Source: an optimization exercise on an open RTL-to-GDS flow (aim: small area). Production flows keep margins and buffers that such runs may drop. Where RTL was checked, it was by simulation tests only, not by an equivalence proof against the original. Some runs may be left out. An edit can pass the tests and still lose a function that they never use. Function not checked in run 6: the RTL went through the layout flow alone.

`flow/constraint.sdc`:
```
create_clock -name core_clock -period 12.0 [get_ports {clk}]
set_input_delay 2.4000 -clock core_clock [delete_from_list [all_inputs] [get_ports {clk}]]
set_output_delay 2.4000 -clock core_clock [all_outputs]
set_load 0.01 [all_outputs]
```
`flow/design.v`:
```
`timescale 1ns/10ps
module pos_bit_count (
    input  wire [255:0] gn,
    output wire [8:0]   cnt
);
    wire s1;
    wire c2;
    wire s3;
    wire c4;
    wire s5;
    wire c6;
    wire s7;
    wire c8;
    wire s9;
    wire c10;
    wire s11;
    wire c12;
    wire s13;
    wire c14;
    wire s15;
    wire c16;
    wire s17;
    wire c18;
    wire s19;
    wire c20;
    wire s21;
    wire c22;
    wire s23;
    wire c24;
    wire s25;
    wire c26;
    wire s27;
    wire c28;
    wire s29;
    wire c30;
    wire s31;
    wire c32;
    wire s33;
    wire c34;
    wire s35;
    wire c36;
    wire s37;
    wire c38;
    wire s39;
    wire c40;
    wire s41;
    wire c42;
    wire s43;
    wire c44;
    wire s45;
    wire c46;
    wire s47;
    wire c48;
    wire s49;
    wire c50;
    wire s51;
    wire c52;
    wire s53;
    wire c54;
    wire s55;
    wire c56;
    wire s57;
    wire c58;
    wire s59;
    wire c60;
    wire s61;
    wire c62;
    wire s63;
    wire c64;
    wire s65;
    wire c66;
    wire s67;
    wire c68;
    wire s69;
    wire c70;
    wire s71;
    wire c72;
    wire s73;
    wire c74;
    wire s75;
    wire c76;
    wire s77;
    wire c78;
    wire s79;
    wire c80;
    wire s81;
    wire c82;
    wire s83;
    wire c84;
    wire s85;
    wire c86;
    wire s87;
    wire c88;
    wire s89;
    wire c90;
    wire s91;
    wire c92;
    wire s93;
    wire c94;
    wire s95;
    wire c96;
    wire s97;
    wire c98;
    wire s99;
    wire c100;
    wire s101;
    wire c102;
    wire s103;
    wire c104;
    wire s105;
    wire c106;
    wire s107;
    wire c108;
    wire s109;
    wire c110;
    wire s111;
    wire c112;
    wire s113;
    wire c114;
    wire s115;
    wire c116;
    wire s117;
    wire c118;
    wire s119;
    wire c120;
    wire s121;
    wire c122;
    wire s123;
    wire c124;
    wire s125;
    wire c126;
    wire s127;
    wire c128;
    wire s129;
    wire c130;
    wire s131;
    wire c132;
    wire s133;
    wire c134;
    wire s135;
    wire c136;
    wire s137;
    wire c138;
    wire s139;
    wire c140;
    wire s141;
    wire c142;
    wire s143;
    wire c144;
    wire s145;
    wire c146;
    wire s147;
    wire c148;
    wire s149;
    wire c150;
    wire s151;
    wire c152;
    wire s153;
    wire c154;
    wire s155;
    wire c156;
    wire s157;
    wire c158;
    wire s159;
    wire c160;
    wire s161;
    wire c162;
    wire s163;
    wire c164;
    wire s165;
    wire c166;
    wire s167;
    wire c168;
    wire s169;
    wire c170;
    wire s171;
    wire c172;
    wire s173;
    wire c174;
    wire s175;
    wire c176;
    wire s177;
    wire c178;
    wire s179;
    wire c180;
    wire s181;
    wire c182;
    wire s183;
    wire c184;
    wire s185;
    wire c186;
    wire s187;
    wire c188;
    wire s189;
    wire c190;
    wire s191;
    wire c192;
    wire s193;
    wire c194;
    wire s195;
    wire c196;
    wire s197;
    wire c198;
    wire s199;
    wire c200;
    wire s201;
    wire c202;
    wire s203;
    wire c204;
    wire s205;
    wire c206;
    wire s207;
    wire c208;
    wire s209;
    wire c210;
    wire s211;
    wire c212;
    wire s213;
    wire c214;
    wire s215;
    wire c216;
    wire s217;
    wire c218;
    wire s219;
    wire c220;
    wire s221;
    wire c222;
    wire s223;
    wire c224;
    wire s225;
    wire c226;
    wire s227;
    wire c228;
    wire s229;
    wire c230;
    wire s231;
    wire c232;
    wire s233;
    wire c234;
    wire s235;
    wire c236;
    wire s237;
    wire c238;
    wire s239;
    wire c240;
    wire s241;
    wire c242;
    wire s243;
    wire c244;
    wire s245;
    wire c246;
    wire s247;
    wire c248;
    wire s249;
    wire c250;
    wire s251;
    wire c252;
    wire s253;
    wire c254;
    wire h255;
    wire k256;
    wire s257;
    wire c258;
    wire s259;
    wire c260;
    wire s261;
    wire c262;
    wire s263;
    wire c264;
    wire s265;
    wire c266;
    wire s267;
    wire c268;
    wire s269;
    wire c270;
    wire s271;
    wire c272;
    wire s273;
    wire c274;
    wire s275;
    wire c276;
    wire s277;
    wire c278;
    wire s279;
    wire c280;
    wire s281;
    wire c282;
    wire s283;
    wire c284;
    wire s285;
    wire c286;
    wire s287;
    wire c288;
    wire s289;
    wire c290;
    wire s291;
    wire c292;
    wire s293;
    wire c294;
    wire s295;
    wire c296;
    wire s297;
    wire c298;
    wire s299;
    wire c300;
    wire s301;
    wire c302;
    wire s303;
    wire c304;
    wire s305;
    wire c306;
    wire s307;
    wire c308;
    wire s309;
    wire c310;
    wire s311;
    wire c312;
    wire s313;
    wire c314;
    wire s315;
    wire c316;
    wire s317;
    wire c318;
    wire s319;
    wire c320;
    wire s321;
    wire c322;
    wire s323;
    wire c324;
    wire s325;
    wire c326;
    wire s327;
    wire c328;
    wire s329;
    wire c330;
    wire s331;
    wire c332;
    wire s333;
    wire c334;
    wire s335;
    wire c336;
    wire s337;
    wire c338;
    wire s339;
    wire c340;
    wire s341;
    wire c342;
    wire s343;
    wire c344;
    wire s345;
    wire c346;
    wire s347;
    wire c348;
    wire s349;
    wire c350;
    wire s351;
    wire c352;
    wire s353;
    wire c354;
    wire s355;
    wire c356;
    wire s357;
    wire c358;
    wire s359;
    wire c360;
    wire s361;
    wire c362;
    wire s363;
    wire c364;
    wire s365;
    wire c366;
    wire s367;
    wire c368;
    wire s369;
    wire c370;
    wire s371;
    wire c372;
    wire s373;
    wire c374;
    wire s375;
    wire c376;
    wire s377;
    wire c378;
    wire s379;
    wire c380;
    wire s381;
    wire c382;
    wire h383;
    wire k384;
    wire s385;
    wire c386;
    wire s387;
    wire c388;
    wire s389;
    wire c390;
    wire s391;
    wire c392;
    wire s393;
    wire c394;
    wire s395;
    wire c396;
    wire s397;
    wire c398;
    wire s399;
    wire c400;
    wire s401;
    wire c402;
    wire s403;
    wire c404;
    wire s405;
    wire c406;
    wire s407;
    wire c408;
    wire s409;
    wire c410;
    wire s411;
    wire c412;
    wire s413;
    wire c414;
    wire s415;
    wire c416;
    wire s417;
    wire c418;
    wire s419;
    wire c420;
    wire s421;
    wire c422;
    wire s423;
    wire c424;
    wire s425;
    wire c426;
    wire s427;
    wire c428;
    wire s429;
    wire c430;
    wire s431;
    wire c432;
    wire s433;
    wire c434;
    wire s435;
    wire c436;
    wire s437;
    wire c438;
    wire s439;
    wire c440;
    wire s441;
    wire c442;
    wire s443;
    wire c444;
    wire s445;
    wire c446;
    wire h447;
    wire k448;
    wire s449;
    wire c450;
    wire s451;
    wire c452;
    wire s453;
    wire c454;
    wire s455;
    wire c456;
    wire s457;
    wire c458;
    wire s459;
    wire c460;
    wire s461;
    wire c462;
    wire s463;
    wire c464;
    wire s465;
    wire c466;
    wire s467;
    wire c468;
    wire s469;
    wire c470;
    wire s471;
    wire c472;
    wire s473;
    wire c474;
    wire s475;
    wire c476;
    wire s477;
    wire c478;
    wire h479;
    wire k480;
    wire s481;
    wire c482;
    wire s483;
    wire c484;
    wire s485;
    wire c486;
    wire s487;
    wire c488;
    wire s489;
    wire c490;
    wire s491;
    wire c492;
    wire s493;
    wire c494;
    wire h495;
    wire k496;
    wire s497;
    wire c498;
    wire s499;
    wire c500;
    wire s501;
    wire c502;
    wire h503;
    wire k504;
    wire s505;
    wire c506;
    wire h507;
    wire k508;
    wire h509;
    wire k510;
    atf_fa u_s1 (.a(gn[0]), .b(gn[1]), .c(gn[2]), .s(s1), .co(c2));
    atf_fa u_s3 (.a(gn[3]), .b(gn[4]), .c(gn[5]), .s(s3), .co(c4));
    atf_fa u_s5 (.a(gn[6]), .b(gn[7]), .c(gn[8]), .s(s5), .co(c6));
    atf_fa u_s7 (.a(gn[9]), .b(gn[10]), .c(gn[11]), .s(s7), .co(c8));
    atf_fa u_s9 (.a(gn[12]), .b(gn[13]), .c(gn[14]), .s(s9), .co(c10));
    atf_fa u_s11 (.a(gn[15]), .b(gn[16]), .c(gn[17]), .s(s11), .co(c12));
    atf_fa u_s13 (.a(gn[18]), .b(gn[19]), .c(gn[20]), .s(s13), .co(c14));
    atf_fa u_s15 (.a(gn[21]), .b(gn[22]), .c(gn[23]), .s(s15), .co(c16));
    atf_fa u_s17 (.a(gn[24]), .b(gn[25]), .c(gn[26]), .s(s17), .co(c18));
    atf_fa u_s19 (.a(gn[27]), .b(gn[28]), .c(gn[29]), .s(s19), .co(c20));
    atf_fa u_s21 (.a(gn[30]), .b(gn[31]), .c(gn[32]), .s(s21), .co(c22));
    atf_fa u_s23 (.a(gn[33]), .b(gn[34]), .c(gn[35]), .s(s23), .co(c24));
    atf_fa u_s25 (.a(gn[36]), .b(gn[37]), .c(gn[38]), .s(s25), .co(c26));
    atf_fa u_s27 (.a(gn[39]), .b(gn[40]), .c(gn[41]), .s(s27), .co(c28));
    atf_fa u_s29 (.a(gn[42]), .b(gn[43]), .c(gn[44]), .s(s29), .co(c30));
    atf_fa u_s31 (.a(gn[45]), .b(gn[46]), .c(gn[47]), .s(s31), .co(c32));
    atf_fa u_s33 (.a(gn[48]), .b(gn[49]), .c(gn[50]), .s(s33), .co(c34));
    atf_fa u_s35 (.a(gn[51]), .b(gn[52]), .c(gn[53]), .s(s35), .co(c36));
    atf_fa u_s37 (.a(gn[54]), .b(gn[55]), .c(gn[56]), .s(s37), .co(c38));
    atf_fa u_s39 (.a(gn[57]), .b(gn[58]), .c(gn[59]), .s(s39), .co(c40));
    atf_fa u_s41 (.a(gn[60]), .b(gn[61]), .c(gn[62]), .s(s41), .co(c42));
    atf_fa u_s43 (.a(gn[63]), .b(gn[64]), .c(gn[65]), .s(s43), .co(c44));
    atf_fa u_s45 (.a(gn[66]), .b(gn[67]), .c(gn[68]), .s(s45), .co(c46));
    atf_fa u_s47 (.a(gn[69]), .b(gn[70]), .c(gn[71]), .s(s47), .co(c48));
    atf_fa u_s49 (.a(gn[72]), .b(gn[73]), .c(gn[74]), .s(s49), .co(c50));
    atf_fa u_s51 (.a(gn[75]), .b(gn[76]), .c(gn[77]), .s(s51), .co(c52));
    atf_fa u_s53 (.a(gn[78]), .b(gn[79]), .c(gn[80]), .s(s53), .co(c54));
    atf_fa u_s55 (.a(gn[81]), .b(gn[82]), .c(gn[83]), .s(s55), .co(c56));
    atf_fa u_s57 (.a(gn[84]), .b(gn[85]), .c(gn[86]), .s(s57), .co(c58));
    atf_fa u_s59 (.a(gn[87]), .b(gn[88]), .c(gn[89]), .s(s59), .co(c60));
    atf_fa u_s61 (.a(gn[90]), .b(gn[91]), .c(gn[92]), .s(s61), .co(c62));
    atf_fa u_s63 (.a(gn[93]), .b(gn[94]), .c(gn[95]), .s(s63), .co(c64));
    atf_fa u_s65 (.a(gn[96]), .b(gn[97]), .c(gn[98]), .s(s65), .co(c66));
    atf_fa u_s67 (.a(gn[99]), .b(gn[100]), .c(gn[101]), .s(s67), .co(c68));
    atf_fa u_s69 (.a(gn[102]), .b(gn[103]), .c(gn[104]), .s(s69), .co(c70));
    atf_fa u_s71 (.a(gn[105]), .b(gn[106]), .c(gn[107]), .s(s71), .co(c72));
    atf_fa u_s73 (.a(gn[108]), .b(gn[109]), .c(gn[110]), .s(s73), .co(c74));
    atf_fa u_s75 (.a(gn[111]), .b(gn[112]), .c(gn[113]), .s(s75), .co(c76));
    atf_fa u_s77 (.a(gn[114]), .b(gn[115]), .c(gn[116]), .s(s77), .co(c78));
    atf_fa u_s79 (.a(gn[117]), .b(gn[118]), .c(gn[119]), .s(s79), .co(c80));
    atf_fa u_s81 (.a(gn[120]), .b(gn[121]), .c(gn[122]), .s(s81), .co(c82));
    atf_fa u_s83 (.a(gn[123]), .b(gn[124]), .c(gn[125]), .s(s83), .co(c84));
    atf_fa u_s85 (.a(gn[126]), .b(gn[127]), .c(gn[128]), .s(s85), .co(c86));
    atf_fa u_s87 (.a(gn[129]), .b(gn[130]), .c(gn[131]), .s(s87), .co(c88));
    atf_fa u_s89 (.a(gn[132]), .b(gn[133]), .c(gn[134]), .s(s89), .co(c90));
    atf_fa u_s91 (.a(gn[135]), .b(gn[136]), .c(gn[137]), .s(s91), .co(c92));
    atf_fa u_s93 (.a(gn[138]), .b(gn[139]), .c(gn[140]), .s(s93), .co(c94));
    atf_fa u_s95 (.a(gn[141]), .b(gn[142]), .c(gn[143]), .s(s95), .co(c96));
    atf_fa u_s97 (.a(gn[144]), .b(gn[145]), .c(gn[146]), .s(s97), .co(c98));
    atf_fa u_s99 (.a(gn[147]), .b(gn[148]), .c(gn[149]), .s(s99), .co(c100));
    atf_fa u_s101 (.a(gn[150]), .b(gn[151]), .c(gn[152]), .s(s101), .co(c102));
    atf_fa u_s103 (.a(gn[153]), .b(gn[154]), .c(gn[155]), .s(s103), .co(c104));
    atf_fa u_s105 (.a(gn[156]), .b(gn[157]), .c(gn[158]), .s(s105), .co(c106));
    atf_fa u_s107 (.a(gn[159]), .b(gn[160]), .c(gn[161]), .s(s107), .co(c108));
    atf_fa u_s109 (.a(gn[162]), .b(gn[163]), .c(gn[164]), .s(s109), .co(c110));
    atf_fa u_s111 (.a(gn[165]), .b(gn[166]), .c(gn[167]), .s(s111), .co(c112));
    atf_fa u_s113 (.a(gn[168]), .b(gn[169]), .c(gn[170]), .s(s113), .co(c114));
    atf_fa u_s115 (.a(gn[171]), .b(gn[172]), .c(gn[173]), .s(s115), .co(c116));
    atf_fa u_s117 (.a(gn[174]), .b(gn[175]), .c(gn[176]), .s(s117), .co(c118));
    atf_fa u_s119 (.a(gn[177]), .b(gn[178]), .c(gn[179]), .s(s119), .co(c120));
    atf_fa u_s121 (.a(gn[180]), .b(gn[181]), .c(gn[182]), .s(s121), .co(c122));
    atf_fa u_s123 (.a(gn[183]), .b(gn[184]), .c(gn[185]), .s(s123), .co(c124));
    atf_fa u_s125 (.a(gn[186]), .b(gn[187]), .c(gn[188]), .s(s125), .co(c126));
    atf_fa u_s127 (.a(gn[189]), .b(gn[190]), .c(gn[191]), .s(s127), .co(c128));
    atf_fa u_s129 (.a(gn[192]), .b(gn[193]), .c(gn[194]), .s(s129), .co(c130));
    atf_fa u_s131 (.a(gn[195]), .b(gn[196]), .c(gn[197]), .s(s131), .co(c132));
    atf_fa u_s133 (.a(gn[198]), .b(gn[199]), .c(gn[200]), .s(s133), .co(c134));
    atf_fa u_s135 (.a(gn[201]), .b(gn[202]), .c(gn[203]), .s(s135), .co(c136));
    atf_fa u_s137 (.a(gn[204]), .b(gn[205]), .c(gn[206]), .s(s137), .co(c138));
    atf_fa u_s139 (.a(gn[207]), .b(gn[208]), .c(gn[209]), .s(s139), .co(c140));
    atf_fa u_s141 (.a(gn[210]), .b(gn[211]), .c(gn[212]), .s(s141), .co(c142));
    atf_fa u_s143 (.a(gn[213]), .b(gn[214]), .c(gn[215]), .s(s143), .co(c144));
    atf_fa u_s145 (.a(gn[216]), .b(gn[217]), .c(gn[218]), .s(s145), .co(c146));
    atf_fa u_s147 (.a(gn[219]), .b(gn[220]), .c(gn[221]), .s(s147), .co(c148));
    atf_fa u_s149 (.a(gn[222]), .b(gn[223]), .c(gn[224]), .s(s149), .co(c150));
    atf_fa u_s151 (.a(gn[225]), .b(gn[226]), .c(gn[227]), .s(s151), .co(c152));
    atf_fa u_s153 (.a(gn[228]), .b(gn[229]), .c(gn[230]), .s(s153), .co(c154));
    atf_fa u_s155 (.a(gn[231]), .b(gn[232]), .c(gn[233]), .s(s155), .co(c156));
    atf_fa u_s157 (.a(gn[234]), .b(gn[235]), .c(gn[236]), .s(s157), .co(c158));
    atf_fa u_s159 (.a(gn[237]), .b(gn[238]), .c(gn[239]), .s(s159), .co(c160));
    atf_fa u_s161 (.a(gn[240]), .b(gn[241]), .c(gn[242]), .s(s161), .co(c162));
    atf_fa u_s163 (.a(gn[243]), .b(gn[244]), .c(gn[245]), .s(s163), .co(c164));
    atf_fa u_s165 (.a(gn[246]), .b(gn[247]), .c(gn[248]), .s(s165), .co(c166));
    atf_fa u_s167 (.a(gn[249]), .b(gn[250]), .c(gn[251]), .s(s167), .co(c168));
    atf_fa u_s169 (.a(gn[252]), .b(gn[253]), .c(gn[254]), .s(s169), .co(c170));
    atf_fa u_s171 (.a(gn[255]), .b(s1), .c(s3), .s(s171), .co(c172));
    atf_fa u_s173 (.a(s5), .b(s7), .c(s9), .s(s173), .co(c174));
    atf_fa u_s175 (.a(s11), .b(s13), .c(s15), .s(s175), .co(c176));
    atf_fa u_s177 (.a(s17), .b(s19), .c(s21), .s(s177), .co(c178));
    atf_fa u_s179 (.a(s23), .b(s25), .c(s27), .s(s179), .co(c180));
    atf_fa u_s181 (.a(s29), .b(s31), .c(s33), .s(s181), .co(c182));
    atf_fa u_s183 (.a(s35), .b(s37), .c(s39), .s(s183), .co(c184));
    atf_fa u_s185 (.a(s41), .b(s43), .c(s45), .s(s185), .co(c186));
    atf_fa u_s187 (.a(s47), .b(s49), .c(s51), .s(s187), .co(c188));
    atf_fa u_s189 (.a(s53), .b(s55), .c(s57), .s(s189), .co(c190));
    atf_fa u_s191 (.a(s59), .b(s61), .c(s63), .s(s191), .co(c192));
    atf_fa u_s193 (.a(s65), .b(s67), .c(s69), .s(s193), .co(c194));
    atf_fa u_s195 (.a(s71), .b(s73), .c(s75), .s(s195), .co(c196));
    atf_fa u_s197 (.a(s77), .b(s79), .c(s81), .s(s197), .co(c198));
    atf_fa u_s199 (.a(s83), .b(s85), .c(s87), .s(s199), .co(c200));
    atf_fa u_s201 (.a(s89), .b(s91), .c(s93), .s(s201), .co(c202));
    atf_fa u_s203 (.a(s95), .b(s97), .c(s99), .s(s203), .co(c204));
    atf_fa u_s205 (.a(s101), .b(s103), .c(s105), .s(s205), .co(c206));
    atf_fa u_s207 (.a(s107), .b(s109), .c(s111), .s(s207), .co(c208));
    atf_fa u_s209 (.a(s113), .b(s115), .c(s117), .s(s209), .co(c210));
    atf_fa u_s211 (.a(s119), .b(s121), .c(s123), .s(s211), .co(c212));
    atf_fa u_s213 (.a(s125), .b(s127), .c(s129), .s(s213), .co(c214));
    atf_fa u_s215 (.a(s131), .b(s133), .c(s135), .s(s215), .co(c216));
    atf_fa u_s217 (.a(s137), .b(s139), .c(s141), .s(s217), .co(c218));
    atf_fa u_s219 (.a(s143), .b(s145), .c(s147), .s(s219), .co(c220));
    atf_fa u_s221 (.a(s149), .b(s151), .c(s153), .s(s221), .co(c222));
    atf_fa u_s223 (.a(s155), .b(s157), .c(s159), .s(s223), .co(c224));
    atf_fa u_s225 (.a(s161), .b(s163), .c(s165), .s(s225), .co(c226));
    atf_fa u_s227 (.a(s167), .b(s169), .c(s171), .s(s227), .co(c228));
    atf_fa u_s229 (.a(s173), .b(s175), .c(s177), .s(s229), .co(c230));
    atf_fa u_s231 (.a(s179), .b(s181), .c(s183), .s(s231), .co(c232));
    atf_fa u_s233 (.a(s185), .b(s187), .c(s189), .s(s233), .co(c234));
    atf_fa u_s235 (.a(s191), .b(s193), .c(s195), .s(s235), .co(c236));
    atf_fa u_s237 (.a(s197), .b(s199), .c(s201), .s(s237), .co(c238));
    atf_fa u_s239 (.a(s203), .b(s205), .c(s207), .s(s239), .co(c240));
    atf_fa u_s241 (.a(s209), .b(s211), .c(s213), .s(s241), .co(c242));
    atf_fa u_s243 (.a(s215), .b(s217), .c(s219), .s(s243), .co(c244));
    atf_fa u_s245 (.a(s221), .b(s223), .c(s225), .s(s245), .co(c246));
    atf_fa u_s247 (.a(s227), .b(s229), .c(s231), .s(s247), .co(c248));
    atf_fa u_s249 (.a(s233), .b(s235), .c(s237), .s(s249), .co(c250));
    atf_fa u_s251 (.a(s239), .b(s241), .c(s243), .s(s251), .co(c252));
    atf_fa u_s253 (.a(s245), .b(s247), .c(s249), .s(s253), .co(c254));
    assign h255 = s251 ^ s253;
    assign k256 = s251 & s253;
    atf_fa u_s257 (.a(c2), .b(c4), .c(c6), .s(s257), .co(c258));
    atf_fa u_s259 (.a(c8), .b(c10), .c(c12), .s(s259), .co(c260));
    atf_fa u_s261 (.a(c14), .b(c16), .c(c18), .s(s261), .co(c262));
    atf_fa u_s263 (.a(c20), .b(c22), .c(c24), .s(s263), .co(c264));
    atf_fa u_s265 (.a(c26), .b(c28), .c(c30), .s(s265), .co(c266));
    atf_fa u_s267 (.a(c32), .b(c34), .c(c36), .s(s267), .co(c268));
    atf_fa u_s269 (.a(c38), .b(c40), .c(c42), .s(s269), .co(c270));
    atf_fa u_s271 (.a(c44), .b(c46), .c(c48), .s(s271), .co(c272));
    atf_fa u_s273 (.a(c50), .b(c52), .c(c54), .s(s273), .co(c274));
    atf_fa u_s275 (.a(c56), .b(c58), .c(c60), .s(s275), .co(c276));
    atf_fa u_s277 (.a(c62), .b(c64), .c(c66), .s(s277), .co(c278));
    atf_fa u_s279 (.a(c68), .b(c70), .c(c72), .s(s279), .co(c280));
    atf_fa u_s281 (.a(c74), .b(c76), .c(c78), .s(s281), .co(c282));
    atf_fa u_s283 (.a(c80), .b(c82), .c(c84), .s(s283), .co(c284));
    atf_fa u_s285 (.a(c86), .b(c88), .c(c90), .s(s285), .co(c286));
    atf_fa u_s287 (.a(c92), .b(c94), .c(c96), .s(s287), .co(c288));
    atf_fa u_s289 (.a(c98), .b(c100), .c(c102), .s(s289), .co(c290));
    atf_fa u_s291 (.a(c104), .b(c106), .c(c108), .s(s291), .co(c292));
    atf_fa u_s293 (.a(c110), .b(c112), .c(c114), .s(s293), .co(c294));
    atf_fa u_s295 (.a(c116), .b(c118), .c(c120), .s(s295), .co(c296));
    atf_fa u_s297 (.a(c122), .b(c124), .c(c126), .s(s297), .co(c298));
    atf_fa u_s299 (.a(c128), .b(c130), .c(c132), .s(s299), .co(c300));
    atf_fa u_s301 (.a(c134), .b(c136), .c(c138), .s(s301), .co(c302));
    atf_fa u_s303 (.a(c140), .b(c142), .c(c144), .s(s303), .co(c304));
    atf_fa u_s305 (.a(c146), .b(c148), .c(c150), .s(s305), .co(c306));
    atf_fa u_s307 (.a(c152), .b(c154), .c(c156), .s(s307), .co(c308));
    atf_fa u_s309 (.a(c158), .b(c160), .c(c162), .s(s309), .co(c310));
    atf_fa u_s311 (.a(c164), .b(c166), .c(c168), .s(s311), .co(c312));
    atf_fa u_s313 (.a(c170), .b(c172), .c(c174), .s(s313), .co(c314));
    atf_fa u_s315 (.a(c176), .b(c178), .c(c180), .s(s315), .co(c316));
    atf_fa u_s317 (.a(c182), .b(c184), .c(c186), .s(s317), .co(c318));
    atf_fa u_s319 (.a(c188), .b(c190), .c(c192), .s(s319), .co(c320));
    atf_fa u_s321 (.a(c194), .b(c196), .c(c198), .s(s321), .co(c322));
    atf_fa u_s323 (.a(c200), .b(c202), .c(c204), .s(s323), .co(c324));
    atf_fa u_s325 (.a(c206), .b(c208), .c(c210), .s(s325), .co(c326));
    atf_fa u_s327 (.a(c212), .b(c214), .c(c216), .s(s327), .co(c328));
    atf_fa u_s329 (.a(c218), .b(c220), .c(c222), .s(s329), .co(c330));
    atf_fa u_s331 (.a(c224), .b(c226), .c(s257), .s(s331), .co(c332));
    atf_fa u_s333 (.a(s259), .b(s261), .c(s263), .s(s333), .co(c334));
    atf_fa u_s335 (.a(s265), .b(s267), .c(s269), .s(s335), .co(c336));
    atf_fa u_s337 (.a(s271), .b(s273), .c(s275), .s(s337), .co(c338));
    atf_fa u_s339 (.a(s277), .b(s279), .c(s281), .s(s339), .co(c340));
    atf_fa u_s341 (.a(s283), .b(s285), .c(s287), .s(s341), .co(c342));
    atf_fa u_s343 (.a(s289), .b(s291), .c(s293), .s(s343), .co(c344));
    atf_fa u_s345 (.a(s295), .b(s297), .c(s299), .s(s345), .co(c346));
    atf_fa u_s347 (.a(s301), .b(s303), .c(s305), .s(s347), .co(c348));
    atf_fa u_s349 (.a(s307), .b(s309), .c(s311), .s(s349), .co(c350));
    atf_fa u_s351 (.a(c228), .b(c230), .c(c232), .s(s351), .co(c352));
    atf_fa u_s353 (.a(c234), .b(c236), .c(c238), .s(s353), .co(c354));
    atf_fa u_s355 (.a(c240), .b(c242), .c(c244), .s(s355), .co(c356));
    atf_fa u_s357 (.a(c246), .b(s313), .c(s315), .s(s357), .co(c358));
    atf_fa u_s359 (.a(s317), .b(s319), .c(s321), .s(s359), .co(c360));
    atf_fa u_s361 (.a(s323), .b(s325), .c(s327), .s(s361), .co(c362));
    atf_fa u_s363 (.a(s329), .b(s331), .c(s333), .s(s363), .co(c364));
    atf_fa u_s365 (.a(s335), .b(s337), .c(s339), .s(s365), .co(c366));
    atf_fa u_s367 (.a(s341), .b(s343), .c(s345), .s(s367), .co(c368));
    atf_fa u_s369 (.a(s347), .b(s349), .c(c248), .s(s369), .co(c370));
    atf_fa u_s371 (.a(c250), .b(c252), .c(s351), .s(s371), .co(c372));
    atf_fa u_s373 (.a(s353), .b(s355), .c(s357), .s(s373), .co(c374));
    atf_fa u_s375 (.a(s359), .b(s361), .c(s363), .s(s375), .co(c376));
    atf_fa u_s377 (.a(s365), .b(s367), .c(c254), .s(s377), .co(c378));
    atf_fa u_s379 (.a(s369), .b(s371), .c(s373), .s(s379), .co(c380));
    atf_fa u_s381 (.a(s375), .b(k256), .c(s377), .s(s381), .co(c382));
    assign h383 = s379 ^ s381;
    assign k384 = s379 & s381;
    atf_fa u_s385 (.a(c258), .b(c260), .c(c262), .s(s385), .co(c386));
    atf_fa u_s387 (.a(c264), .b(c266), .c(c268), .s(s387), .co(c388));
    atf_fa u_s389 (.a(c270), .b(c272), .c(c274), .s(s389), .co(c390));
    atf_fa u_s391 (.a(c276), .b(c278), .c(c280), .s(s391), .co(c392));
    atf_fa u_s393 (.a(c282), .b(c284), .c(c286), .s(s393), .co(c394));
    atf_fa u_s395 (.a(c288), .b(c290), .c(c292), .s(s395), .co(c396));
    atf_fa u_s397 (.a(c294), .b(c296), .c(c298), .s(s397), .co(c398));
    atf_fa u_s399 (.a(c300), .b(c302), .c(c304), .s(s399), .co(c400));
    atf_fa u_s401 (.a(c306), .b(c308), .c(c310), .s(s401), .co(c402));
    atf_fa u_s403 (.a(c312), .b(c314), .c(c316), .s(s403), .co(c404));
    atf_fa u_s405 (.a(c318), .b(c320), .c(c322), .s(s405), .co(c406));
    atf_fa u_s407 (.a(c324), .b(c326), .c(c328), .s(s407), .co(c408));
    atf_fa u_s409 (.a(c330), .b(c332), .c(c334), .s(s409), .co(c410));
    atf_fa u_s411 (.a(c336), .b(c338), .c(c340), .s(s411), .co(c412));
    atf_fa u_s413 (.a(c342), .b(c344), .c(c346), .s(s413), .co(c414));
    atf_fa u_s415 (.a(c348), .b(c350), .c(s385), .s(s415), .co(c416));
    atf_fa u_s417 (.a(s387), .b(s389), .c(s391), .s(s417), .co(c418));
    atf_fa u_s419 (.a(s393), .b(s395), .c(s397), .s(s419), .co(c420));
    atf_fa u_s421 (.a(s399), .b(s401), .c(c352), .s(s421), .co(c422));
    atf_fa u_s423 (.a(c354), .b(c356), .c(c358), .s(s423), .co(c424));
    atf_fa u_s425 (.a(c360), .b(c362), .c(c364), .s(s425), .co(c426));
    atf_fa u_s427 (.a(c366), .b(c368), .c(s403), .s(s427), .co(c428));
    atf_fa u_s429 (.a(s405), .b(s407), .c(s409), .s(s429), .co(c430));
    atf_fa u_s431 (.a(s411), .b(s413), .c(s415), .s(s431), .co(c432));
    atf_fa u_s433 (.a(s417), .b(s419), .c(c370), .s(s433), .co(c434));
    atf_fa u_s435 (.a(c372), .b(c374), .c(c376), .s(s435), .co(c436));
    atf_fa u_s437 (.a(s421), .b(s423), .c(s425), .s(s437), .co(c438));
    atf_fa u_s439 (.a(s427), .b(s429), .c(s431), .s(s439), .co(c440));
    atf_fa u_s441 (.a(c378), .b(c380), .c(s433), .s(s441), .co(c442));
    atf_fa u_s443 (.a(s435), .b(s437), .c(s439), .s(s443), .co(c444));
    atf_fa u_s445 (.a(c382), .b(s441), .c(s443), .s(s445), .co(c446));
    assign h447 = k384 ^ s445;
    assign k448 = k384 & s445;
    atf_fa u_s449 (.a(c386), .b(c388), .c(c390), .s(s449), .co(c450));
    atf_fa u_s451 (.a(c392), .b(c394), .c(c396), .s(s451), .co(c452));
    atf_fa u_s453 (.a(c398), .b(c400), .c(c402), .s(s453), .co(c454));
    atf_fa u_s455 (.a(c404), .b(c406), .c(c408), .s(s455), .co(c456));
    atf_fa u_s457 (.a(c410), .b(c412), .c(c414), .s(s457), .co(c458));
    atf_fa u_s459 (.a(c416), .b(c418), .c(c420), .s(s459), .co(c460));
    atf_fa u_s461 (.a(s449), .b(s451), .c(s453), .s(s461), .co(c462));
    atf_fa u_s463 (.a(c422), .b(c424), .c(c426), .s(s463), .co(c464));
    atf_fa u_s465 (.a(c428), .b(c430), .c(c432), .s(s465), .co(c466));
    atf_fa u_s467 (.a(s455), .b(s457), .c(s459), .s(s467), .co(c468));
    atf_fa u_s469 (.a(s461), .b(c434), .c(c436), .s(s469), .co(c470));
    atf_fa u_s471 (.a(c438), .b(c440), .c(s463), .s(s471), .co(c472));
    atf_fa u_s473 (.a(s465), .b(s467), .c(c442), .s(s473), .co(c474));
    atf_fa u_s475 (.a(c444), .b(s469), .c(s471), .s(s475), .co(c476));
    atf_fa u_s477 (.a(c446), .b(s473), .c(s475), .s(s477), .co(c478));
    assign h479 = k448 ^ s477;
    assign k480 = k448 & s477;
    atf_fa u_s481 (.a(c450), .b(c452), .c(c454), .s(s481), .co(c482));
    atf_fa u_s483 (.a(c456), .b(c458), .c(c460), .s(s483), .co(c484));
    atf_fa u_s485 (.a(c462), .b(s481), .c(c464), .s(s485), .co(c486));
    atf_fa u_s487 (.a(c466), .b(c468), .c(s483), .s(s487), .co(c488));
    atf_fa u_s489 (.a(c470), .b(c472), .c(s485), .s(s489), .co(c490));
    atf_fa u_s491 (.a(s487), .b(c474), .c(c476), .s(s491), .co(c492));
    atf_fa u_s493 (.a(s489), .b(c478), .c(s491), .s(s493), .co(c494));
    assign h495 = k480 ^ s493;
    assign k496 = k480 & s493;
    atf_fa u_s497 (.a(c482), .b(c484), .c(c486), .s(s497), .co(c498));
    atf_fa u_s499 (.a(c488), .b(c490), .c(s497), .s(s499), .co(c500));
    atf_fa u_s501 (.a(c492), .b(s499), .c(c494), .s(s501), .co(c502));
    assign h503 = k496 ^ s501;
    assign k504 = k496 & s501;
    atf_fa u_s505 (.a(c498), .b(c500), .c(c502), .s(s505), .co(c506));
    assign h507 = k504 ^ s505;
    assign k508 = k504 & s505;
    assign h509 = c506 ^ k508;
    assign k510 = c506 & k508;
    assign cnt[0] = h255;
    assign cnt[1] = h383;
    assign cnt[2] = h447;
    assign cnt[3] = h479;
    assign cnt[4] = h495;
    assign cnt[5] = h503;
    assign cnt[6] = h507;
    assign cnt[7] = h509;
    assign cnt[8] = k510;
endmodule
module atf_fa (
    input  wire a,
    input  wire b,
    input  wire c,
    output wire s,
    output wire co
);
    assign s = a ^ b ^ c;
    assign co = (a & b) | (a & c) | (b & c);
endmodule
`timescale 1ns/10ps
module advanced_trace_filter #(
    parameter DETERMINISTIC_DATA_WIDTH = 256,
    parameter NUM_OF_SEEDS = 4,
    parameter RANGES_PER_SEED = 4,
    parameter SEEDS_ADDR_WIDTH = 2,
    parameter RANGES_ADDR_WIDTH = 2,
    parameter BIT_COUNTS_WIDTH = 11
) (
    input wire clk,
    input wire rst_n,
    input wire en,
    input wire [DETERMINISTIC_DATA_WIDTH-1:0] data_pkt_deterministic,
    input wire [DETERMINISTIC_DATA_WIDTH-1:0] seed_input,
    input wire [DETERMINISTIC_DATA_WIDTH-1:0] seed_mask_input,
    input wire [SEEDS_ADDR_WIDTH-1:0] seed_address,
    input wire seed_write_enable,
    input wire [BIT_COUNTS_WIDTH-1:0] lower_bound_input,
    input wire [BIT_COUNTS_WIDTH-1:0] upper_bound_input,
    input wire [RANGES_ADDR_WIDTH-1:0] range_address,
    input wire range_write_enable,
    output wire drop_pkt,
    output wire keep_pkt,
    output wire [BIT_COUNTS_WIDTH-1:0] result_bit_counts_0_probe,
    output wire [BIT_COUNTS_WIDTH-1:0] lower_bound_0_0_probe,
    output wire [BIT_COUNTS_WIDTH-1:0] upper_bound_0_0_probe,
    output wire [NUM_OF_SEEDS*BIT_COUNTS_WIDTH-1:0] bit_counts
);
    localparam W = 256;
    localparam NS = 4;
    localparam NR = 4;
    reg [W-1:0] match_one_n [NS-1:0];    
    reg [W-1:0] match_zero_n [NS-1:0];   
    reg [NS-1:0] seed_valid;           
    wire [W-1:0] enc_one_n = ~(seed_input & seed_mask_input);
    wire [W-1:0] enc_zero_n = ~(~seed_input & seed_mask_input);
    always @(posedge clk) begin
        for (int i = 0; i < NS; i++) begin
            if (seed_write_enable && seed_address == i) begin
                match_one_n[i] <= enc_one_n;
                match_zero_n[i] <= enc_zero_n;
            end
        end
    end
    always @(posedge clk) begin
        if (!rst_n) begin
            seed_valid <= '0;
        end else if (seed_write_enable) begin
            seed_valid[seed_address] <= 1'b1;
        end
    end
    reg [8:0] counts [NS-1:0];
    for (genvar i = 0; i < NS; i++) begin : g_seed
        wire [W-1:0] agree;
        wire [8:0] pc;
        for (genvar k = 0; k < W; k++) begin : g_bit
            assign agree[k] = ~(data_pkt_deterministic[k] ? match_one_n[i][k] : match_zero_n[i][k]);
        end
        pos_bit_count pos_bit_count_inst (
            .gn(agree),
            .cnt(pc)
        );
        always @(posedge clk) begin
            counts[i] <= (rst_n && seed_valid[i]) ? pc : 9'd0;
        end
        assign bit_counts[i*BIT_COUNTS_WIDTH +: BIT_COUNTS_WIDTH] = {2'b00, counts[i]};
    end
    assign result_bit_counts_0_probe = {2'b00, counts[0]};
    reg [10:0] lower_0_0;
    reg [10:0] upper_0_0;
    reg [8:0] lower_sat [1:NS*NR-1];
    reg [8:0] upper_sat [1:NS*NR-1];
    wire [8:0] lower_in_sat = (|lower_bound_input[10:9]) ? 9'h1ff : lower_bound_input[8:0];
    wire [8:0] upper_in_sat = (|upper_bound_input[10:9]) ? 9'h1ff : upper_bound_input[8:0];
    wire [3:0] range_index = {seed_address, range_address};
    wire [10:0] lower_load = rst_n ? lower_bound_input : 11'h7ff;
    wire [10:0] upper_load = rst_n ? upper_bound_input : 11'h000;
    wire [8:0] lower_sat_load = rst_n ? lower_in_sat : 9'h1ff;
    wire [8:0] upper_sat_load = rst_n ? upper_in_sat : 9'h000;
    wire [NS*NR-1:0] range_load;
    for (genvar k = 0; k < NS*NR; k++) begin : g_rload
        assign range_load[k] = !rst_n || (range_write_enable && range_index == k);
    end
    always @(posedge clk) begin
        if (range_load[0]) begin
            lower_0_0 <= lower_load;
            upper_0_0 <= upper_load;
        end
    end
    always @(posedge clk) begin
        for (int k = 1; k < NS*NR; k++) begin
            if (range_load[k]) begin
                lower_sat[k] <= lower_sat_load;
                upper_sat[k] <= upper_sat_load;
            end
        end
    end
    assign lower_bound_0_0_probe = lower_0_0;
    assign upper_bound_0_0_probe = upper_0_0;
    function automatic ge9;
        input [8:0] a;
        input [8:0] b;
        integer n;
        begin
            ge9 = 1'b1;
            for (n = 0; n < 9; n = n + 1) ge9 = (a[n] ^ b[n]) ? a[n] : ge9;
        end
    endfunction
    reg hit;
    always @(*) begin
        hit = ~|lower_0_0[10:9] && ge9(counts[0], lower_0_0[8:0]) &&
              (|upper_0_0[10:9] || ge9(upper_0_0[8:0], counts[0]));
        for (int k = 1; k < NS*NR; k++) begin
            if (ge9(counts[k/NR], lower_sat[k]) && ge9(upper_sat[k], counts[k/NR]))
                hit = 1'b1;
        end
    end
    reg keep;
    always @(posedge clk) begin
        keep <= rst_n && en && hit;
    end
    assign keep_pkt = keep;
    assign drop_pkt = ~keep;
endmodule
```
`flow/config.mk`:
```
export PLATFORM = sky130hd
export DESIGN_NAME = advanced_trace_filter
export DESIGN_NICKNAME = advanced_trace_filter
export VERILOG_FILES = /design/flow/design.v
export SDC_FILE = /design/flow/constraint.sdc
export NUM_CORES = 4
export LEC_CHECK = 0
export CAP_MARGIN = 20
export CORE_MARGIN = 2
export CORE_UTILIZATION = 40
export SLEW_MARGIN = 20
export SYNTH_HIERARCHICAL = 1
export SYNTH_MINIMUM_KEEP_SIZE = 0
```
`flow/run.sh`:
```
#!/bin/bash
# synth_recipe.tcl (not shown) runs the flow's synth.tcl, then flattens the netlist and writes it again
# the make line also repeats each setting of config.mk as NAME=value (left out here)
make -C /OpenROAD-flow-scripts/flow DESIGN_CONFIG=/design/flow/config.mk WORK_HOME=/design/flow/orfs CLKGATE_MAP_FILE= SYNTH_SCRIPT=/design/flow/synth_recipe.tcl finish
```
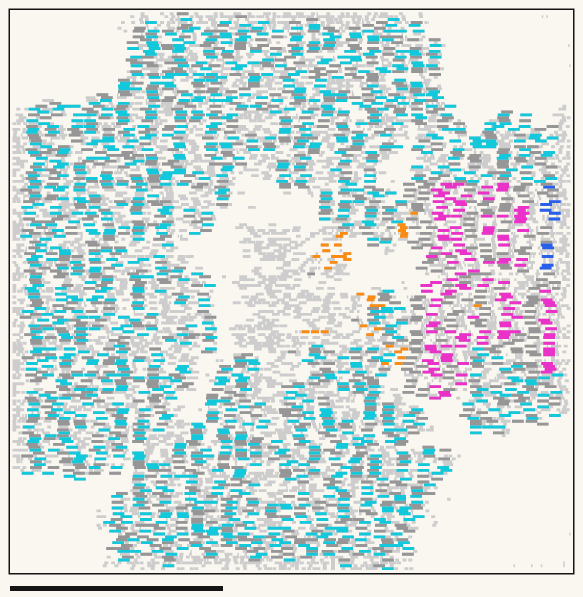
run_1/flops_by_reg.png
Bar = 200 µm.
- `upper_sat`: magenta (placed flops 135; where right middle)
- `match_one_n`: cyan (placed flops 1,024; where spread over the die)
- `upper_0_0`: blue (placed flops 11)
- `counts`: orange (placed flops 36)
- not coloured: 1,175
sequential cell area: 71,100 µm²
sequential share of cell area: 0.543
final core utilization: 0.475

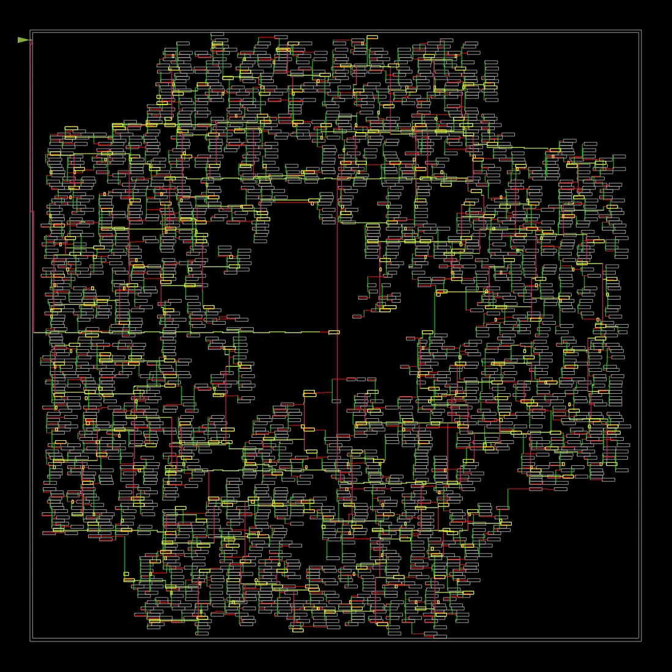
run_1/clocks.png
Worst-Skew Late Latency: 0.92 ns
CTS Buf Count: 248
FF+latch count: 2,381

==> impl_metrics.ini, run 1 <==
[placement]
dp_slack_ns = 1.77
portBuffers = 867
gp_congestion = 0.894
dp_hpwl_um = 264000

[floorplan]
fp.dieW_um = 530
start_util = 0.401
rows = 193
die_h_um = 530
io_pins = 878

[yosys]
synthTopCellsByCount = edfxtp_1, mux2i_1, fa_1, nand2b_1, nand2_1
synth_compound_gate_area_share = 0.0168
netlist_area_um2 = 111000
synthSimpleGateAreaFrac = 0.0414
synth_adder_area_share = 0.190
yosysTopAreaCell = edfxtp_1

[timing]
rsz0062_at_grt = false
maxSlewHeadroom = 0.224
setup_ws_ns = 2.64
max_freq_ghz = 0.107
fin_crit_ns = 9.36
hold_viol = 0
period_share = 0.780

[critical_path]
rrSetupSlack_ns = 4.46
setup.worst_path.start = data_pkt_deterministic[54]
critPathKind = input port to register
end_kind = register
cpMostUsedCell = fa_1
crit_family = adder cells
cp_max_fo = 4

[finish]
area_delta_synth_final_pct = 18.4
layout.nets = 8699

[grt]
antenna_found_initial = 120
grt_max_degree = 155
grt_pass1_wl_um = 450000

[clock_network]
clkSlewWorstSetupHoldPaths_ns = 0.06
cts_tree = done
cts_setup_buffers = 0

[worst_hold_path]
min_from = seed_valid[1]$_SDFFE_PN0P_
whs_path_depth = 1
hold_path.class = register to register
whs_endpoint = counts[1][7]$_SDFF_PN0_

[outcome]
status = timing/DRC/antenna clean

[route]
routedWlPerCell_um = 30.5
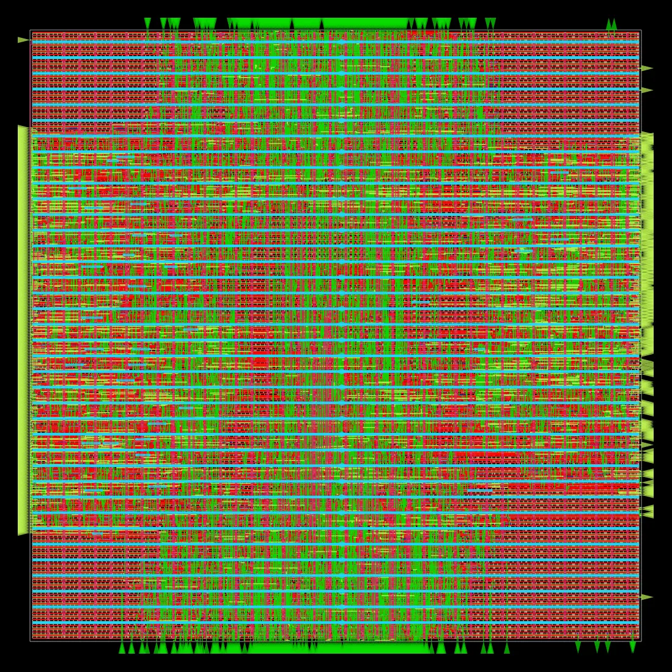
run_1/chip.png
final instance area: 131,000 µm²
Cell Count, Final, Fillers Out: 10,800

-- run 1: metrics by stage --
stage	cell area (µm²)	instances
finish	131000	10800
global placement	123000	10300
detailed placement	123000	10300
floorplan	111000	6063
global route	131000	10800
CTS	131000	10800
-- run 1: per-layer routing --
metal  GRT usage  vias up  part of all wire
met4      0.0768       68             0.032
met3      0.0517      515             0.079
li1            -    23900                 -
met1       0.315    29300              0.41
met5           0        -            0.0013
met2       0.379     2281              0.48
-- run 1: state kept, by name, indices dropped and copies added (netlist names) --
| name | flops |
|---|---|
| counts | 36 |
| keep | 1 |
| lower_0_0 | 11 |
| lower_sat | 135 |
| match_one_n | 1024 |
| match_zero_n | 1024 |
| seed_valid | 4 |
| upper_0_0 | 11 |
| upper_sat | 135 |
-- run 1: modules after synthesis (local to each module, per instance) --
module                 cells  times used  flip-flops and latches
advanced_trace_filter   4998           1                    2381
atf_fa                     1         988                       0
pos_bit_count             17           4                       0
-- run 1: placed cells by master (no fill, tap or decap), types with 30 or more instances in the layout --
| master | n |
|---|---|
| fa_1 | 988 |
| nor2b_1 | 61 |
| nand2b_1 | 322 |
| clkbuf_1 | 46 |
| dfxtp_1 | 41 |
| nor2_1 | 37 |
| clkbuf_16 | 249 |
| clkinv_1 | 69 |
| o21ai_0 | 30 |
| edfxtp_1 | 2340 |
| inv_1 | 70 |
| mux2i_1 | 1025 |
| clkdlybuf4s50_1 | 866 |
| diode_2 | 43 |
| maj3_1 | 58 |
| and3_1 | 37 |
| nand2_1 | 303 |
| a21oi_1 | 42 |
| clkinv_2 | 46 |
| ha_1 | 32 |
-- run 1: how the worst max path moves through the flow --
stage	slack [ns]	endpoint	depth (start not counted)
2_1_floorplan	-4.43	match_one_n[3][0]$_DFFE_PP_	2
6_report	2.64	counts[0][7]$_SDFF_PN0_	17
3_3_place_gp	1.74	counts[0][7]$_SDFF_PN0_	17
4_1_cts	2.75	counts[0][7]$_SDFF_PN0_	17
5_1_grt	2.54	counts[0][7]$_SDFF_PN0_	17
3_5_place_dp	1.77	counts[0][7]$_SDFF_PN0_	17
-- run 1: cell families after synthesis --
family / Yosys count
flops: 2381
buf+inv: 419
compound gates: 258
simple gates: 867
fa+ha+maj: 1103
other cells: 1
mux: 1025
-- run 1: area by class of cell --
| cell class | instances | area [µm²] |
|---|---|---|
| Clock buffer | 295 | 6400 |
| Antenna cell | 43 | 108 |
| Fill cell | 23100 | 145000 |
| Multi-Input combinational cell | 3263 | 37900 |
| Tap cell | 3705 | 4640 |
| Clock inverter | 155 | 1520 |
| Inverter | 85 | 319 |
| Timing Repair Buffer | 901 | 9060 |
| Sequential cell | 2381 | 71100 |
-- run 1: worst register-to-register path, stage by stage, from the launching register on --
cell and delay (ns):
edfxtp_1 0.36, mux2i_1 0.27, fa_1 0.50, fa_1 0.59, fa_1 0.53, fa_1 0.74, fa_1 0.51, fa_1 0.44
fa_1 0.49, fa_1 0.44, fa_1 0.46, fa_1 0.42, fa_1 0.39, fa_1 0.51, ha_1 0.24, ha_1 0.27
and3_1 0.19
==> inputs of run 2 (changes only) <==
--- a/flow/design.v
+++ b/flow/design.v
@@ -866,15 +866,15 @@
     assign result_bit_counts_0_probe = {2'b00, counts[0]};
     reg [10:0] lower_0_0;
     reg [10:0] upper_0_0;
-    reg [8:0] lower_sat [1:NS*NR-1];
-    reg [8:0] upper_sat [1:NS*NR-1];
-    wire [8:0] lower_in_sat = (|lower_bound_input[10:9]) ? 9'h1ff : lower_bound_input[8:0];
-    wire [8:0] upper_in_sat = (|upper_bound_input[10:9]) ? 9'h1ff : upper_bound_input[8:0];
+    reg [8:0] lower_n [1:NS*NR-1];
+    reg [8:0] upper_n [1:NS*NR-1];
+    wire [8:0] lower_in_n = (|lower_bound_input[10:9]) ? 9'h000 : ~lower_bound_input[8:0];
+    wire [8:0] upper_in_n = (|upper_bound_input[10:9]) ? 9'h000 : ~upper_bound_input[8:0];
     wire [3:0] range_index = {seed_address, range_address};
     wire [10:0] lower_load = rst_n ? lower_bound_input : 11'h7ff;
     wire [10:0] upper_load = rst_n ? upper_bound_input : 11'h000;
-    wire [8:0] lower_sat_load = rst_n ? lower_in_sat : 9'h1ff;
-    wire [8:0] upper_sat_load = rst_n ? upper_in_sat : 9'h000;
+    wire [8:0] lower_n_load = rst_n ? lower_in_n : 9'h000;
+    wire [8:0] upper_n_load = rst_n ? upper_in_n : 9'h1ff;
     wire [NS*NR-1:0] range_load;
     for (genvar k = 0; k < NS*NR; k++) begin : g_rload
         assign range_load[k] = !rst_n || (range_write_enable && range_index == k);
@@ -888,31 +888,44 @@
     always @(posedge clk) begin
         for (int k = 1; k < NS*NR; k++) begin
             if (range_load[k]) begin
-                lower_sat[k] <= lower_sat_load;
-                upper_sat[k] <= upper_sat_load;
+                lower_n[k] <= lower_n_load;
+                upper_n[k] <= upper_n_load;
             end
         end
     end
     assign lower_bound_0_0_probe = lower_0_0;
     assign upper_bound_0_0_probe = upper_0_0;
-    function automatic ge9;
-        input [8:0] a;
-        input [8:0] b;
-        integer n;
-        begin
-            ge9 = 1'b1;
-            for (n = 0; n < 9; n = n + 1) ge9 = (a[n] ^ b[n]) ? a[n] : ge9;
+    wire [NS*NR-1:0] in_range;
+    for (genvar k = 0; k < NS*NR; k++) begin : g_cmp
+        wire [8:0] c = counts[k/NR];
+        wire [8:0] ln;
+        wire [8:0] un;
+        wire [9:0] ge_c;
+        wire [9:0] gt_c;
+        wire lower_ok;
+        wire upper_ok;
+        if (k == 0) begin : g_exact
+            assign ln = ~lower_0_0[8:0];
+            assign un = ~upper_0_0[8:0];
+            assign lower_ok = ~|lower_0_0[10:9] & ge_c[9];
+            assign upper_ok = |upper_0_0[10:9] | ~gt_c[9];
+        end else begin : g_sat
+            assign ln = lower_n[k];
+            assign un = upper_n[k];
+            assign lower_ok = ge_c[9];
+            assign upper_ok = ~gt_c[9];
         end
-    endfunction
-    reg hit;
-    always @(*) begin
-        hit = ~|lower_0_0[10:9] && ge9(counts[0], lower_0_0[8:0]) &&
-              (|upper_0_0[10:9] || ge9(upper_0_0[8:0], counts[0]));
-        for (int k = 1; k < NS*NR; k++) begin
-            if (ge9(counts[k/NR], lower_sat[k]) && ge9(upper_sat[k], counts[k/NR]))
-                hit = 1'b1;
+        assign ge_c[0] = 1'b1;
+        assign gt_c[0] = 1'b0;
+        assign ge_c[1] = c[0] | ln[0];
+        assign gt_c[1] = c[0] & un[0];
+        for (genvar n = 1; n < 9; n++) begin : g_bit
+            atf_maj3 u_ge (.a(c[n]), .b(ln[n]), .c(ge_c[n]), .y(ge_c[n+1]));
+            atf_maj3 u_gt (.a(c[n]), .b(un[n]), .c(gt_c[n]), .y(gt_c[n+1]));
         end
+        assign in_range[k] = lower_ok & upper_ok;
     end
+    wire hit = |in_range;
     reg keep;
     always @(posedge clk) begin
         keep <= rst_n && en && hit;
@@ -920,3 +933,11 @@
     assign keep_pkt = keep;
     assign drop_pkt = ~keep;
 endmodule
+module atf_maj3 (
+    input  wire a,
+    input  wire b,
+    input  wire c,
+    output wire y
+);
+    assign y = (a & b) | (a & c) | (b & c);
+endmodule
==> flow/flow/run.sh (new file) <==
#!/bin/bash
# Layout flow: the standard flow (standard.sh, unchanged synthesis) with
# two layout settings changed:
#  - input and output ports are buffered with the smallest buffer
#    (sky130_fd_sc_hd__buf_1) instead of the default delay buffer;
#  - clock tree synthesis builds the tree from sky130_fd_sc_hd__clkbuf_2 and
#    adds no dummy loads.
# standard.sh's output goes to standard.log; ORFS keeps each step's log in orfs/logs/.
export BUFFER_PORTS_ARGS="-buffer_cell sky130_fd_sc_hd__buf_1"
export CTS_ARGS="-sink_clustering_enable -repair_clock_nets -dont_use_dummy_load -buf_list sky130_fd_sc_hd__clkbuf_2"
bash standard.sh > standard.log 2>&1
==> flow/standard.sh (new file) <==
#!/bin/bash
# synth_recipe.tcl (not shown) runs the flow's synth.tcl, then flattens the netlist and writes it again
# the make line also repeats each setting of config.mk as NAME=value (left out here)
make -C /OpenROAD-flow-scripts/flow DESIGN_CONFIG=/design/flow/config.mk WORK_HOME=/design/flow/orfs CLKGATE_MAP_FILE= SYNTH_SCRIPT=/design/flow/synth_recipe.tcl "${@:-finish}"
removed: flow/run.sh
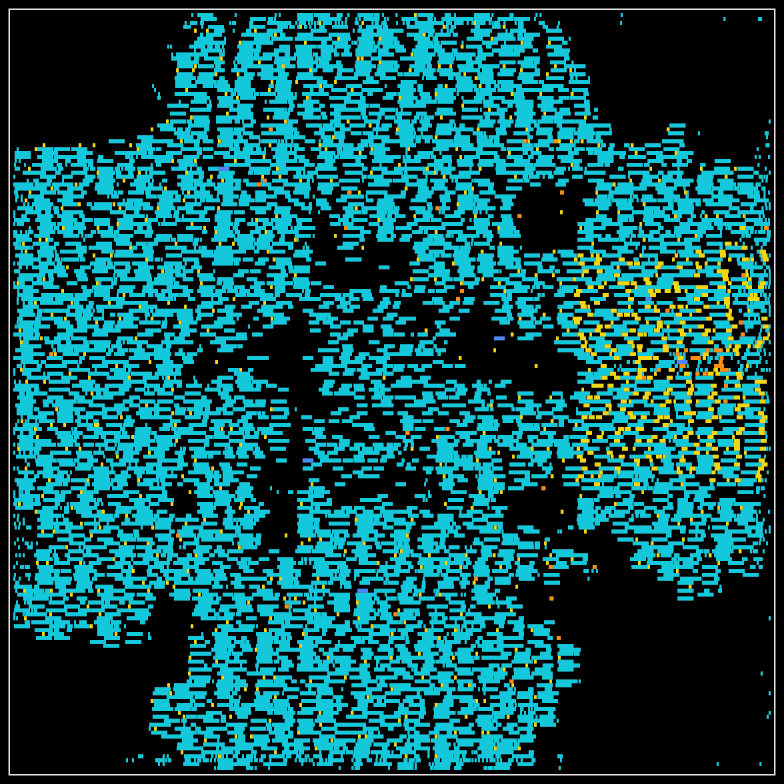
run_2/sizes.png
- _2 cells: yellow (cells 915; most used clkbuf_2)
- _6 and larger: blue (cells 6; most used buf_12)
- _0 and _1 cells: cyan (cells 5,955; most used edfxtp_1)
- _3 and _4 cells: orange (cells 47; most used buf_4)
Non-clock buffers: 914
setup ws final: 3.92 ns
final instance area: 120,000 µm²
Layout area overhead: 9.27%

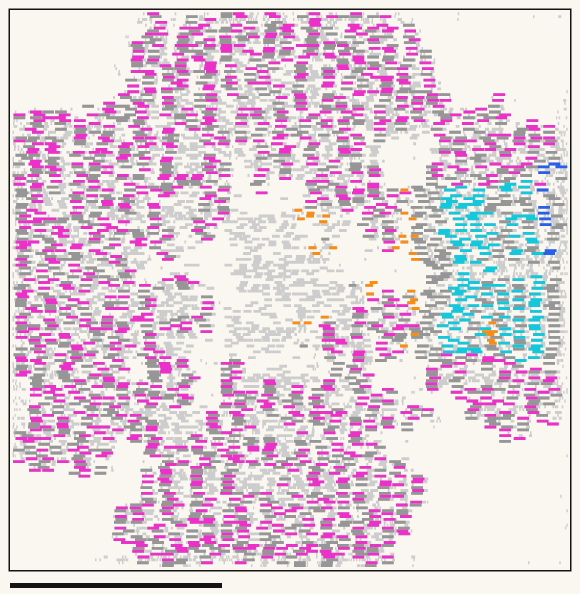
run_2/flops_by_reg.png
Bar = 200 µm.
- `match_one_n`: magenta (placed flops 1,024; where spread over the die)
- `upper_n`: cyan (placed flops 135; where right middle)
- `upper_0_0`: blue (placed flops 11)
- `counts`: orange (placed flops 36)
- not coloured: 1,175
final core utilization: 0.438
sequential share of cell area: 0.594

==> impl_metrics.ini, run 2 <==
[yosys]
synthTopCellsByCount = edfxtp_1, mux2i_1, fa_1, nand2b_1, clkbuf_1
yosysTopAreaCell = edfxtp_1
synthSimpleGateAreaFrac = 0.0304
synth_adder_area_share = 0.211
synth_compound_gate_area_share = 0.00154

[route]
routedWlPerCell_um = 30.4

[placement]
dp_slack_ns = 2.12
portBuffers = 867
gp_congestion = 0.888

[finish]
final_cell_mix = edfxtp_1, mux2i_1, fa_1
final_common_cell = edfxtp_1
reg_top3 = match_one_n x1024, match_zero_n x1024
layout.nets = 8744

[clock_network]
clkSlewWorstSetupHoldPaths_ns = 0.10
cts_setup_buffers = 0
clkLatencyLatePin_ns = 2.04

[timing]
rsz0062_at_grt = false
max_freq_ghz = 0.124
fin_crit_ns = 8.08
period_share = 0.673

[outcome]
status = timing/DRC/antenna clean

[critical_path]
cpMostUsedCell = fa_1
critPathKind = input port to register

[worst_hold_path]
hold_path.class = register to register
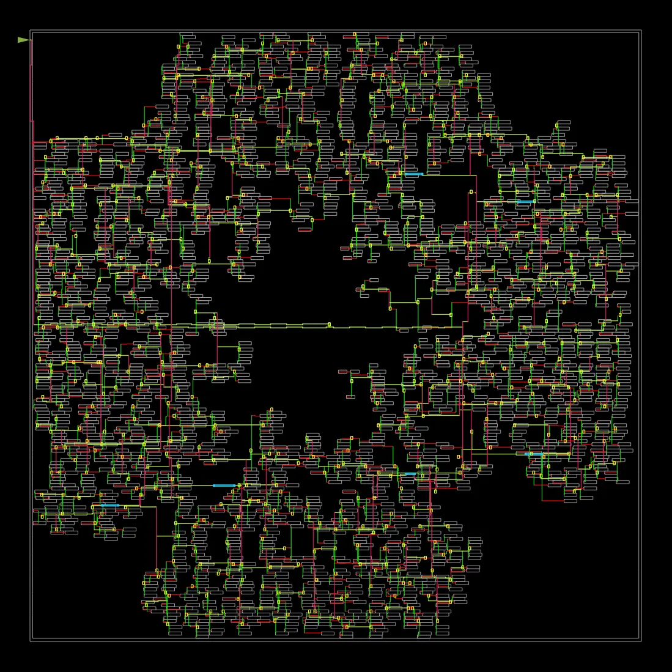
run_2/clocks.png
CTS Buf Count: 616
CTS Sinks: 2,381

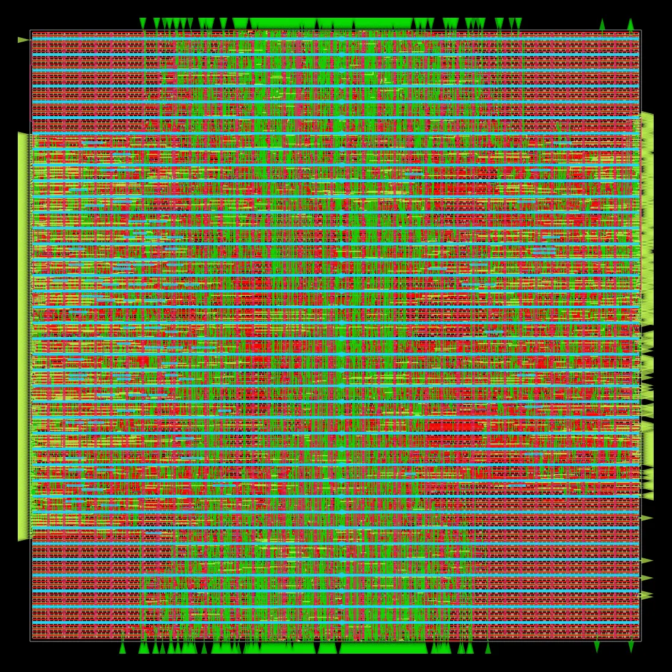
run_2/chip.png
die area: 278,000 µm²
io pins: 878
Rows: 192
Die Y: 527 µm
die width: 527 µm

run 2: changes by cell type in the layout (fill, tap and decap cells not counted), sizes merged, moves of 44 or more:
cell	delta
clkdlybuf4s50	-866
inv	-44
maj3	+173
nand2	-44
clkbuf	+322
buf	+878
clkinv	-124
nor2b	-61
nand2b	-52
run 2: final cells by class:
type                       count  area (µm²)
fill                       24100      153000
timing repair buffer         914        3670
sequential                  2381       71100
multi-input combinational   2979       36900
tap                         3589        4490
antenna                       75         188
clock buffer                 616        3080
inverter                      33         124
run 2: worst paths after layout:
kind	slack [ns]	cells past startpoint	from	end
worst max-delay path	3.92	17	data_pkt_deterministic[53]	counts[2][7]$_SDFF_PN0_
worst min-delay path	0.48	1	seed_valid[3]$_SDFFE_PN0P_	counts[3][4]$_SDFF_PN0_
worst max register to register	4.27	16	match_one_n[2][17]$_DFFE_PP_	counts[2][7]$_SDFF_PN0_
worst min register to register	0.48	1	seed_valid[3]$_SDFFE_PN0P_	counts[3][4]$_SDFF_PN0_
run 2: kinds of logic after synthesis:
kind of cell,after synthesis
multiplexers,1024
adder cells (fa/ha/maj),1276
flip-flops,2381
AO/OA/AOI/OAI,29
AND/OR/NAND/NOR,640
buffers and inverters,354
other,1
run 2: routing by layer:
metal  vias up  track usage  wire length (µm)
met2      2205        0.369            154000
met1     28200        0.295            129000
li1      23300            -                 -
met5         -            0              1050
met3       715       0.0715             27000
met4       162       0.0904             11700
run 2: worst reg2reg max path, stage by stage, from the launching register on:
cell      delay [ns]
edfxtp_1        0.39
mux2i_1         0.34
fa_1            0.54
fa_1            0.49
fa_1            0.70
fa_1            0.55
fa_1            0.44
fa_1            0.51
fa_1            0.54
fa_1            0.42
fa_1            0.46
fa_1            0.42
fa_1            0.41
fa_1            0.51
ha_1            0.22
ha_1            0.26
and3_1          0.17
run 2: Yosys stat by module, one instance, submodules excluded:
module                 flip-flops and latches  cells inside  copies in the design  area [µm²]
pos_bit_count                               0            17                     4         168
atf_maj3                                    0             1                   256        11.3
advanced_trace_filter                    2381          4393                     1       86100
atf_fa                                      0             1                   988        20.0
run 2: stage by stage:
step	util	instance area, µm²	TNS [ns]	std cells	hold WS [ns]
after global placement	0.426	116000	0	9895	0.564
after CTS	0.437	119000	0	10500	0.259
after detailed placement	0.426	116000	0	9895	0.579
after global routing	0.438	120000	0	10600	0.452
after floorplan	-	110000	-5885.72	5714	0.526
final	0.438	120000	0	10600	0.485
==> inputs of run 3 (changes only) <==
--- a/flow/design.v
+++ b/flow/design.v
@@ -830,8 +830,12 @@
     reg [W-1:0] match_one_n [NS-1:0];    
     reg [W-1:0] match_zero_n [NS-1:0];   
     reg [NS-1:0] seed_valid;           
-    wire [W-1:0] enc_one_n = ~(seed_input & seed_mask_input);
-    wire [W-1:0] enc_zero_n = ~(~seed_input & seed_mask_input);
+    wire [W-1:0] enc_one_n;
+    wire [W-1:0] enc_zero_n;
+    for (genvar k = 0; k < W; k++) begin : g_enc
+        atf_nand2 u_one (.a(seed_input[k]), .b(seed_mask_input[k]), .y(enc_one_n[k]));
+        atf_nand2 u_zero (.a(seed_mask_input[k]), .b(enc_one_n[k]), .y(enc_zero_n[k]));
+    end
     always @(posedge clk) begin
         for (int i = 0; i < NS; i++) begin
             if (seed_write_enable && seed_address == i) begin
@@ -933,6 +937,13 @@
     assign keep_pkt = keep;
     assign drop_pkt = ~keep;
 endmodule
+module atf_nand2 (
+    input  wire a,
+    input  wire b,
+    output wire y
+);
+    assign y = ~(a & b);
+endmodule
 module atf_maj3 (
     input  wire a,
     input  wire b,
==> flow/flow/run.sh (replaced) <==
#!/bin/bash
# Layout flow: the standard flow (standard.sh, unchanged synthesis) with
# two layout settings changed:
#  - input and output ports are buffered with the smallest buffer
#    (sky130_fd_sc_hd__buf_1) instead of the default delay buffer;
#  - clock tree synthesis builds the tree from sky130_fd_sc_hd__clkbuf_4 (clusters of at most 10 flip-flops within 40 um) and
#    adds no dummy loads.
# standard.sh's output goes to standard.log; ORFS keeps each step's log in orfs/logs/.
export BUFFER_PORTS_ARGS="-buffer_cell sky130_fd_sc_hd__buf_1"
export CTS_ARGS="-sink_clustering_enable -repair_clock_nets -dont_use_dummy_load -buf_list sky130_fd_sc_hd__clkbuf_4 -sink_clustering_size 10 -sink_clustering_max_diameter 40"
bash standard.sh > standard.log 2>&1
--- a/flow/config.mk
+++ b/flow/config.mk
@@ -7,7 +7,7 @@
 export LEC_CHECK = 0
 export CAP_MARGIN = 20
 export CORE_MARGIN = 2
-export CORE_UTILIZATION = 40
+export CORE_UTILIZATION = 65
 export SLEW_MARGIN = 20
 export SYNTH_HIERARCHICAL = 1
 export SYNTH_MINIMUM_KEEP_SIZE = 0
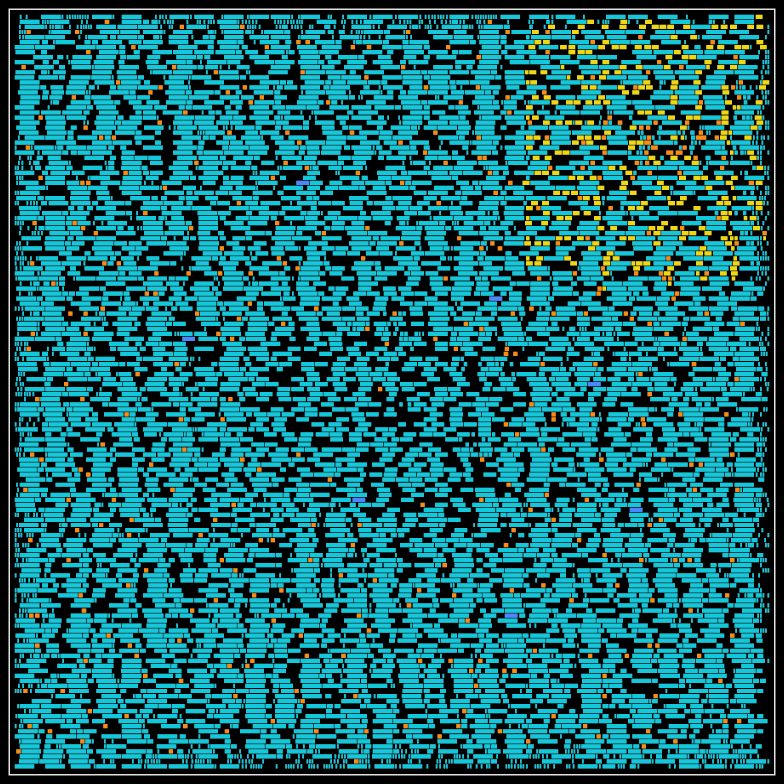
run_3/sizes.png
- _6 and larger: blue (cells 7; most used buf_12)
- _2 cells: yellow (cells 287; most used maj3_2)
- _0 and _1 cells: cyan (cells 5,966; most used edfxtp_1)
- _3 and _4 cells: orange (cells 388; most used clkbuf_4)
setup ws final: 3.58 ns
Layout area overhead: 7.16%
final instance area: 117,000 µm²
Non-clock buffers: 923

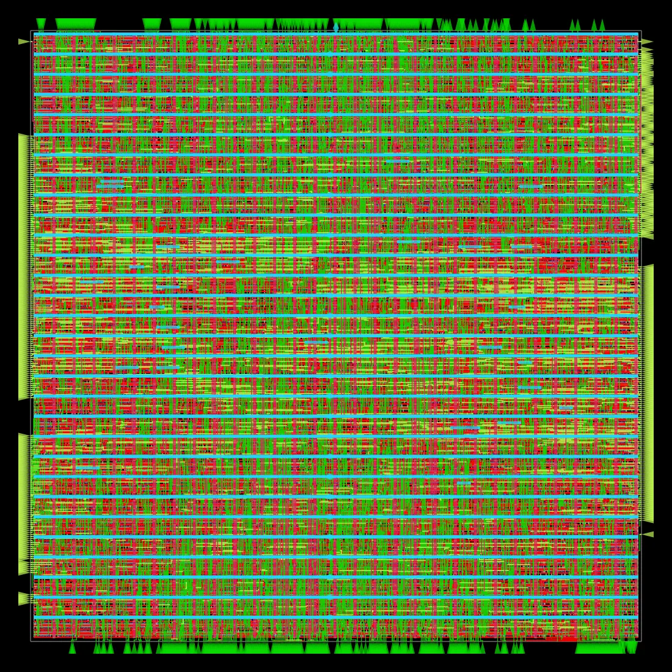
run_3/chip.png
die area: 171,000 µm²
final WL: 286,000 µm

==> impl_metrics.ini, run 3 <==
[outcome]
status = timing/DRC/antenna clean

[clock_network]
clock-sinks = 2381
clock-root-buffer = clkbuf_4
clkSlewWorstSetupHoldPaths_ns = 0.07
cts_setup_buffers = 0
numCtsBuffers = 333
cts.htree.levels = 5

[placement]
dp_slack_ns = 2.24
dp.cells = 8519
gp_congestion = 0.954
placed_cell_area_um2 = 114000
portBuffers = 867

[worst_hold_path]
hold_path.class = register to register
min_from = seed_valid[2]$_SDFFE_PN0P_

[finish]
register_area_um2 = 71100
fin_cells = 8889
final_common_cell = edfxtp_1
multi_input_area_um2 = 36300
fill_cells = 11000
layout.nets = 8469
final_cell_mix = edfxtp_1, mux2i_1, fa_1
reg_top3 = match_one_n x1024, match_zero_n x1024

[yosys]
netlist_area_um2 = 109000
synth_compound_gate_area_share = 0.00155
synthArstFlopShare = 0
synthSimpleGateAreaFrac = 0.0245
synth_xor_area_frac = 0
yosysTopAreaCell = edfxtp_1
synthMuxAreaShare = 0.0942
synth_adder_area_share = 0.212
synthTopCellsByCount = edfxtp_1, mux2i_1, fa_1, nand2_1, clkbuf_1
synth_enable_flop_cells = 2340

[floorplan]
io_pins = 878
fp.dieW_um = 413
die_h_um = 413

[route]
drc = 0
routedWlPerCell_um = 32.1
vias_per_cell = 6.06

[timing]
fin_crit_ns = 8.42
max_freq_ghz = 0.119
holdWs_ns = 0.597
rsz0062_at_grt = false
period_share = 0.702

[grt]
antenna_found_initial = 71
grt_pass1_wl_um = 396000
grt_pass1_vias = 55500

[critical_path]
setup.worst_path.start = data_pkt_deterministic[133]
end_kind = register
critPathKind = input port to register
crit_required_ns = 13.24
reg2reg_from = match_one_n[3][133]$_DFFE_PP_
cp_cell_sequence = buf_1 -> mux2i_1 -> fa_1 -> fa_1 -> fa_1 -> fa_1 -> fa_1 -> fa_1 -> fa_1 -> fa_1 -> fa_1 -> fa_1 -> fa_1 -> fa_1 -> ha_1 -> ha_1 -> and3_1
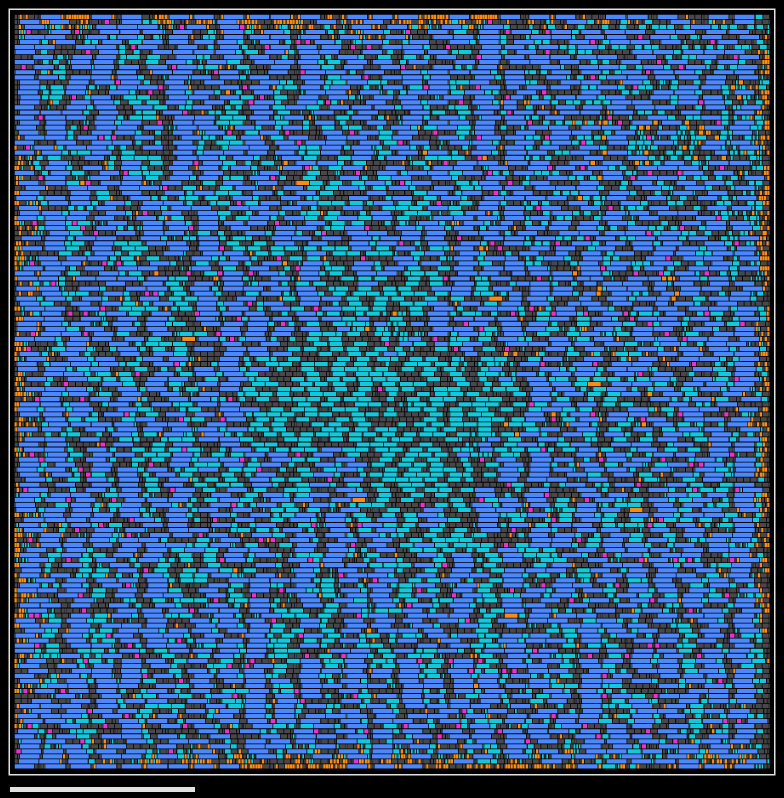
run_3/placement_by_type.png
Bar = 100 µm. Fill, decap, tap and diode cells in grey.
- combinational and other logic: cyan (cells 3,011; share of their area 32%)
- sequential cells: blue (cells 2,381; share of their area 63%)
- clock drivers: magenta (cells 333; share of their area 2.2%)
- remaining buffers and delay cells: orange (cells 923; share of their area 3.3%)
final core utilization: 0.699
Rows: 150
sequential share of cell area: 0.610

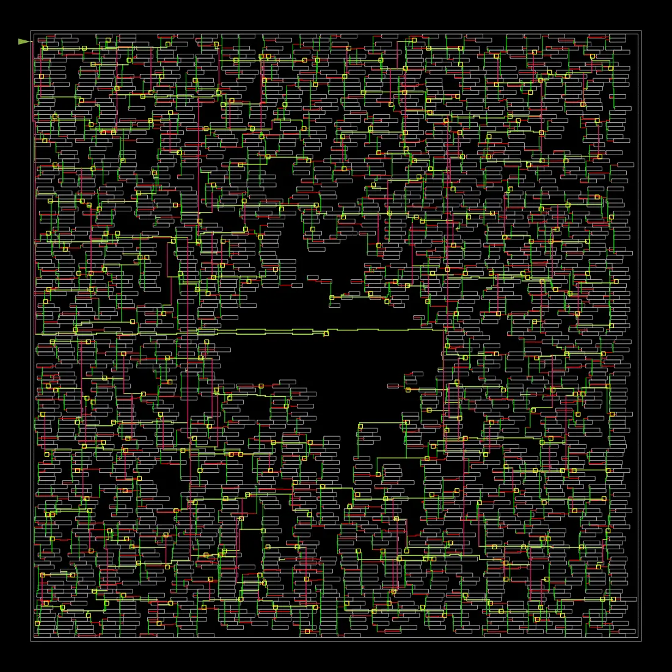
run_3/clocks.png
final-layout clock buffer total: 333
Worst-Skew Late Latency: 1.42 ns
clk_skew: 0.107 ns

## run 3: through the flow
stage               setup TNS [ns]
finish                           0
global route                     0
detailed placement               0
global placement                 0
CTS                              0
floorplan                 -2269.58
## run 3: cells by family (layout without fill, tap and decap cells)
group	after synthesis	count (layout)
AO/OA/AOI/OAI	28	28
adder cells (fa/ha/maj)	1276	1276
buffers and inverters	354	1289
flip-flops	2381	2381
multiplexers	1024	1024
other	1	47
AND/OR/NAND/NOR	640	640
## run 3: final timing paths
| check | slack [ns] | cells after the start | to |
|---|---|---|---|
| min reg2reg | 0.60 | 1 | counts[2][7]$_SDFF_PN0_ |
| max | 3.58 | 17 | counts[3][7]$_SDFF_PN0_ |
| min | 0.60 | 1 | counts[2][7]$_SDFF_PN0_ |
| max reg2reg | 4.48 | 16 | counts[3][7]$_SDFF_PN0_ |
## run 3: critical path: cells and delay by family
family	cells	cell delay, ns
buffers and inverters	1	0.23
muxes	1	0.28
and+or+nand+nor	1	0.18
adders and majority gates	14	6.54
## run 3: per-module statistics from Yosys, one instance, submodules excluded
module,area (µm²),times used
advanced_trace_filter,83500,1
pos_bit_count,168,4
atf_fa,20.0,988
atf_maj3,11.3,256
atf_nand2,3.75,512
## run 3: layer usage
metal / GRT usage / share of wire
met1: 0.465 / 0.38
met2: 0.551 / 0.49
met3: 0.0803 / 0.096
met4: 0.120 / 0.035
met5: 0 / 0.0012
## run 3: area by class of cell
cell class                      instances  area share
Antenna cell                           37    0.000794
Multi-Input combinational cell       2978       0.311
Inverter                               33     0.00106
Sequential cell                      2381       0.610
Clock buffer                          333      0.0214
Tap cell                             2204      0.0237
Timing Repair Buffer                  923      0.0323
==> inputs of run 4 (changes only) <==
--- a/flow/design.v
+++ b/flow/design.v
@@ -851,12 +851,17 @@
             seed_valid[seed_address] <= 1'b1;
         end
     end
+    wire [W-1:0] data_n = ~data_pkt_deterministic;
     reg [8:0] counts [NS-1:0];
     for (genvar i = 0; i < NS; i++) begin : g_seed
         wire [W-1:0] agree;
         wire [8:0] pc;
         for (genvar k = 0; k < W; k++) begin : g_bit
-            assign agree[k] = ~(data_pkt_deterministic[k] ? match_one_n[i][k] : match_zero_n[i][k]);
+            atf_oai22 u_agree (
+                .a1(data_pkt_deterministic[k]), .a2(match_zero_n[i][k]),
+                .b1(data_n[k]), .b2(match_one_n[i][k]),
+                .y(agree[k])
+            );
         end
         pos_bit_count pos_bit_count_inst (
             .gn(agree),
@@ -944,6 +949,15 @@
 );
     assign y = ~(a & b);
 endmodule
+module atf_oai22 (
+    input  wire a1,
+    input  wire a2,
+    input  wire b1,
+    input  wire b2,
+    output wire y
+);
+    assign y = ~((a1 | a2) & (b1 | b2));
+endmodule
 module atf_maj3 (
     input  wire a,
     input  wire b,
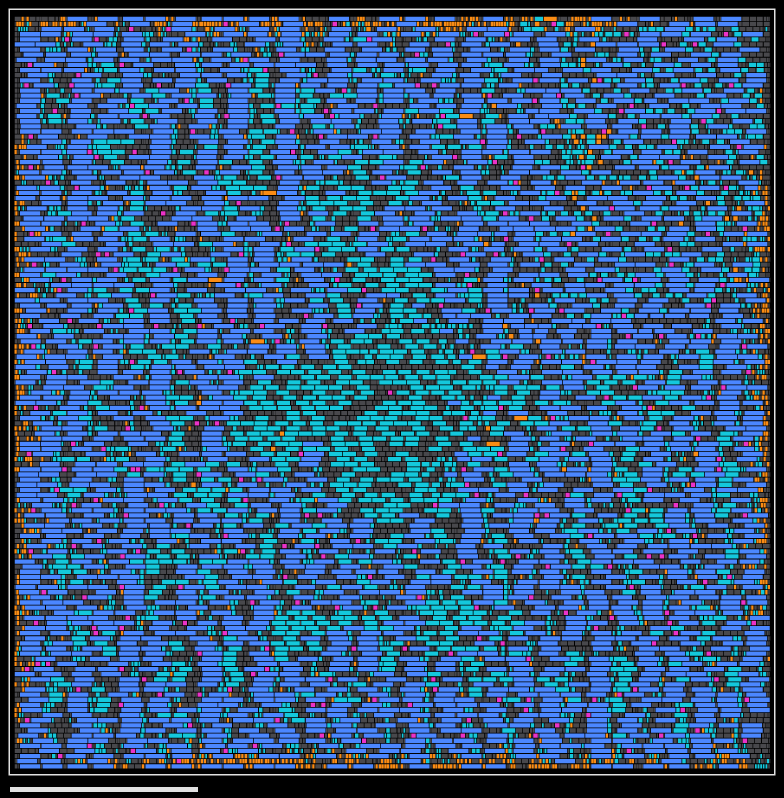
run_4/placement_by_type.png
Bar = 100 µm. Fill, decap, tap and diode cells in grey.
- remaining buffers and delay cells: orange (cells 923; share of their area 3.4%)
- combinational and other logic: cyan (cells 3,270; share of their area 30%)
- clock drivers: magenta (cells 335; share of their area 2.3%)
- sequential cells: blue (cells 2,381; share of their area 64%)
Rows: 147
sequential share of cell area: 0.625
core footprint: 161,000 µm²
final core utilization: 0.708

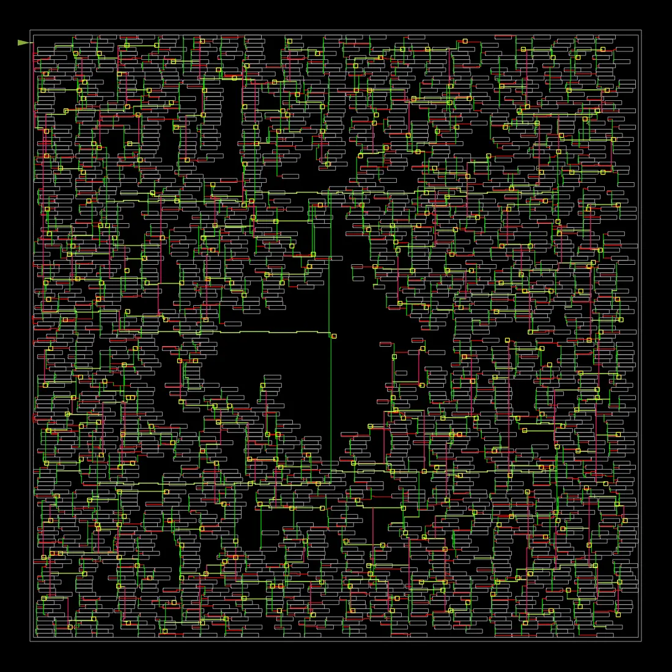
run_4/clocks.png
CTS Buf Count: 335
clk_skew: 0.0992 ns

==> impl_metrics.ini, run 4 <==
[finish]
area_delta_synth_final_pct = 8.30
final_cell_mix = edfxtp_1, o22ai_1, fa_1
layout.nets = 8730
fill_cells = 10600

[yosys]
synth_xor_area_frac = 0
synth_enable_flop_cells = 2340
netlist_area_um2 = 105000

[placement]
gp_congestion = 0.992
portBuffers = 867

[critical_path]
end_kind = register
rrSetupSlack_ns = 4.53
worst-path-buf-inv = 2
ff2ff_path_depth = 16
cp.depth = 18

[timing]
max_freq_ghz = 0.118
period_share = 0.704
fin_crit_ns = 8.44

[clock_network]
clock-root-buffer = clkbuf_4
cts.htree.levels = 5
cts_setup_buffers = 0

[grt]
antenna_found_initial = 63

[outcome]
status = timing/DRC/antenna clean

[floorplan]
io_pins = 878

[route]
vias_per_cell = 6.32
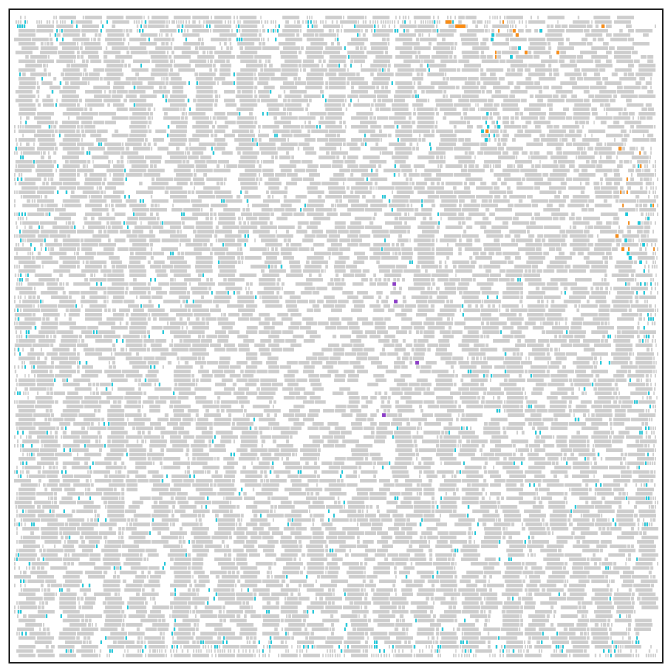
run_4/logic_types.png
- nor cells: orange (cells 25; where top right)
- nand cells: cyan (cells 537; where spread over the die)
- non-inverting ao/oa cells: purple (cells 4; where middle)
Cell Count, Final, Fillers Out: 9,100
commonest non-fill, non-tap cell in the layout: edfxtp_1

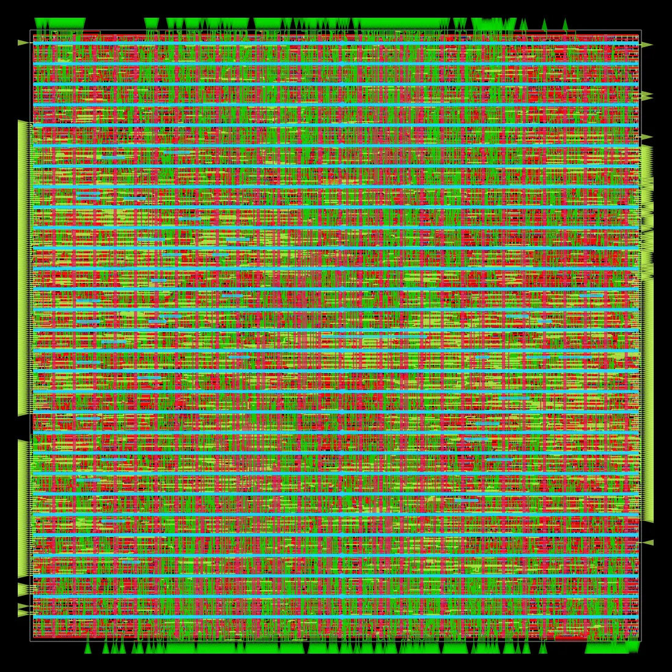
run_4/chip.png
die width: 406 µm
final instance area: 114,000 µm²
final WL: 288,000 µm
Die Y: 406 µm
die area: 165,000 µm²

==> run 4: cell type report <==
type                            instances  area (µm²)  share of cell area
Sequential cell                      2381       71100               0.625
Multi-Input combinational cell       2982       32500               0.286
Timing Repair Buffer                  923        3780              0.0332
Tap cell                             2160        2700              0.0238
Clock buffer                          335        2510              0.0221
Inverter                              288        1080             0.00951
Antenna cell                           31        77.6            0.000682
==> run 4: per-module statistics from Yosys, one instance, submodules excluded <==
module	area, µm²	flip-flops and latches	cells	copies in the design
atf_maj3	11.3	0	1	256
advanced_trace_filter	73300	2381	2862	1
atf_nand2	3.75	0	1	512
atf_oai22	6.26	0	1	1024
atf_fa	20.0	0	1	988
pos_bit_count	168	0	17	4
==> run 4: worst register-to-register path: cells and delay by family, from the launching register on <==
kind	cells	cell delay, ns
simple gates	1	0.18
flops	1	0.38
fa+ha+maj	14	6.49
compound gates	1	0.27
==> run 4: cell families after synthesis <==
logic type,Yosys count
adders and majority gates,1276
DFF,2381
other,1
AOI/OAI and AO/OA,1053
buffers and inverters,356
and+or+nand+nor,643
==> run 4: per-stage QoR <==
step	TNS, ns	instance area, µm²	setup slack (ns)	instances
CTS	0	114000	3.73	9069
global route	0	114000	3.43	9092
finish	0	114000	3.56	9100
floorplan	-3556.12	105000	-3.83	5719
global placement	0	111000	2.38	8734
detailed placement	0	111000	2.29	8734
==> run 4: how the worst max path moves through the flow <==
stage | slack [ns] | to | startpoint
6_report | 3.56 | counts[3][7]$_SDFF_PN0_ | data_pkt_deterministic[5]
5_1_grt | 3.43 | counts[0][7]$_SDFF_PN0_ | data_pkt_deterministic[132]
4_1_cts | 3.73 | counts[0][7]$_SDFF_PN0_ | data_pkt_deterministic[143]
3_5_place_dp | 2.29 | counts[2][7]$_SDFF_PN0_ | data_pkt_deterministic[63]
3_3_place_gp | 2.38 | counts[0][7]$_SDFF_PN0_ | data_pkt_deterministic[143]
2_1_floorplan | -3.83 | match_one_n[0][0]$_DFFE_PP_ | seed_address[1]
==> run 4: layer usage <==
| metal | part of all wire | GRT usage | vias to the layer above | routed length [µm] |
|---|---|---|---|---|
| li1 | - | - | 24200 | - |
| met3 | 0.11 | 0.0936 | 633 | 32000 |
| met4 | 0.048 | 0.166 | 74 | 13700 |
| met5 | 0.0019 | 0.00357 | - | 543 |
| met2 | 0.48 | 0.552 | 3279 | 137000 |
| met1 | 0.36 | 0.481 | 29300 | 105000 |
==> inputs of run 5 (changes only) <==
==> flow/flow/run.sh (replaced) <==
#!/bin/bash
# Layout flow: the standard flow (standard.sh, unchanged synthesis) with
# these layout changes:
#  - after floorplanning, every combinational cell is swapped to the smallest
#    drive strength of the same cell (flow/downsize.tcl); the later placement
#    repair steps re-buffer or re-size wherever slew, capacitance or timing
#    need it;
#  - input and output ports are buffered with the smallest buffer
#    (sky130_fd_sc_hd__buf_1) instead of the default delay buffer;
#  - clock tree synthesis builds the tree from sky130_fd_sc_hd__clkbuf_4
#    (clusters of at most 10 flip-flops within 40 um) and adds no dummy loads.
# Each tool's output goes to its own log here: standard_floorplan.log,
# downsize.log, standard.log (and ORFS keeps each step's log in orfs/logs/).
set -e
export BUFFER_PORTS_ARGS="-buffer_cell sky130_fd_sc_hd__buf_1"
export CTS_ARGS="-sink_clustering_enable -repair_clock_nets -dont_use_dummy_load -buf_list sky130_fd_sc_hd__clkbuf_4 -sink_clustering_size 10 -sink_clustering_max_diameter 40"
bash standard.sh floorplan > standard_floorplan.log 2>&1
R=orfs/results/sky130hd/advanced_trace_filter/base
cp $R/2_floorplan.odb $R/2_floorplan_orig.odb
IN_ODB=$R/2_floorplan_orig.odb OUT_ODB=$R/2_floorplan.odb openroad -no_init -exit flow/downsize.tcl > downsize.log 2>&1
bash standard.sh > standard.log 2>&1
==> flow/flow/downsize.tcl (new file) <==
# Swap every combinational cell to the smallest-area variant of the same cell
# (same function and pins, smaller drive strength). Registers are left as they are.
read_liberty $::env(FLOW_HOME)/platforms/sky130hd/lib/sky130_fd_sc_hd__tt_025C_1v80.lib
read_db $::env(IN_ODB)
set lib [lindex [get_libs *] 0]
array set best {}
foreach lc [get_lib_cells */*] {
  set name [get_property $lc name]
  if {![regexp {^(sky130_fd_sc_hd__[a-z0-9]+)_([0-9]+)$} $name -> base drive]} continue
  set a [get_property $lc area]
  if {[regexp {__(df|edf|sdf|sedf|dl|tap|fill|decap|conb|lpflow|probe|clk)} $name]} continue
  if {![info exists best($base)] || $a < [lindex $best($base) 1]} { set best($base) [list $name $a] }
}
set n 0; set saved 0
foreach inst [get_cells *] {
  set m [get_property $inst ref_name]
  if {![regexp {^(sky130_fd_sc_hd__[a-z0-9]+)_([0-9]+)$} $m -> base drive]} continue
  if {![info exists best($base)]} continue
  if {[regexp {__(df|edf|sdf|sedf|dl|tap|fill|decap|conb|lpflow|probe|clk)} $m]} continue
  set lc [get_lib_cells */$m]
  set b [lindex $best($base) 0]
  if {$b == $m} continue
  set a0 [get_property $lc area]
  set a1 [lindex $best($base) 1]
  if {$a1 < $a0} {
    replace_cell $inst $b
    incr n
    set saved [expr {$saved + $a0 - $a1}]
  }
}
puts "downsized $n cells, saved $saved um2"
write_db $::env(OUT_ODB)
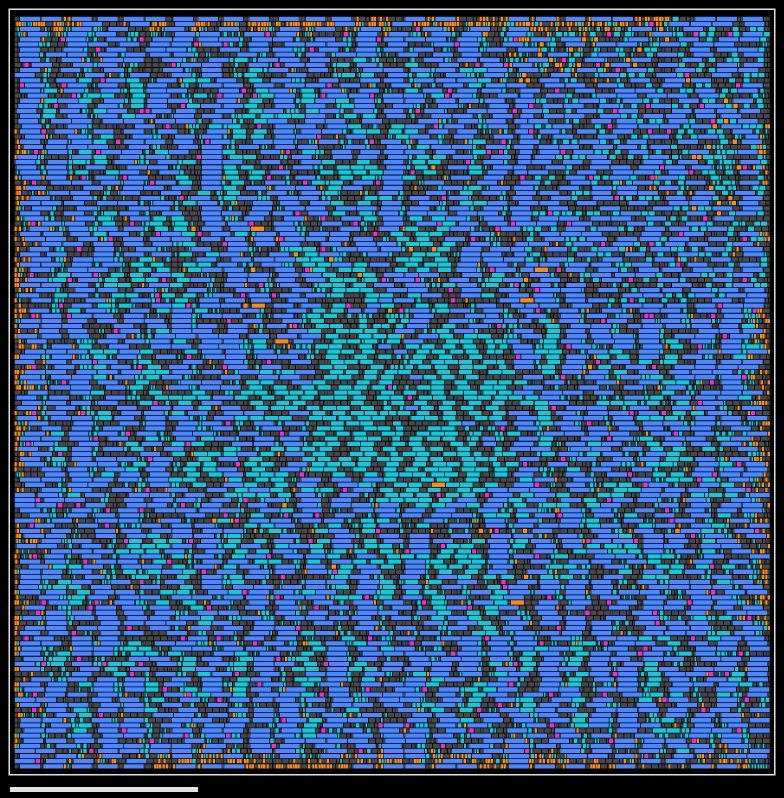
run_5/placement_by_type.png
Bar = 100 µm. Fill, decap, tap and diode cells in grey.
- clock drivers: magenta (cells 335; share of their area 2.3%)
- remaining buffers and delay cells: orange (cells 928; share of their area 3.4%)
- sequential cells: blue (cells 2,381; share of their area 64%)
- combinational and other logic: cyan (cells 3,270; share of their area 30%)
final core utilization: 0.706
final instance area: 113,000 µm²
sequential share of cell area: 0.627

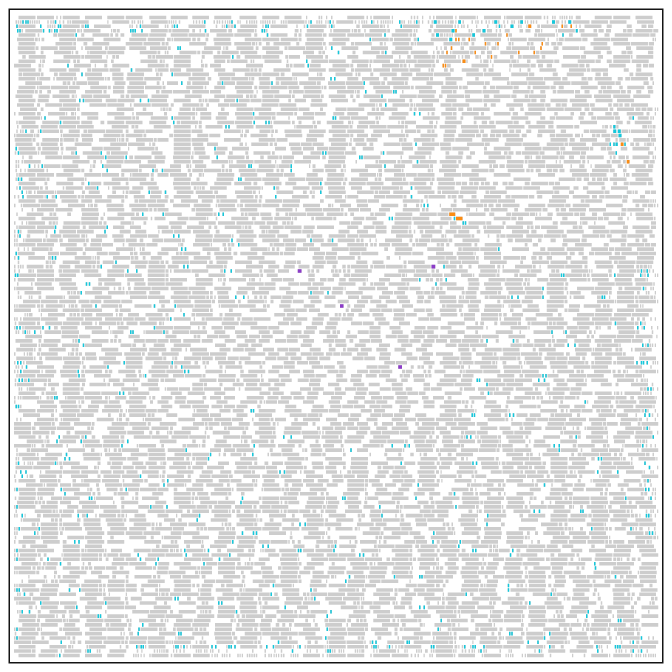
run_5/logic_types.png
- nand cells: cyan (cells 537; where spread over the die)
- non-inverting ao/oa cells: purple (cells 4; where middle)
- nor cells: orange (cells 25; where top right)
Cell Count, Final, Fillers Out: 9,114
multi-input gate share of total cell area: 0.283

==> impl_metrics.ini, run 5 <==
[outcome]
status = timing/DRC/antenna clean

[clock_network]
cts.htree.levels = 5
clock-root-buffer = clkbuf_4
cts_setup_buffers = 0
numCtsBuffers = 335

[finish]
final_cell_mix = edfxtp_1, o22ai_1, fa_1
final_common_cell = edfxtp_1
layout.nets = 8735

[timing]
max_freq_ghz = 0.119
fin_crit_ns = 8.42
clock_skew_ns = 0.134
period_share = 0.702

[floorplan]
die_area_um2 = 165000
io_pins = 878
die_h_um = 406
fp.dieW_um = 406
rows = 147
core_um2 = 161000

[critical_path]
setup.worst_path.start = data_pkt_deterministic[63]
end_kind = register

[yosys]
netlist_area_um2 = 105000

[placement]
gp_congestion = 0.979
dp.cells = 8739
portBuffers = 867

[route]
vias_per_cell = 6.33
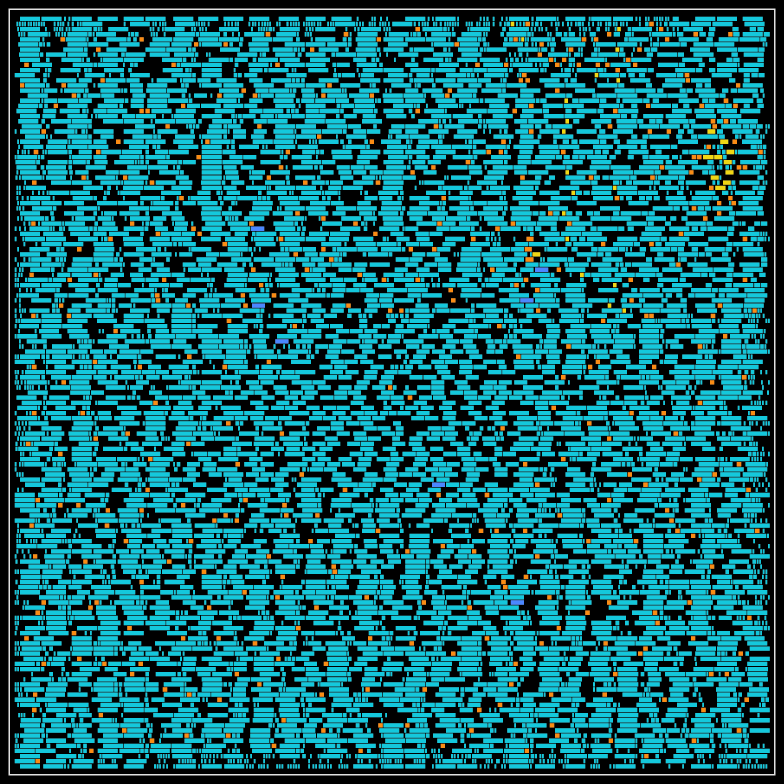
run_5/sizes.png
- _0 and _1 cells: cyan (cells 6,486; most used edfxtp_1)
- _6 and larger: blue (cells 7; most used buf_12)
- _2 cells: yellow (cells 29; most used or2_2)
- _3 and _4 cells: orange (cells 392; most used clkbuf_4)
setup ws final: 3.58 ns
Non-clock buffers: 928
Layout area overhead: 8.02%

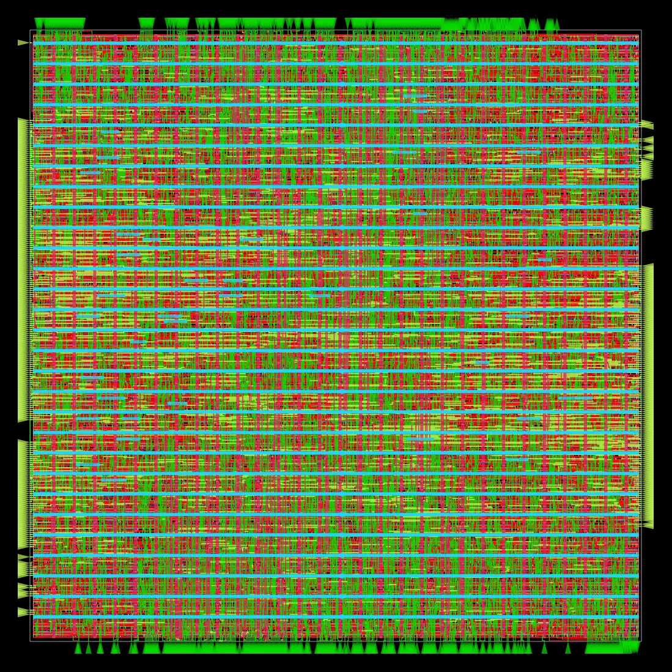
run_5/chip.png
final WL: 290,000 µm

-- run 5: kinds of logic (layout without fill, tap and decap cells) --
group,after synthesis,in the layout,synth area share
other,1,50,0.0000357
AOI/OAI and AO/OA,1053,1053,0.0629
DFF,2381,2381,0.677
and+or+nand+nor,643,643,0.0255
adders and majority gates,1276,1276,0.220
buffers and inverters,356,1551,0.0149
-- run 5: layer usage --
metal	global-route usage	wire, µm	vias up
li1	-	-	24300
met1	0.489	107000	29600
met2	0.554	137000	3205
met3	0.0966	32300	625
met4	0.150	12800	72
met5	0	458	-
-- run 5: final cells by class --
type / count / area [µm²]
flip-flops and latches: 2381 / 71100
multi-input cells: 2982 / 32100
repair buffers: 928 / 3800
diodes: 40 / 100
clock buffers: 335 / 2510
fillers: 10500 / 47100
well taps: 2160 / 2700
inverters: 288 / 1080
-- run 5: worst paths after layout --
path,slack (ns),cells after the start,end
min,0.54,1,counts[3][8]$_SDFF_PN0_
max,3.58,18,counts[3][7]$_SDFF_PN0_
min reg2reg,0.54,1,counts[3][8]$_SDFF_PN0_
max reg2reg,4.53,16,counts[0][7]$_SDFF_PN0_
-- run 5: stage by stage --
stage	utilization	hold slack [ns]	TNS [ns]	setup slack [ns]
after global routing	0.706	0.565	0	3.48
after floorplan	-	0.526	-3556.12	-3.83
after CTS	0.706	0.540	0	3.72
final	0.706	0.545	0	3.58
after detailed placement	0.690	0.560	0	2.22
after global placement	0.690	0.558	0	2.36
-- run 5: Yosys stat by module, one instance, submodules excluded --
module	flip-flops and latches	cells
atf_nand2	0	1
pos_bit_count	0	17
atf_oai22	0	1
advanced_trace_filter	2381	2862
atf_maj3	0	1
atf_fa	0	1
-- run 5: critical path, stage by stage --
cell and delay, ns:
buf_1 0.19, inv_1 0.13, o22ai_1 0.24, fa_1 0.49, fa_1 0.58, fa_1 0.68
fa_1 0.60, fa_1 0.48, fa_1 0.52, fa_1 0.52, fa_1 0.43, fa_1 0.46
fa_1 0.42, fa_1 0.39, fa_1 0.46, ha_1 0.21, ha_1 0.27, and3_1 0.19
## Run 6: files that changed since run 5, shown whole
removed: flow/flow/run.sh
removed: flow/flow/downsize.tcl
removed: flow/standard.sh
==> flow/design.v <==
`timescale 1ns/10ps
module pos_bit_count #(
    parameter DATA_WIDTH = 1024,
    parameter DATA_WIDTH_LOG2 = 10  
) (
    input clk,
    input rst_n,
    input [DATA_WIDTH-1:0] data_in,
    output reg [DATA_WIDTH_LOG2:0] pos_bit_count
);
    reg [DATA_WIDTH_LOG2:0] temp;
    always @(posedge clk) begin
        if(!rst_n) begin
            pos_bit_count <= 0;
        end
        else begin
            temp = 0;
            for (integer i = 0; i < DATA_WIDTH; i=i+1) begin
                temp = temp + data_in[i];
            end
            pos_bit_count <= temp;
        end
    end
endmodule
`timescale 1ns/10ps
module advanced_trace_filter #(
    parameter DETERMINISTIC_DATA_WIDTH = 256,
    parameter NUM_OF_SEEDS = 4, 
    parameter RANGES_PER_SEED = 4,
    parameter SEEDS_ADDR_WIDTH = 2,
    parameter RANGES_ADDR_WIDTH = 2,
    parameter BIT_COUNTS_WIDTH = 11  
) (
    input wire clk,
    input wire rst_n,
    input wire en,
    input wire [DETERMINISTIC_DATA_WIDTH-1:0] data_pkt_deterministic,
    input wire [DETERMINISTIC_DATA_WIDTH-1:0] seed_input,
    input wire [DETERMINISTIC_DATA_WIDTH-1:0] seed_mask_input,
    input wire [SEEDS_ADDR_WIDTH-1:0] seed_address,
    input wire seed_write_enable,
    input wire [BIT_COUNTS_WIDTH-1:0] lower_bound_input,
    input wire [BIT_COUNTS_WIDTH-1:0] upper_bound_input,
    input wire [RANGES_ADDR_WIDTH-1:0] range_address,
    input wire range_write_enable,
    output reg drop_pkt,
    output reg keep_pkt,
    output wire [BIT_COUNTS_WIDTH-1:0] result_bit_counts_0_probe,
    output wire [BIT_COUNTS_WIDTH-1:0] lower_bound_0_0_probe,
    output wire [BIT_COUNTS_WIDTH-1:0] upper_bound_0_0_probe,
    output wire [NUM_OF_SEEDS*BIT_COUNTS_WIDTH-1:0] bit_counts  
);
    reg [DETERMINISTIC_DATA_WIDTH-1:0] seeds [NUM_OF_SEEDS-1:0];
    reg [DETERMINISTIC_DATA_WIDTH-1:0] seed_masks [NUM_OF_SEEDS-1:0];
    reg [BIT_COUNTS_WIDTH-1:0] lower_bounds [NUM_OF_SEEDS-1:0] [RANGES_PER_SEED-1:0];
    reg [BIT_COUNTS_WIDTH-1:0] upper_bounds [NUM_OF_SEEDS-1:0] [RANGES_PER_SEED-1:0];
    wire [BIT_COUNTS_WIDTH-1:0] result_bit_counts [NUM_OF_SEEDS-1:0];
    assign result_bit_counts_0_probe = result_bit_counts[0];
    assign lower_bound_0_0_probe = lower_bounds[0][0];
    assign upper_bound_0_0_probe = upper_bounds[0][0];
    for (genvar i = 0; i < NUM_OF_SEEDS; i++) begin : g_seed
        assign bit_counts[i*BIT_COUNTS_WIDTH +: BIT_COUNTS_WIDTH] = result_bit_counts[i];
        pos_bit_count #(
            .DATA_WIDTH(DETERMINISTIC_DATA_WIDTH)
        ) pos_bit_count_inst (
            .clk(clk),
            .rst_n(rst_n),
            .data_in(~(data_pkt_deterministic ^ seeds[i]) & seed_masks[i]),  
            .pos_bit_count(result_bit_counts[i])
        );
    end
    always @(posedge clk) begin
        if (rst_n == 1'b0) begin
            for (int i = 0; i < NUM_OF_SEEDS; i++) begin
                seeds[i] <= '0;
                seed_masks[i] <= '0;
            end
        end else begin
            if (seed_write_enable) begin
                seeds[seed_address] <= seed_input;
                seed_masks[seed_address] <= seed_mask_input;
            end
        end
    end
    always @(posedge clk) begin
        if (rst_n == 1'b0) begin
            for (int i = 0; i < NUM_OF_SEEDS; i++) begin
                for (int j = 0; j < RANGES_PER_SEED; j++) begin
                    lower_bounds[i][j] <= '1;
                    upper_bounds[i][j] <= '0;
                end
            end
        end else begin
            if (range_write_enable) begin
                lower_bounds[seed_address][range_address] <= lower_bound_input;
                upper_bounds[seed_address][range_address] <= upper_bound_input;
            end
        end
    end
    reg temp_keep;
    always @(posedge clk) begin
        if (rst_n == 1'b0) begin
            drop_pkt <= 1'b1;
            keep_pkt <= 1'b0;
        end else begin
            if (~en) begin
                drop_pkt <= 1'b1;
                keep_pkt <= 1'b0;
            end else begin
                temp_keep = 0;
                for (int i = 0; i < NUM_OF_SEEDS; i++) begin
                    for (int j = 0; j < RANGES_PER_SEED; j++) begin
                        if (result_bit_counts[i] >= lower_bounds[i][j] && result_bit_counts[i] <= upper_bounds[i][j]) begin
                            temp_keep = 1;
                        end
                    end
                end
                keep_pkt <= temp_keep;
                drop_pkt <= ~temp_keep;
            end
        end
    end
endmodule
==> flow/run.sh <==
#!/bin/bash
# synth_recipe.tcl (not shown) runs the flow's synth.tcl, then flattens the netlist and writes it again
# the make line also repeats each setting of config.mk as NAME=value (left out here)
make -C /OpenROAD-flow-scripts/flow DESIGN_CONFIG=/design/flow/config.mk WORK_HOME=/design/flow/orfs CLKGATE_MAP_FILE= SYNTH_SCRIPT=/design/flow/synth_recipe.tcl finish
==> flow/config.mk <==
export PLATFORM = sky130hd
export DESIGN_NAME = advanced_trace_filter
export DESIGN_NICKNAME = advanced_trace_filter
export VERILOG_FILES = /design/flow/design.v
export SDC_FILE = /design/flow/constraint.sdc
export NUM_CORES = 4
export LEC_CHECK = 0
export CAP_MARGIN = 20
export CORE_MARGIN = 2
export CORE_UTILIZATION = 40
export SLEW_MARGIN = 20
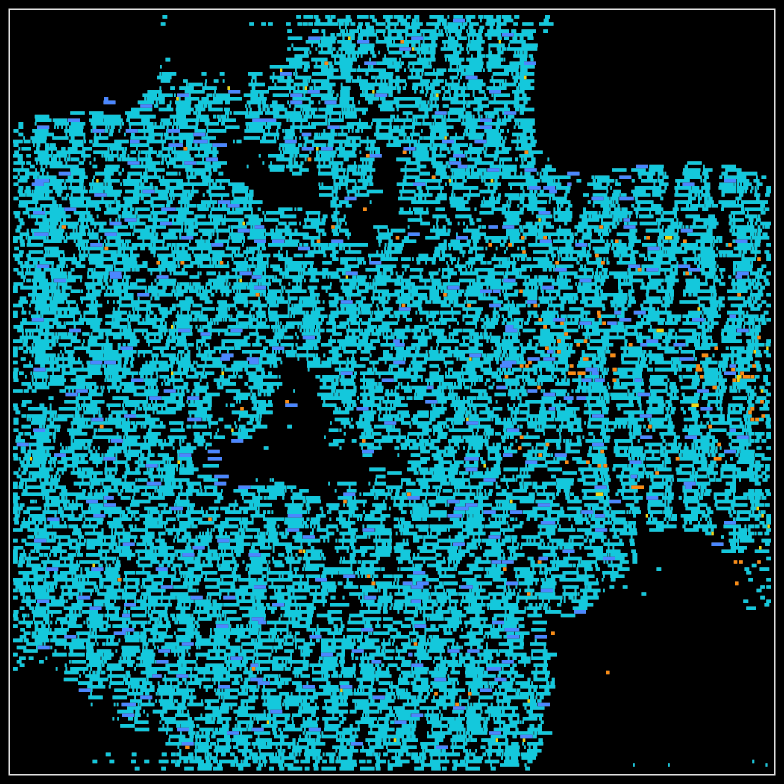
run_6/sizes.png
- _2 cells: yellow (cells 53; most used clkinv_2)
- _6 and larger: blue (cells 360; most used clkbuf_16)
- _0 and _1 cells: cyan (cells 11,614; most used edfxtp_1)
- _3 and _4 cells: orange (cells 127; most used buf_4)
setup ws final: 1.18 ns
Layout area overhead: 16.6%
final instance area: 156,000 µm²
Non-clock buffers: 986

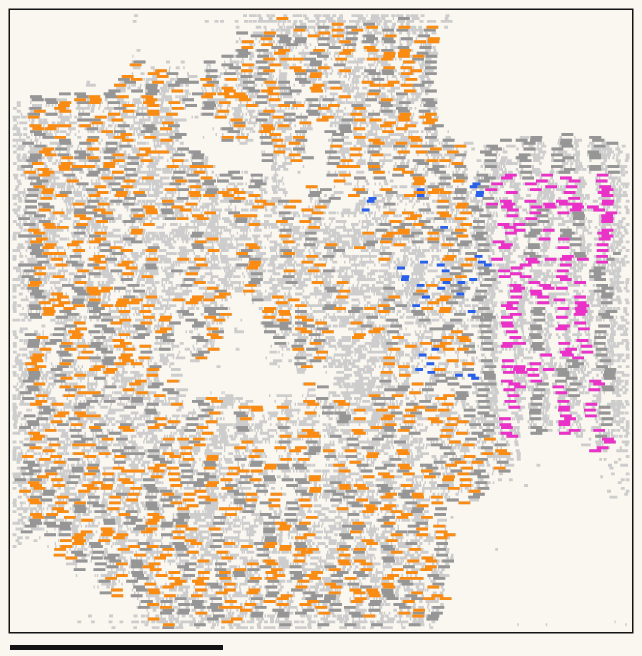
run_6/flops_by_reg.png
Bar = 200 µm.
- `lower_bounds`: magenta (placed flops 176; where right middle)
- `g_seed.pos_bit_count_inst.pos_bit_count`: blue (placed flops 36)
- `seed_masks`: orange (placed flops 1,024)
- not coloured: 1,202
final core utilization: 0.469
sequential share of cell area: 0.466
sequential cell area: 72,800 µm²

==> impl_metrics.ini, run 6 <==
[route]
finalWirelength_um = 440000
vias_per_cell = 5.00

[finish]
final_cell_mix = edfxtp_1, inv_1, nor2_1
fin_cells = 16600
layout.nets = 14100
final_common_cell = edfxtp_1

[floorplan]
io_pins = 878

[yosys]
synth_most_common_cell = edfxtp_1
netlist_area_um2 = 134000
synth_top_family_by_area = adder cells
synthSimpleGateAreaFrac = 0.121
synthMuxAreaShare = 0
synth_warnings = 2
synth_adder_area_share = 0.186
synth_xor_area_frac = 0.0681

[timing]
holdWs_ns = 0.817
worstMarginPinSlew_ns = 1.14
max_freq_ghz = 0.0924
fin_crit_ns = 10.82
clock_skew_ns = 0.0603
period_share = 0.902

[clock_network]
cts_setup_buffers = 0
clock-root-buffer = clkbuf_16
numCtsBuffers = 285
clkLatencyLatePin_ns = 0.92

[placement]
portBuffers = 867
dp_slack_ns = 0.334
dp.cells = 16000
gp_congestion = 0.933

[grt]
grt_max_degree = 150

[critical_path]
cpMostUsedCell = fa_1
critPathSlowestCell = fa_1
end_kind = register
critPathMaxStageDelay_ns = 0.65

[outcome]
status = timing/DRC/antenna clean
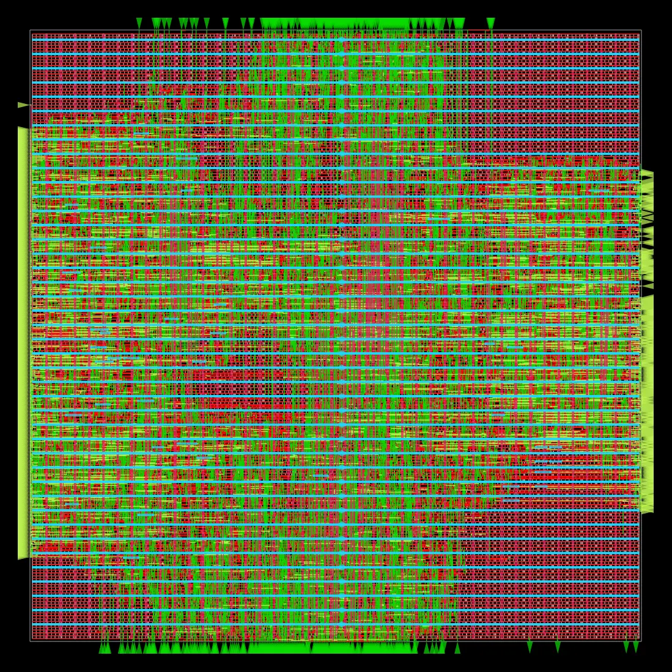
run_6/chip.png
die width: 583 µm
Die Y: 583 µm
die area: 340,000 µm²
Rows: 212

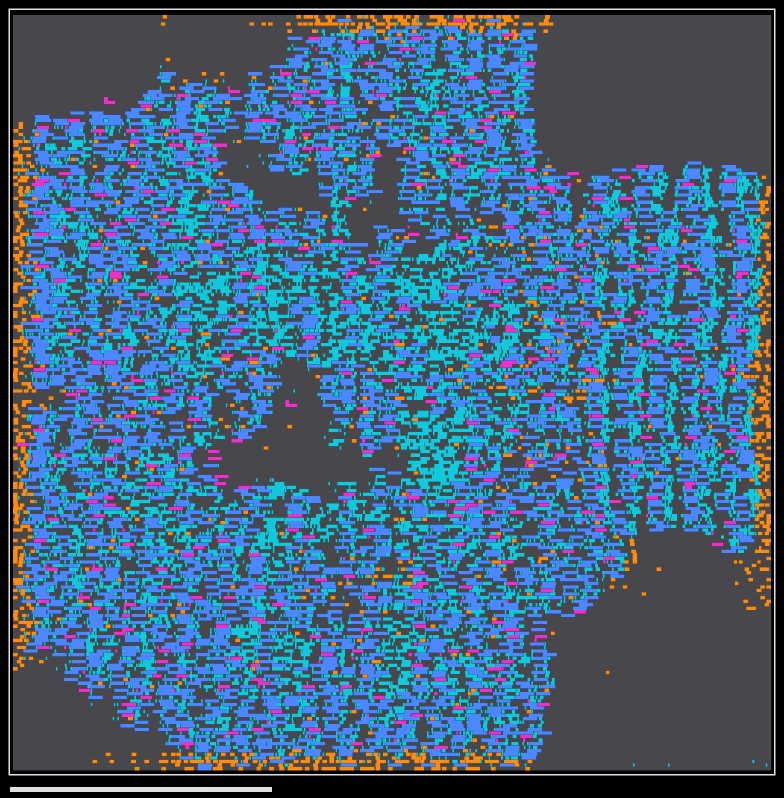
run_6/placement_by_type.png
Bar = 200 µm. Fill, decap, tap and diode cells in grey.
- combinational and other logic: cyan (cells 8,222; share of their area 39%)
- clock drivers and dummy loads: magenta (cells 508; share of their area 6.0%)
- sequential cells: blue (cells 2,438; share of their area 48%)
- remaining buffers and delay cells: orange (cells 986; share of their area 6.5%)
core footprint: 334,000 µm²

==> run 6: cell count changes after synthesis, sizes merged, moves of 484 or more <==
cell	change
nor2	+1570
inv	+1472
xnor2	+1036
o22ai	-1029
and2	+606
nand2	+589
clkbuf	+484
==> run 6: logic make-up (layout without fill, tap and decap cells) <==
group	count (synthesis)	count (layout)
AOI/OAI and AO/OA	312	312
xor gates and xnor gates	1044	1044
adders and majority gates	1416	1416
buffers and inverters	2351	3254
DFF	2438	2438
other	1	77
and+or+nand+nor	3680	3680
==> run 6: per-layer routing <==
| layer | wire length, µm | share of wire | GRT usage | up-vias |
|---|---|---|---|---|
| met5 | 507 | 0.0012 | 0 | - |
| met4 | 19000 | 0.043 | 0.102 | 80 |
| met3 | 39900 | 0.091 | 0.0531 | 685 |
| met2 | 205000 | 0.47 | 0.412 | 3401 |
| met1 | 176000 | 0.40 | 0.342 | 42000 |
| li1 | - | - | - | 36800 |
==> run 6: final timing paths <==
kind	startpoint	to	slack, ns	cells past startpoint
max	data_pkt_deterministic[196]	g_seed[1].pos_bit_count_inst.pos_bit_count[8]$_SDFF_PN0_	1.18	32
min	lower_bounds[3][10]$_SDFFCE_PN1P_	drop_pkt$_SDFF_PN1_	0.82	2
max reg2reg	seeds[1][196]$_SDFFCE_PN0P_	g_seed[1].pos_bit_count_inst.pos_bit_count[8]$_SDFF_PN0_	2.90	31
min reg2reg	lower_bounds[3][10]$_SDFFCE_PN1P_	drop_pkt$_SDFF_PN1_	0.82	2
==> run 6: area by class of cell <==
cell class	instances	area [µm²]
clock buffer	364	7640
multi-input combinational	6462	52500
inverter	1760	6610
fill	29800	177000
timing repair buffer	986	9760
sequential	2438	72800
tap	4387	5490
antenna	67	168
clock inverter	144	1440
==> run 6: per-stage QoR <==
step           setup TNS [ns]  instance area [µm²]
6_report                    0               156000
5_1_grt                     0               156000
4_1_cts                     0               156000
3_5_place_dp                0               147000
3_3_place_gp                0               147000
2_1_floorplan        -2823.59               134000
==> run 6: worst max-delay path, delay by kind of cell <==
kind            cells  cell delay [ns]
xor+xnor            1             0.14
buf+inv             9             1.19
simple gates        4             0.41
compound gates      5             0.76
fa+ha+maj          13             6.71

==> what the ideal ports hide <==
How much do the figures lean on ideal ports? The routed layouts below were timed once more, with nothing changed but the port constraints. Step 1: set_driving_cell puts a clkbuf_16 on clk and a buf_2 on each other input, an assumption about the parent block. Step 2 also shifts input and output timing later by t, the mid clock arrival at the registers, as if the neighbouring blocks saw the same clock. Slacks: ideal ports / drivers / drivers and shift; pairs: ideal ports / drivers.
run	t (ns)	setup WS [ns]	worst setup path at the end	worst register clock-pin slew, ns	pins driven straight from the clock port
run 1	1.008	2.645 / 2.709 / 1.701	input to register	0.07 / 0.07	1
run 2	1.999	3.923 / 3.952 / 1.953	input to register	0.11 / 0.11	1
run 3	1.459	3.579 / 3.561 / 2.102	input to register	0.11 / 0.11	1
run 4	1.380	3.558 / 3.581 / 2.201	input to register	0.11 / 0.11	1
run 5	1.389	3.582 / 3.598 / 2.208	input to register	0.11 / 0.11	1
run 6	1.004	1.176 / 1.260 / 0.256	input to register	0.07 / 0.07	1
After both steps setup and hold are still met in every run listed. The setup slack of run 2, which loses most, moves by +0.029 ns with the drivers and by -1.970 ns with both steps.
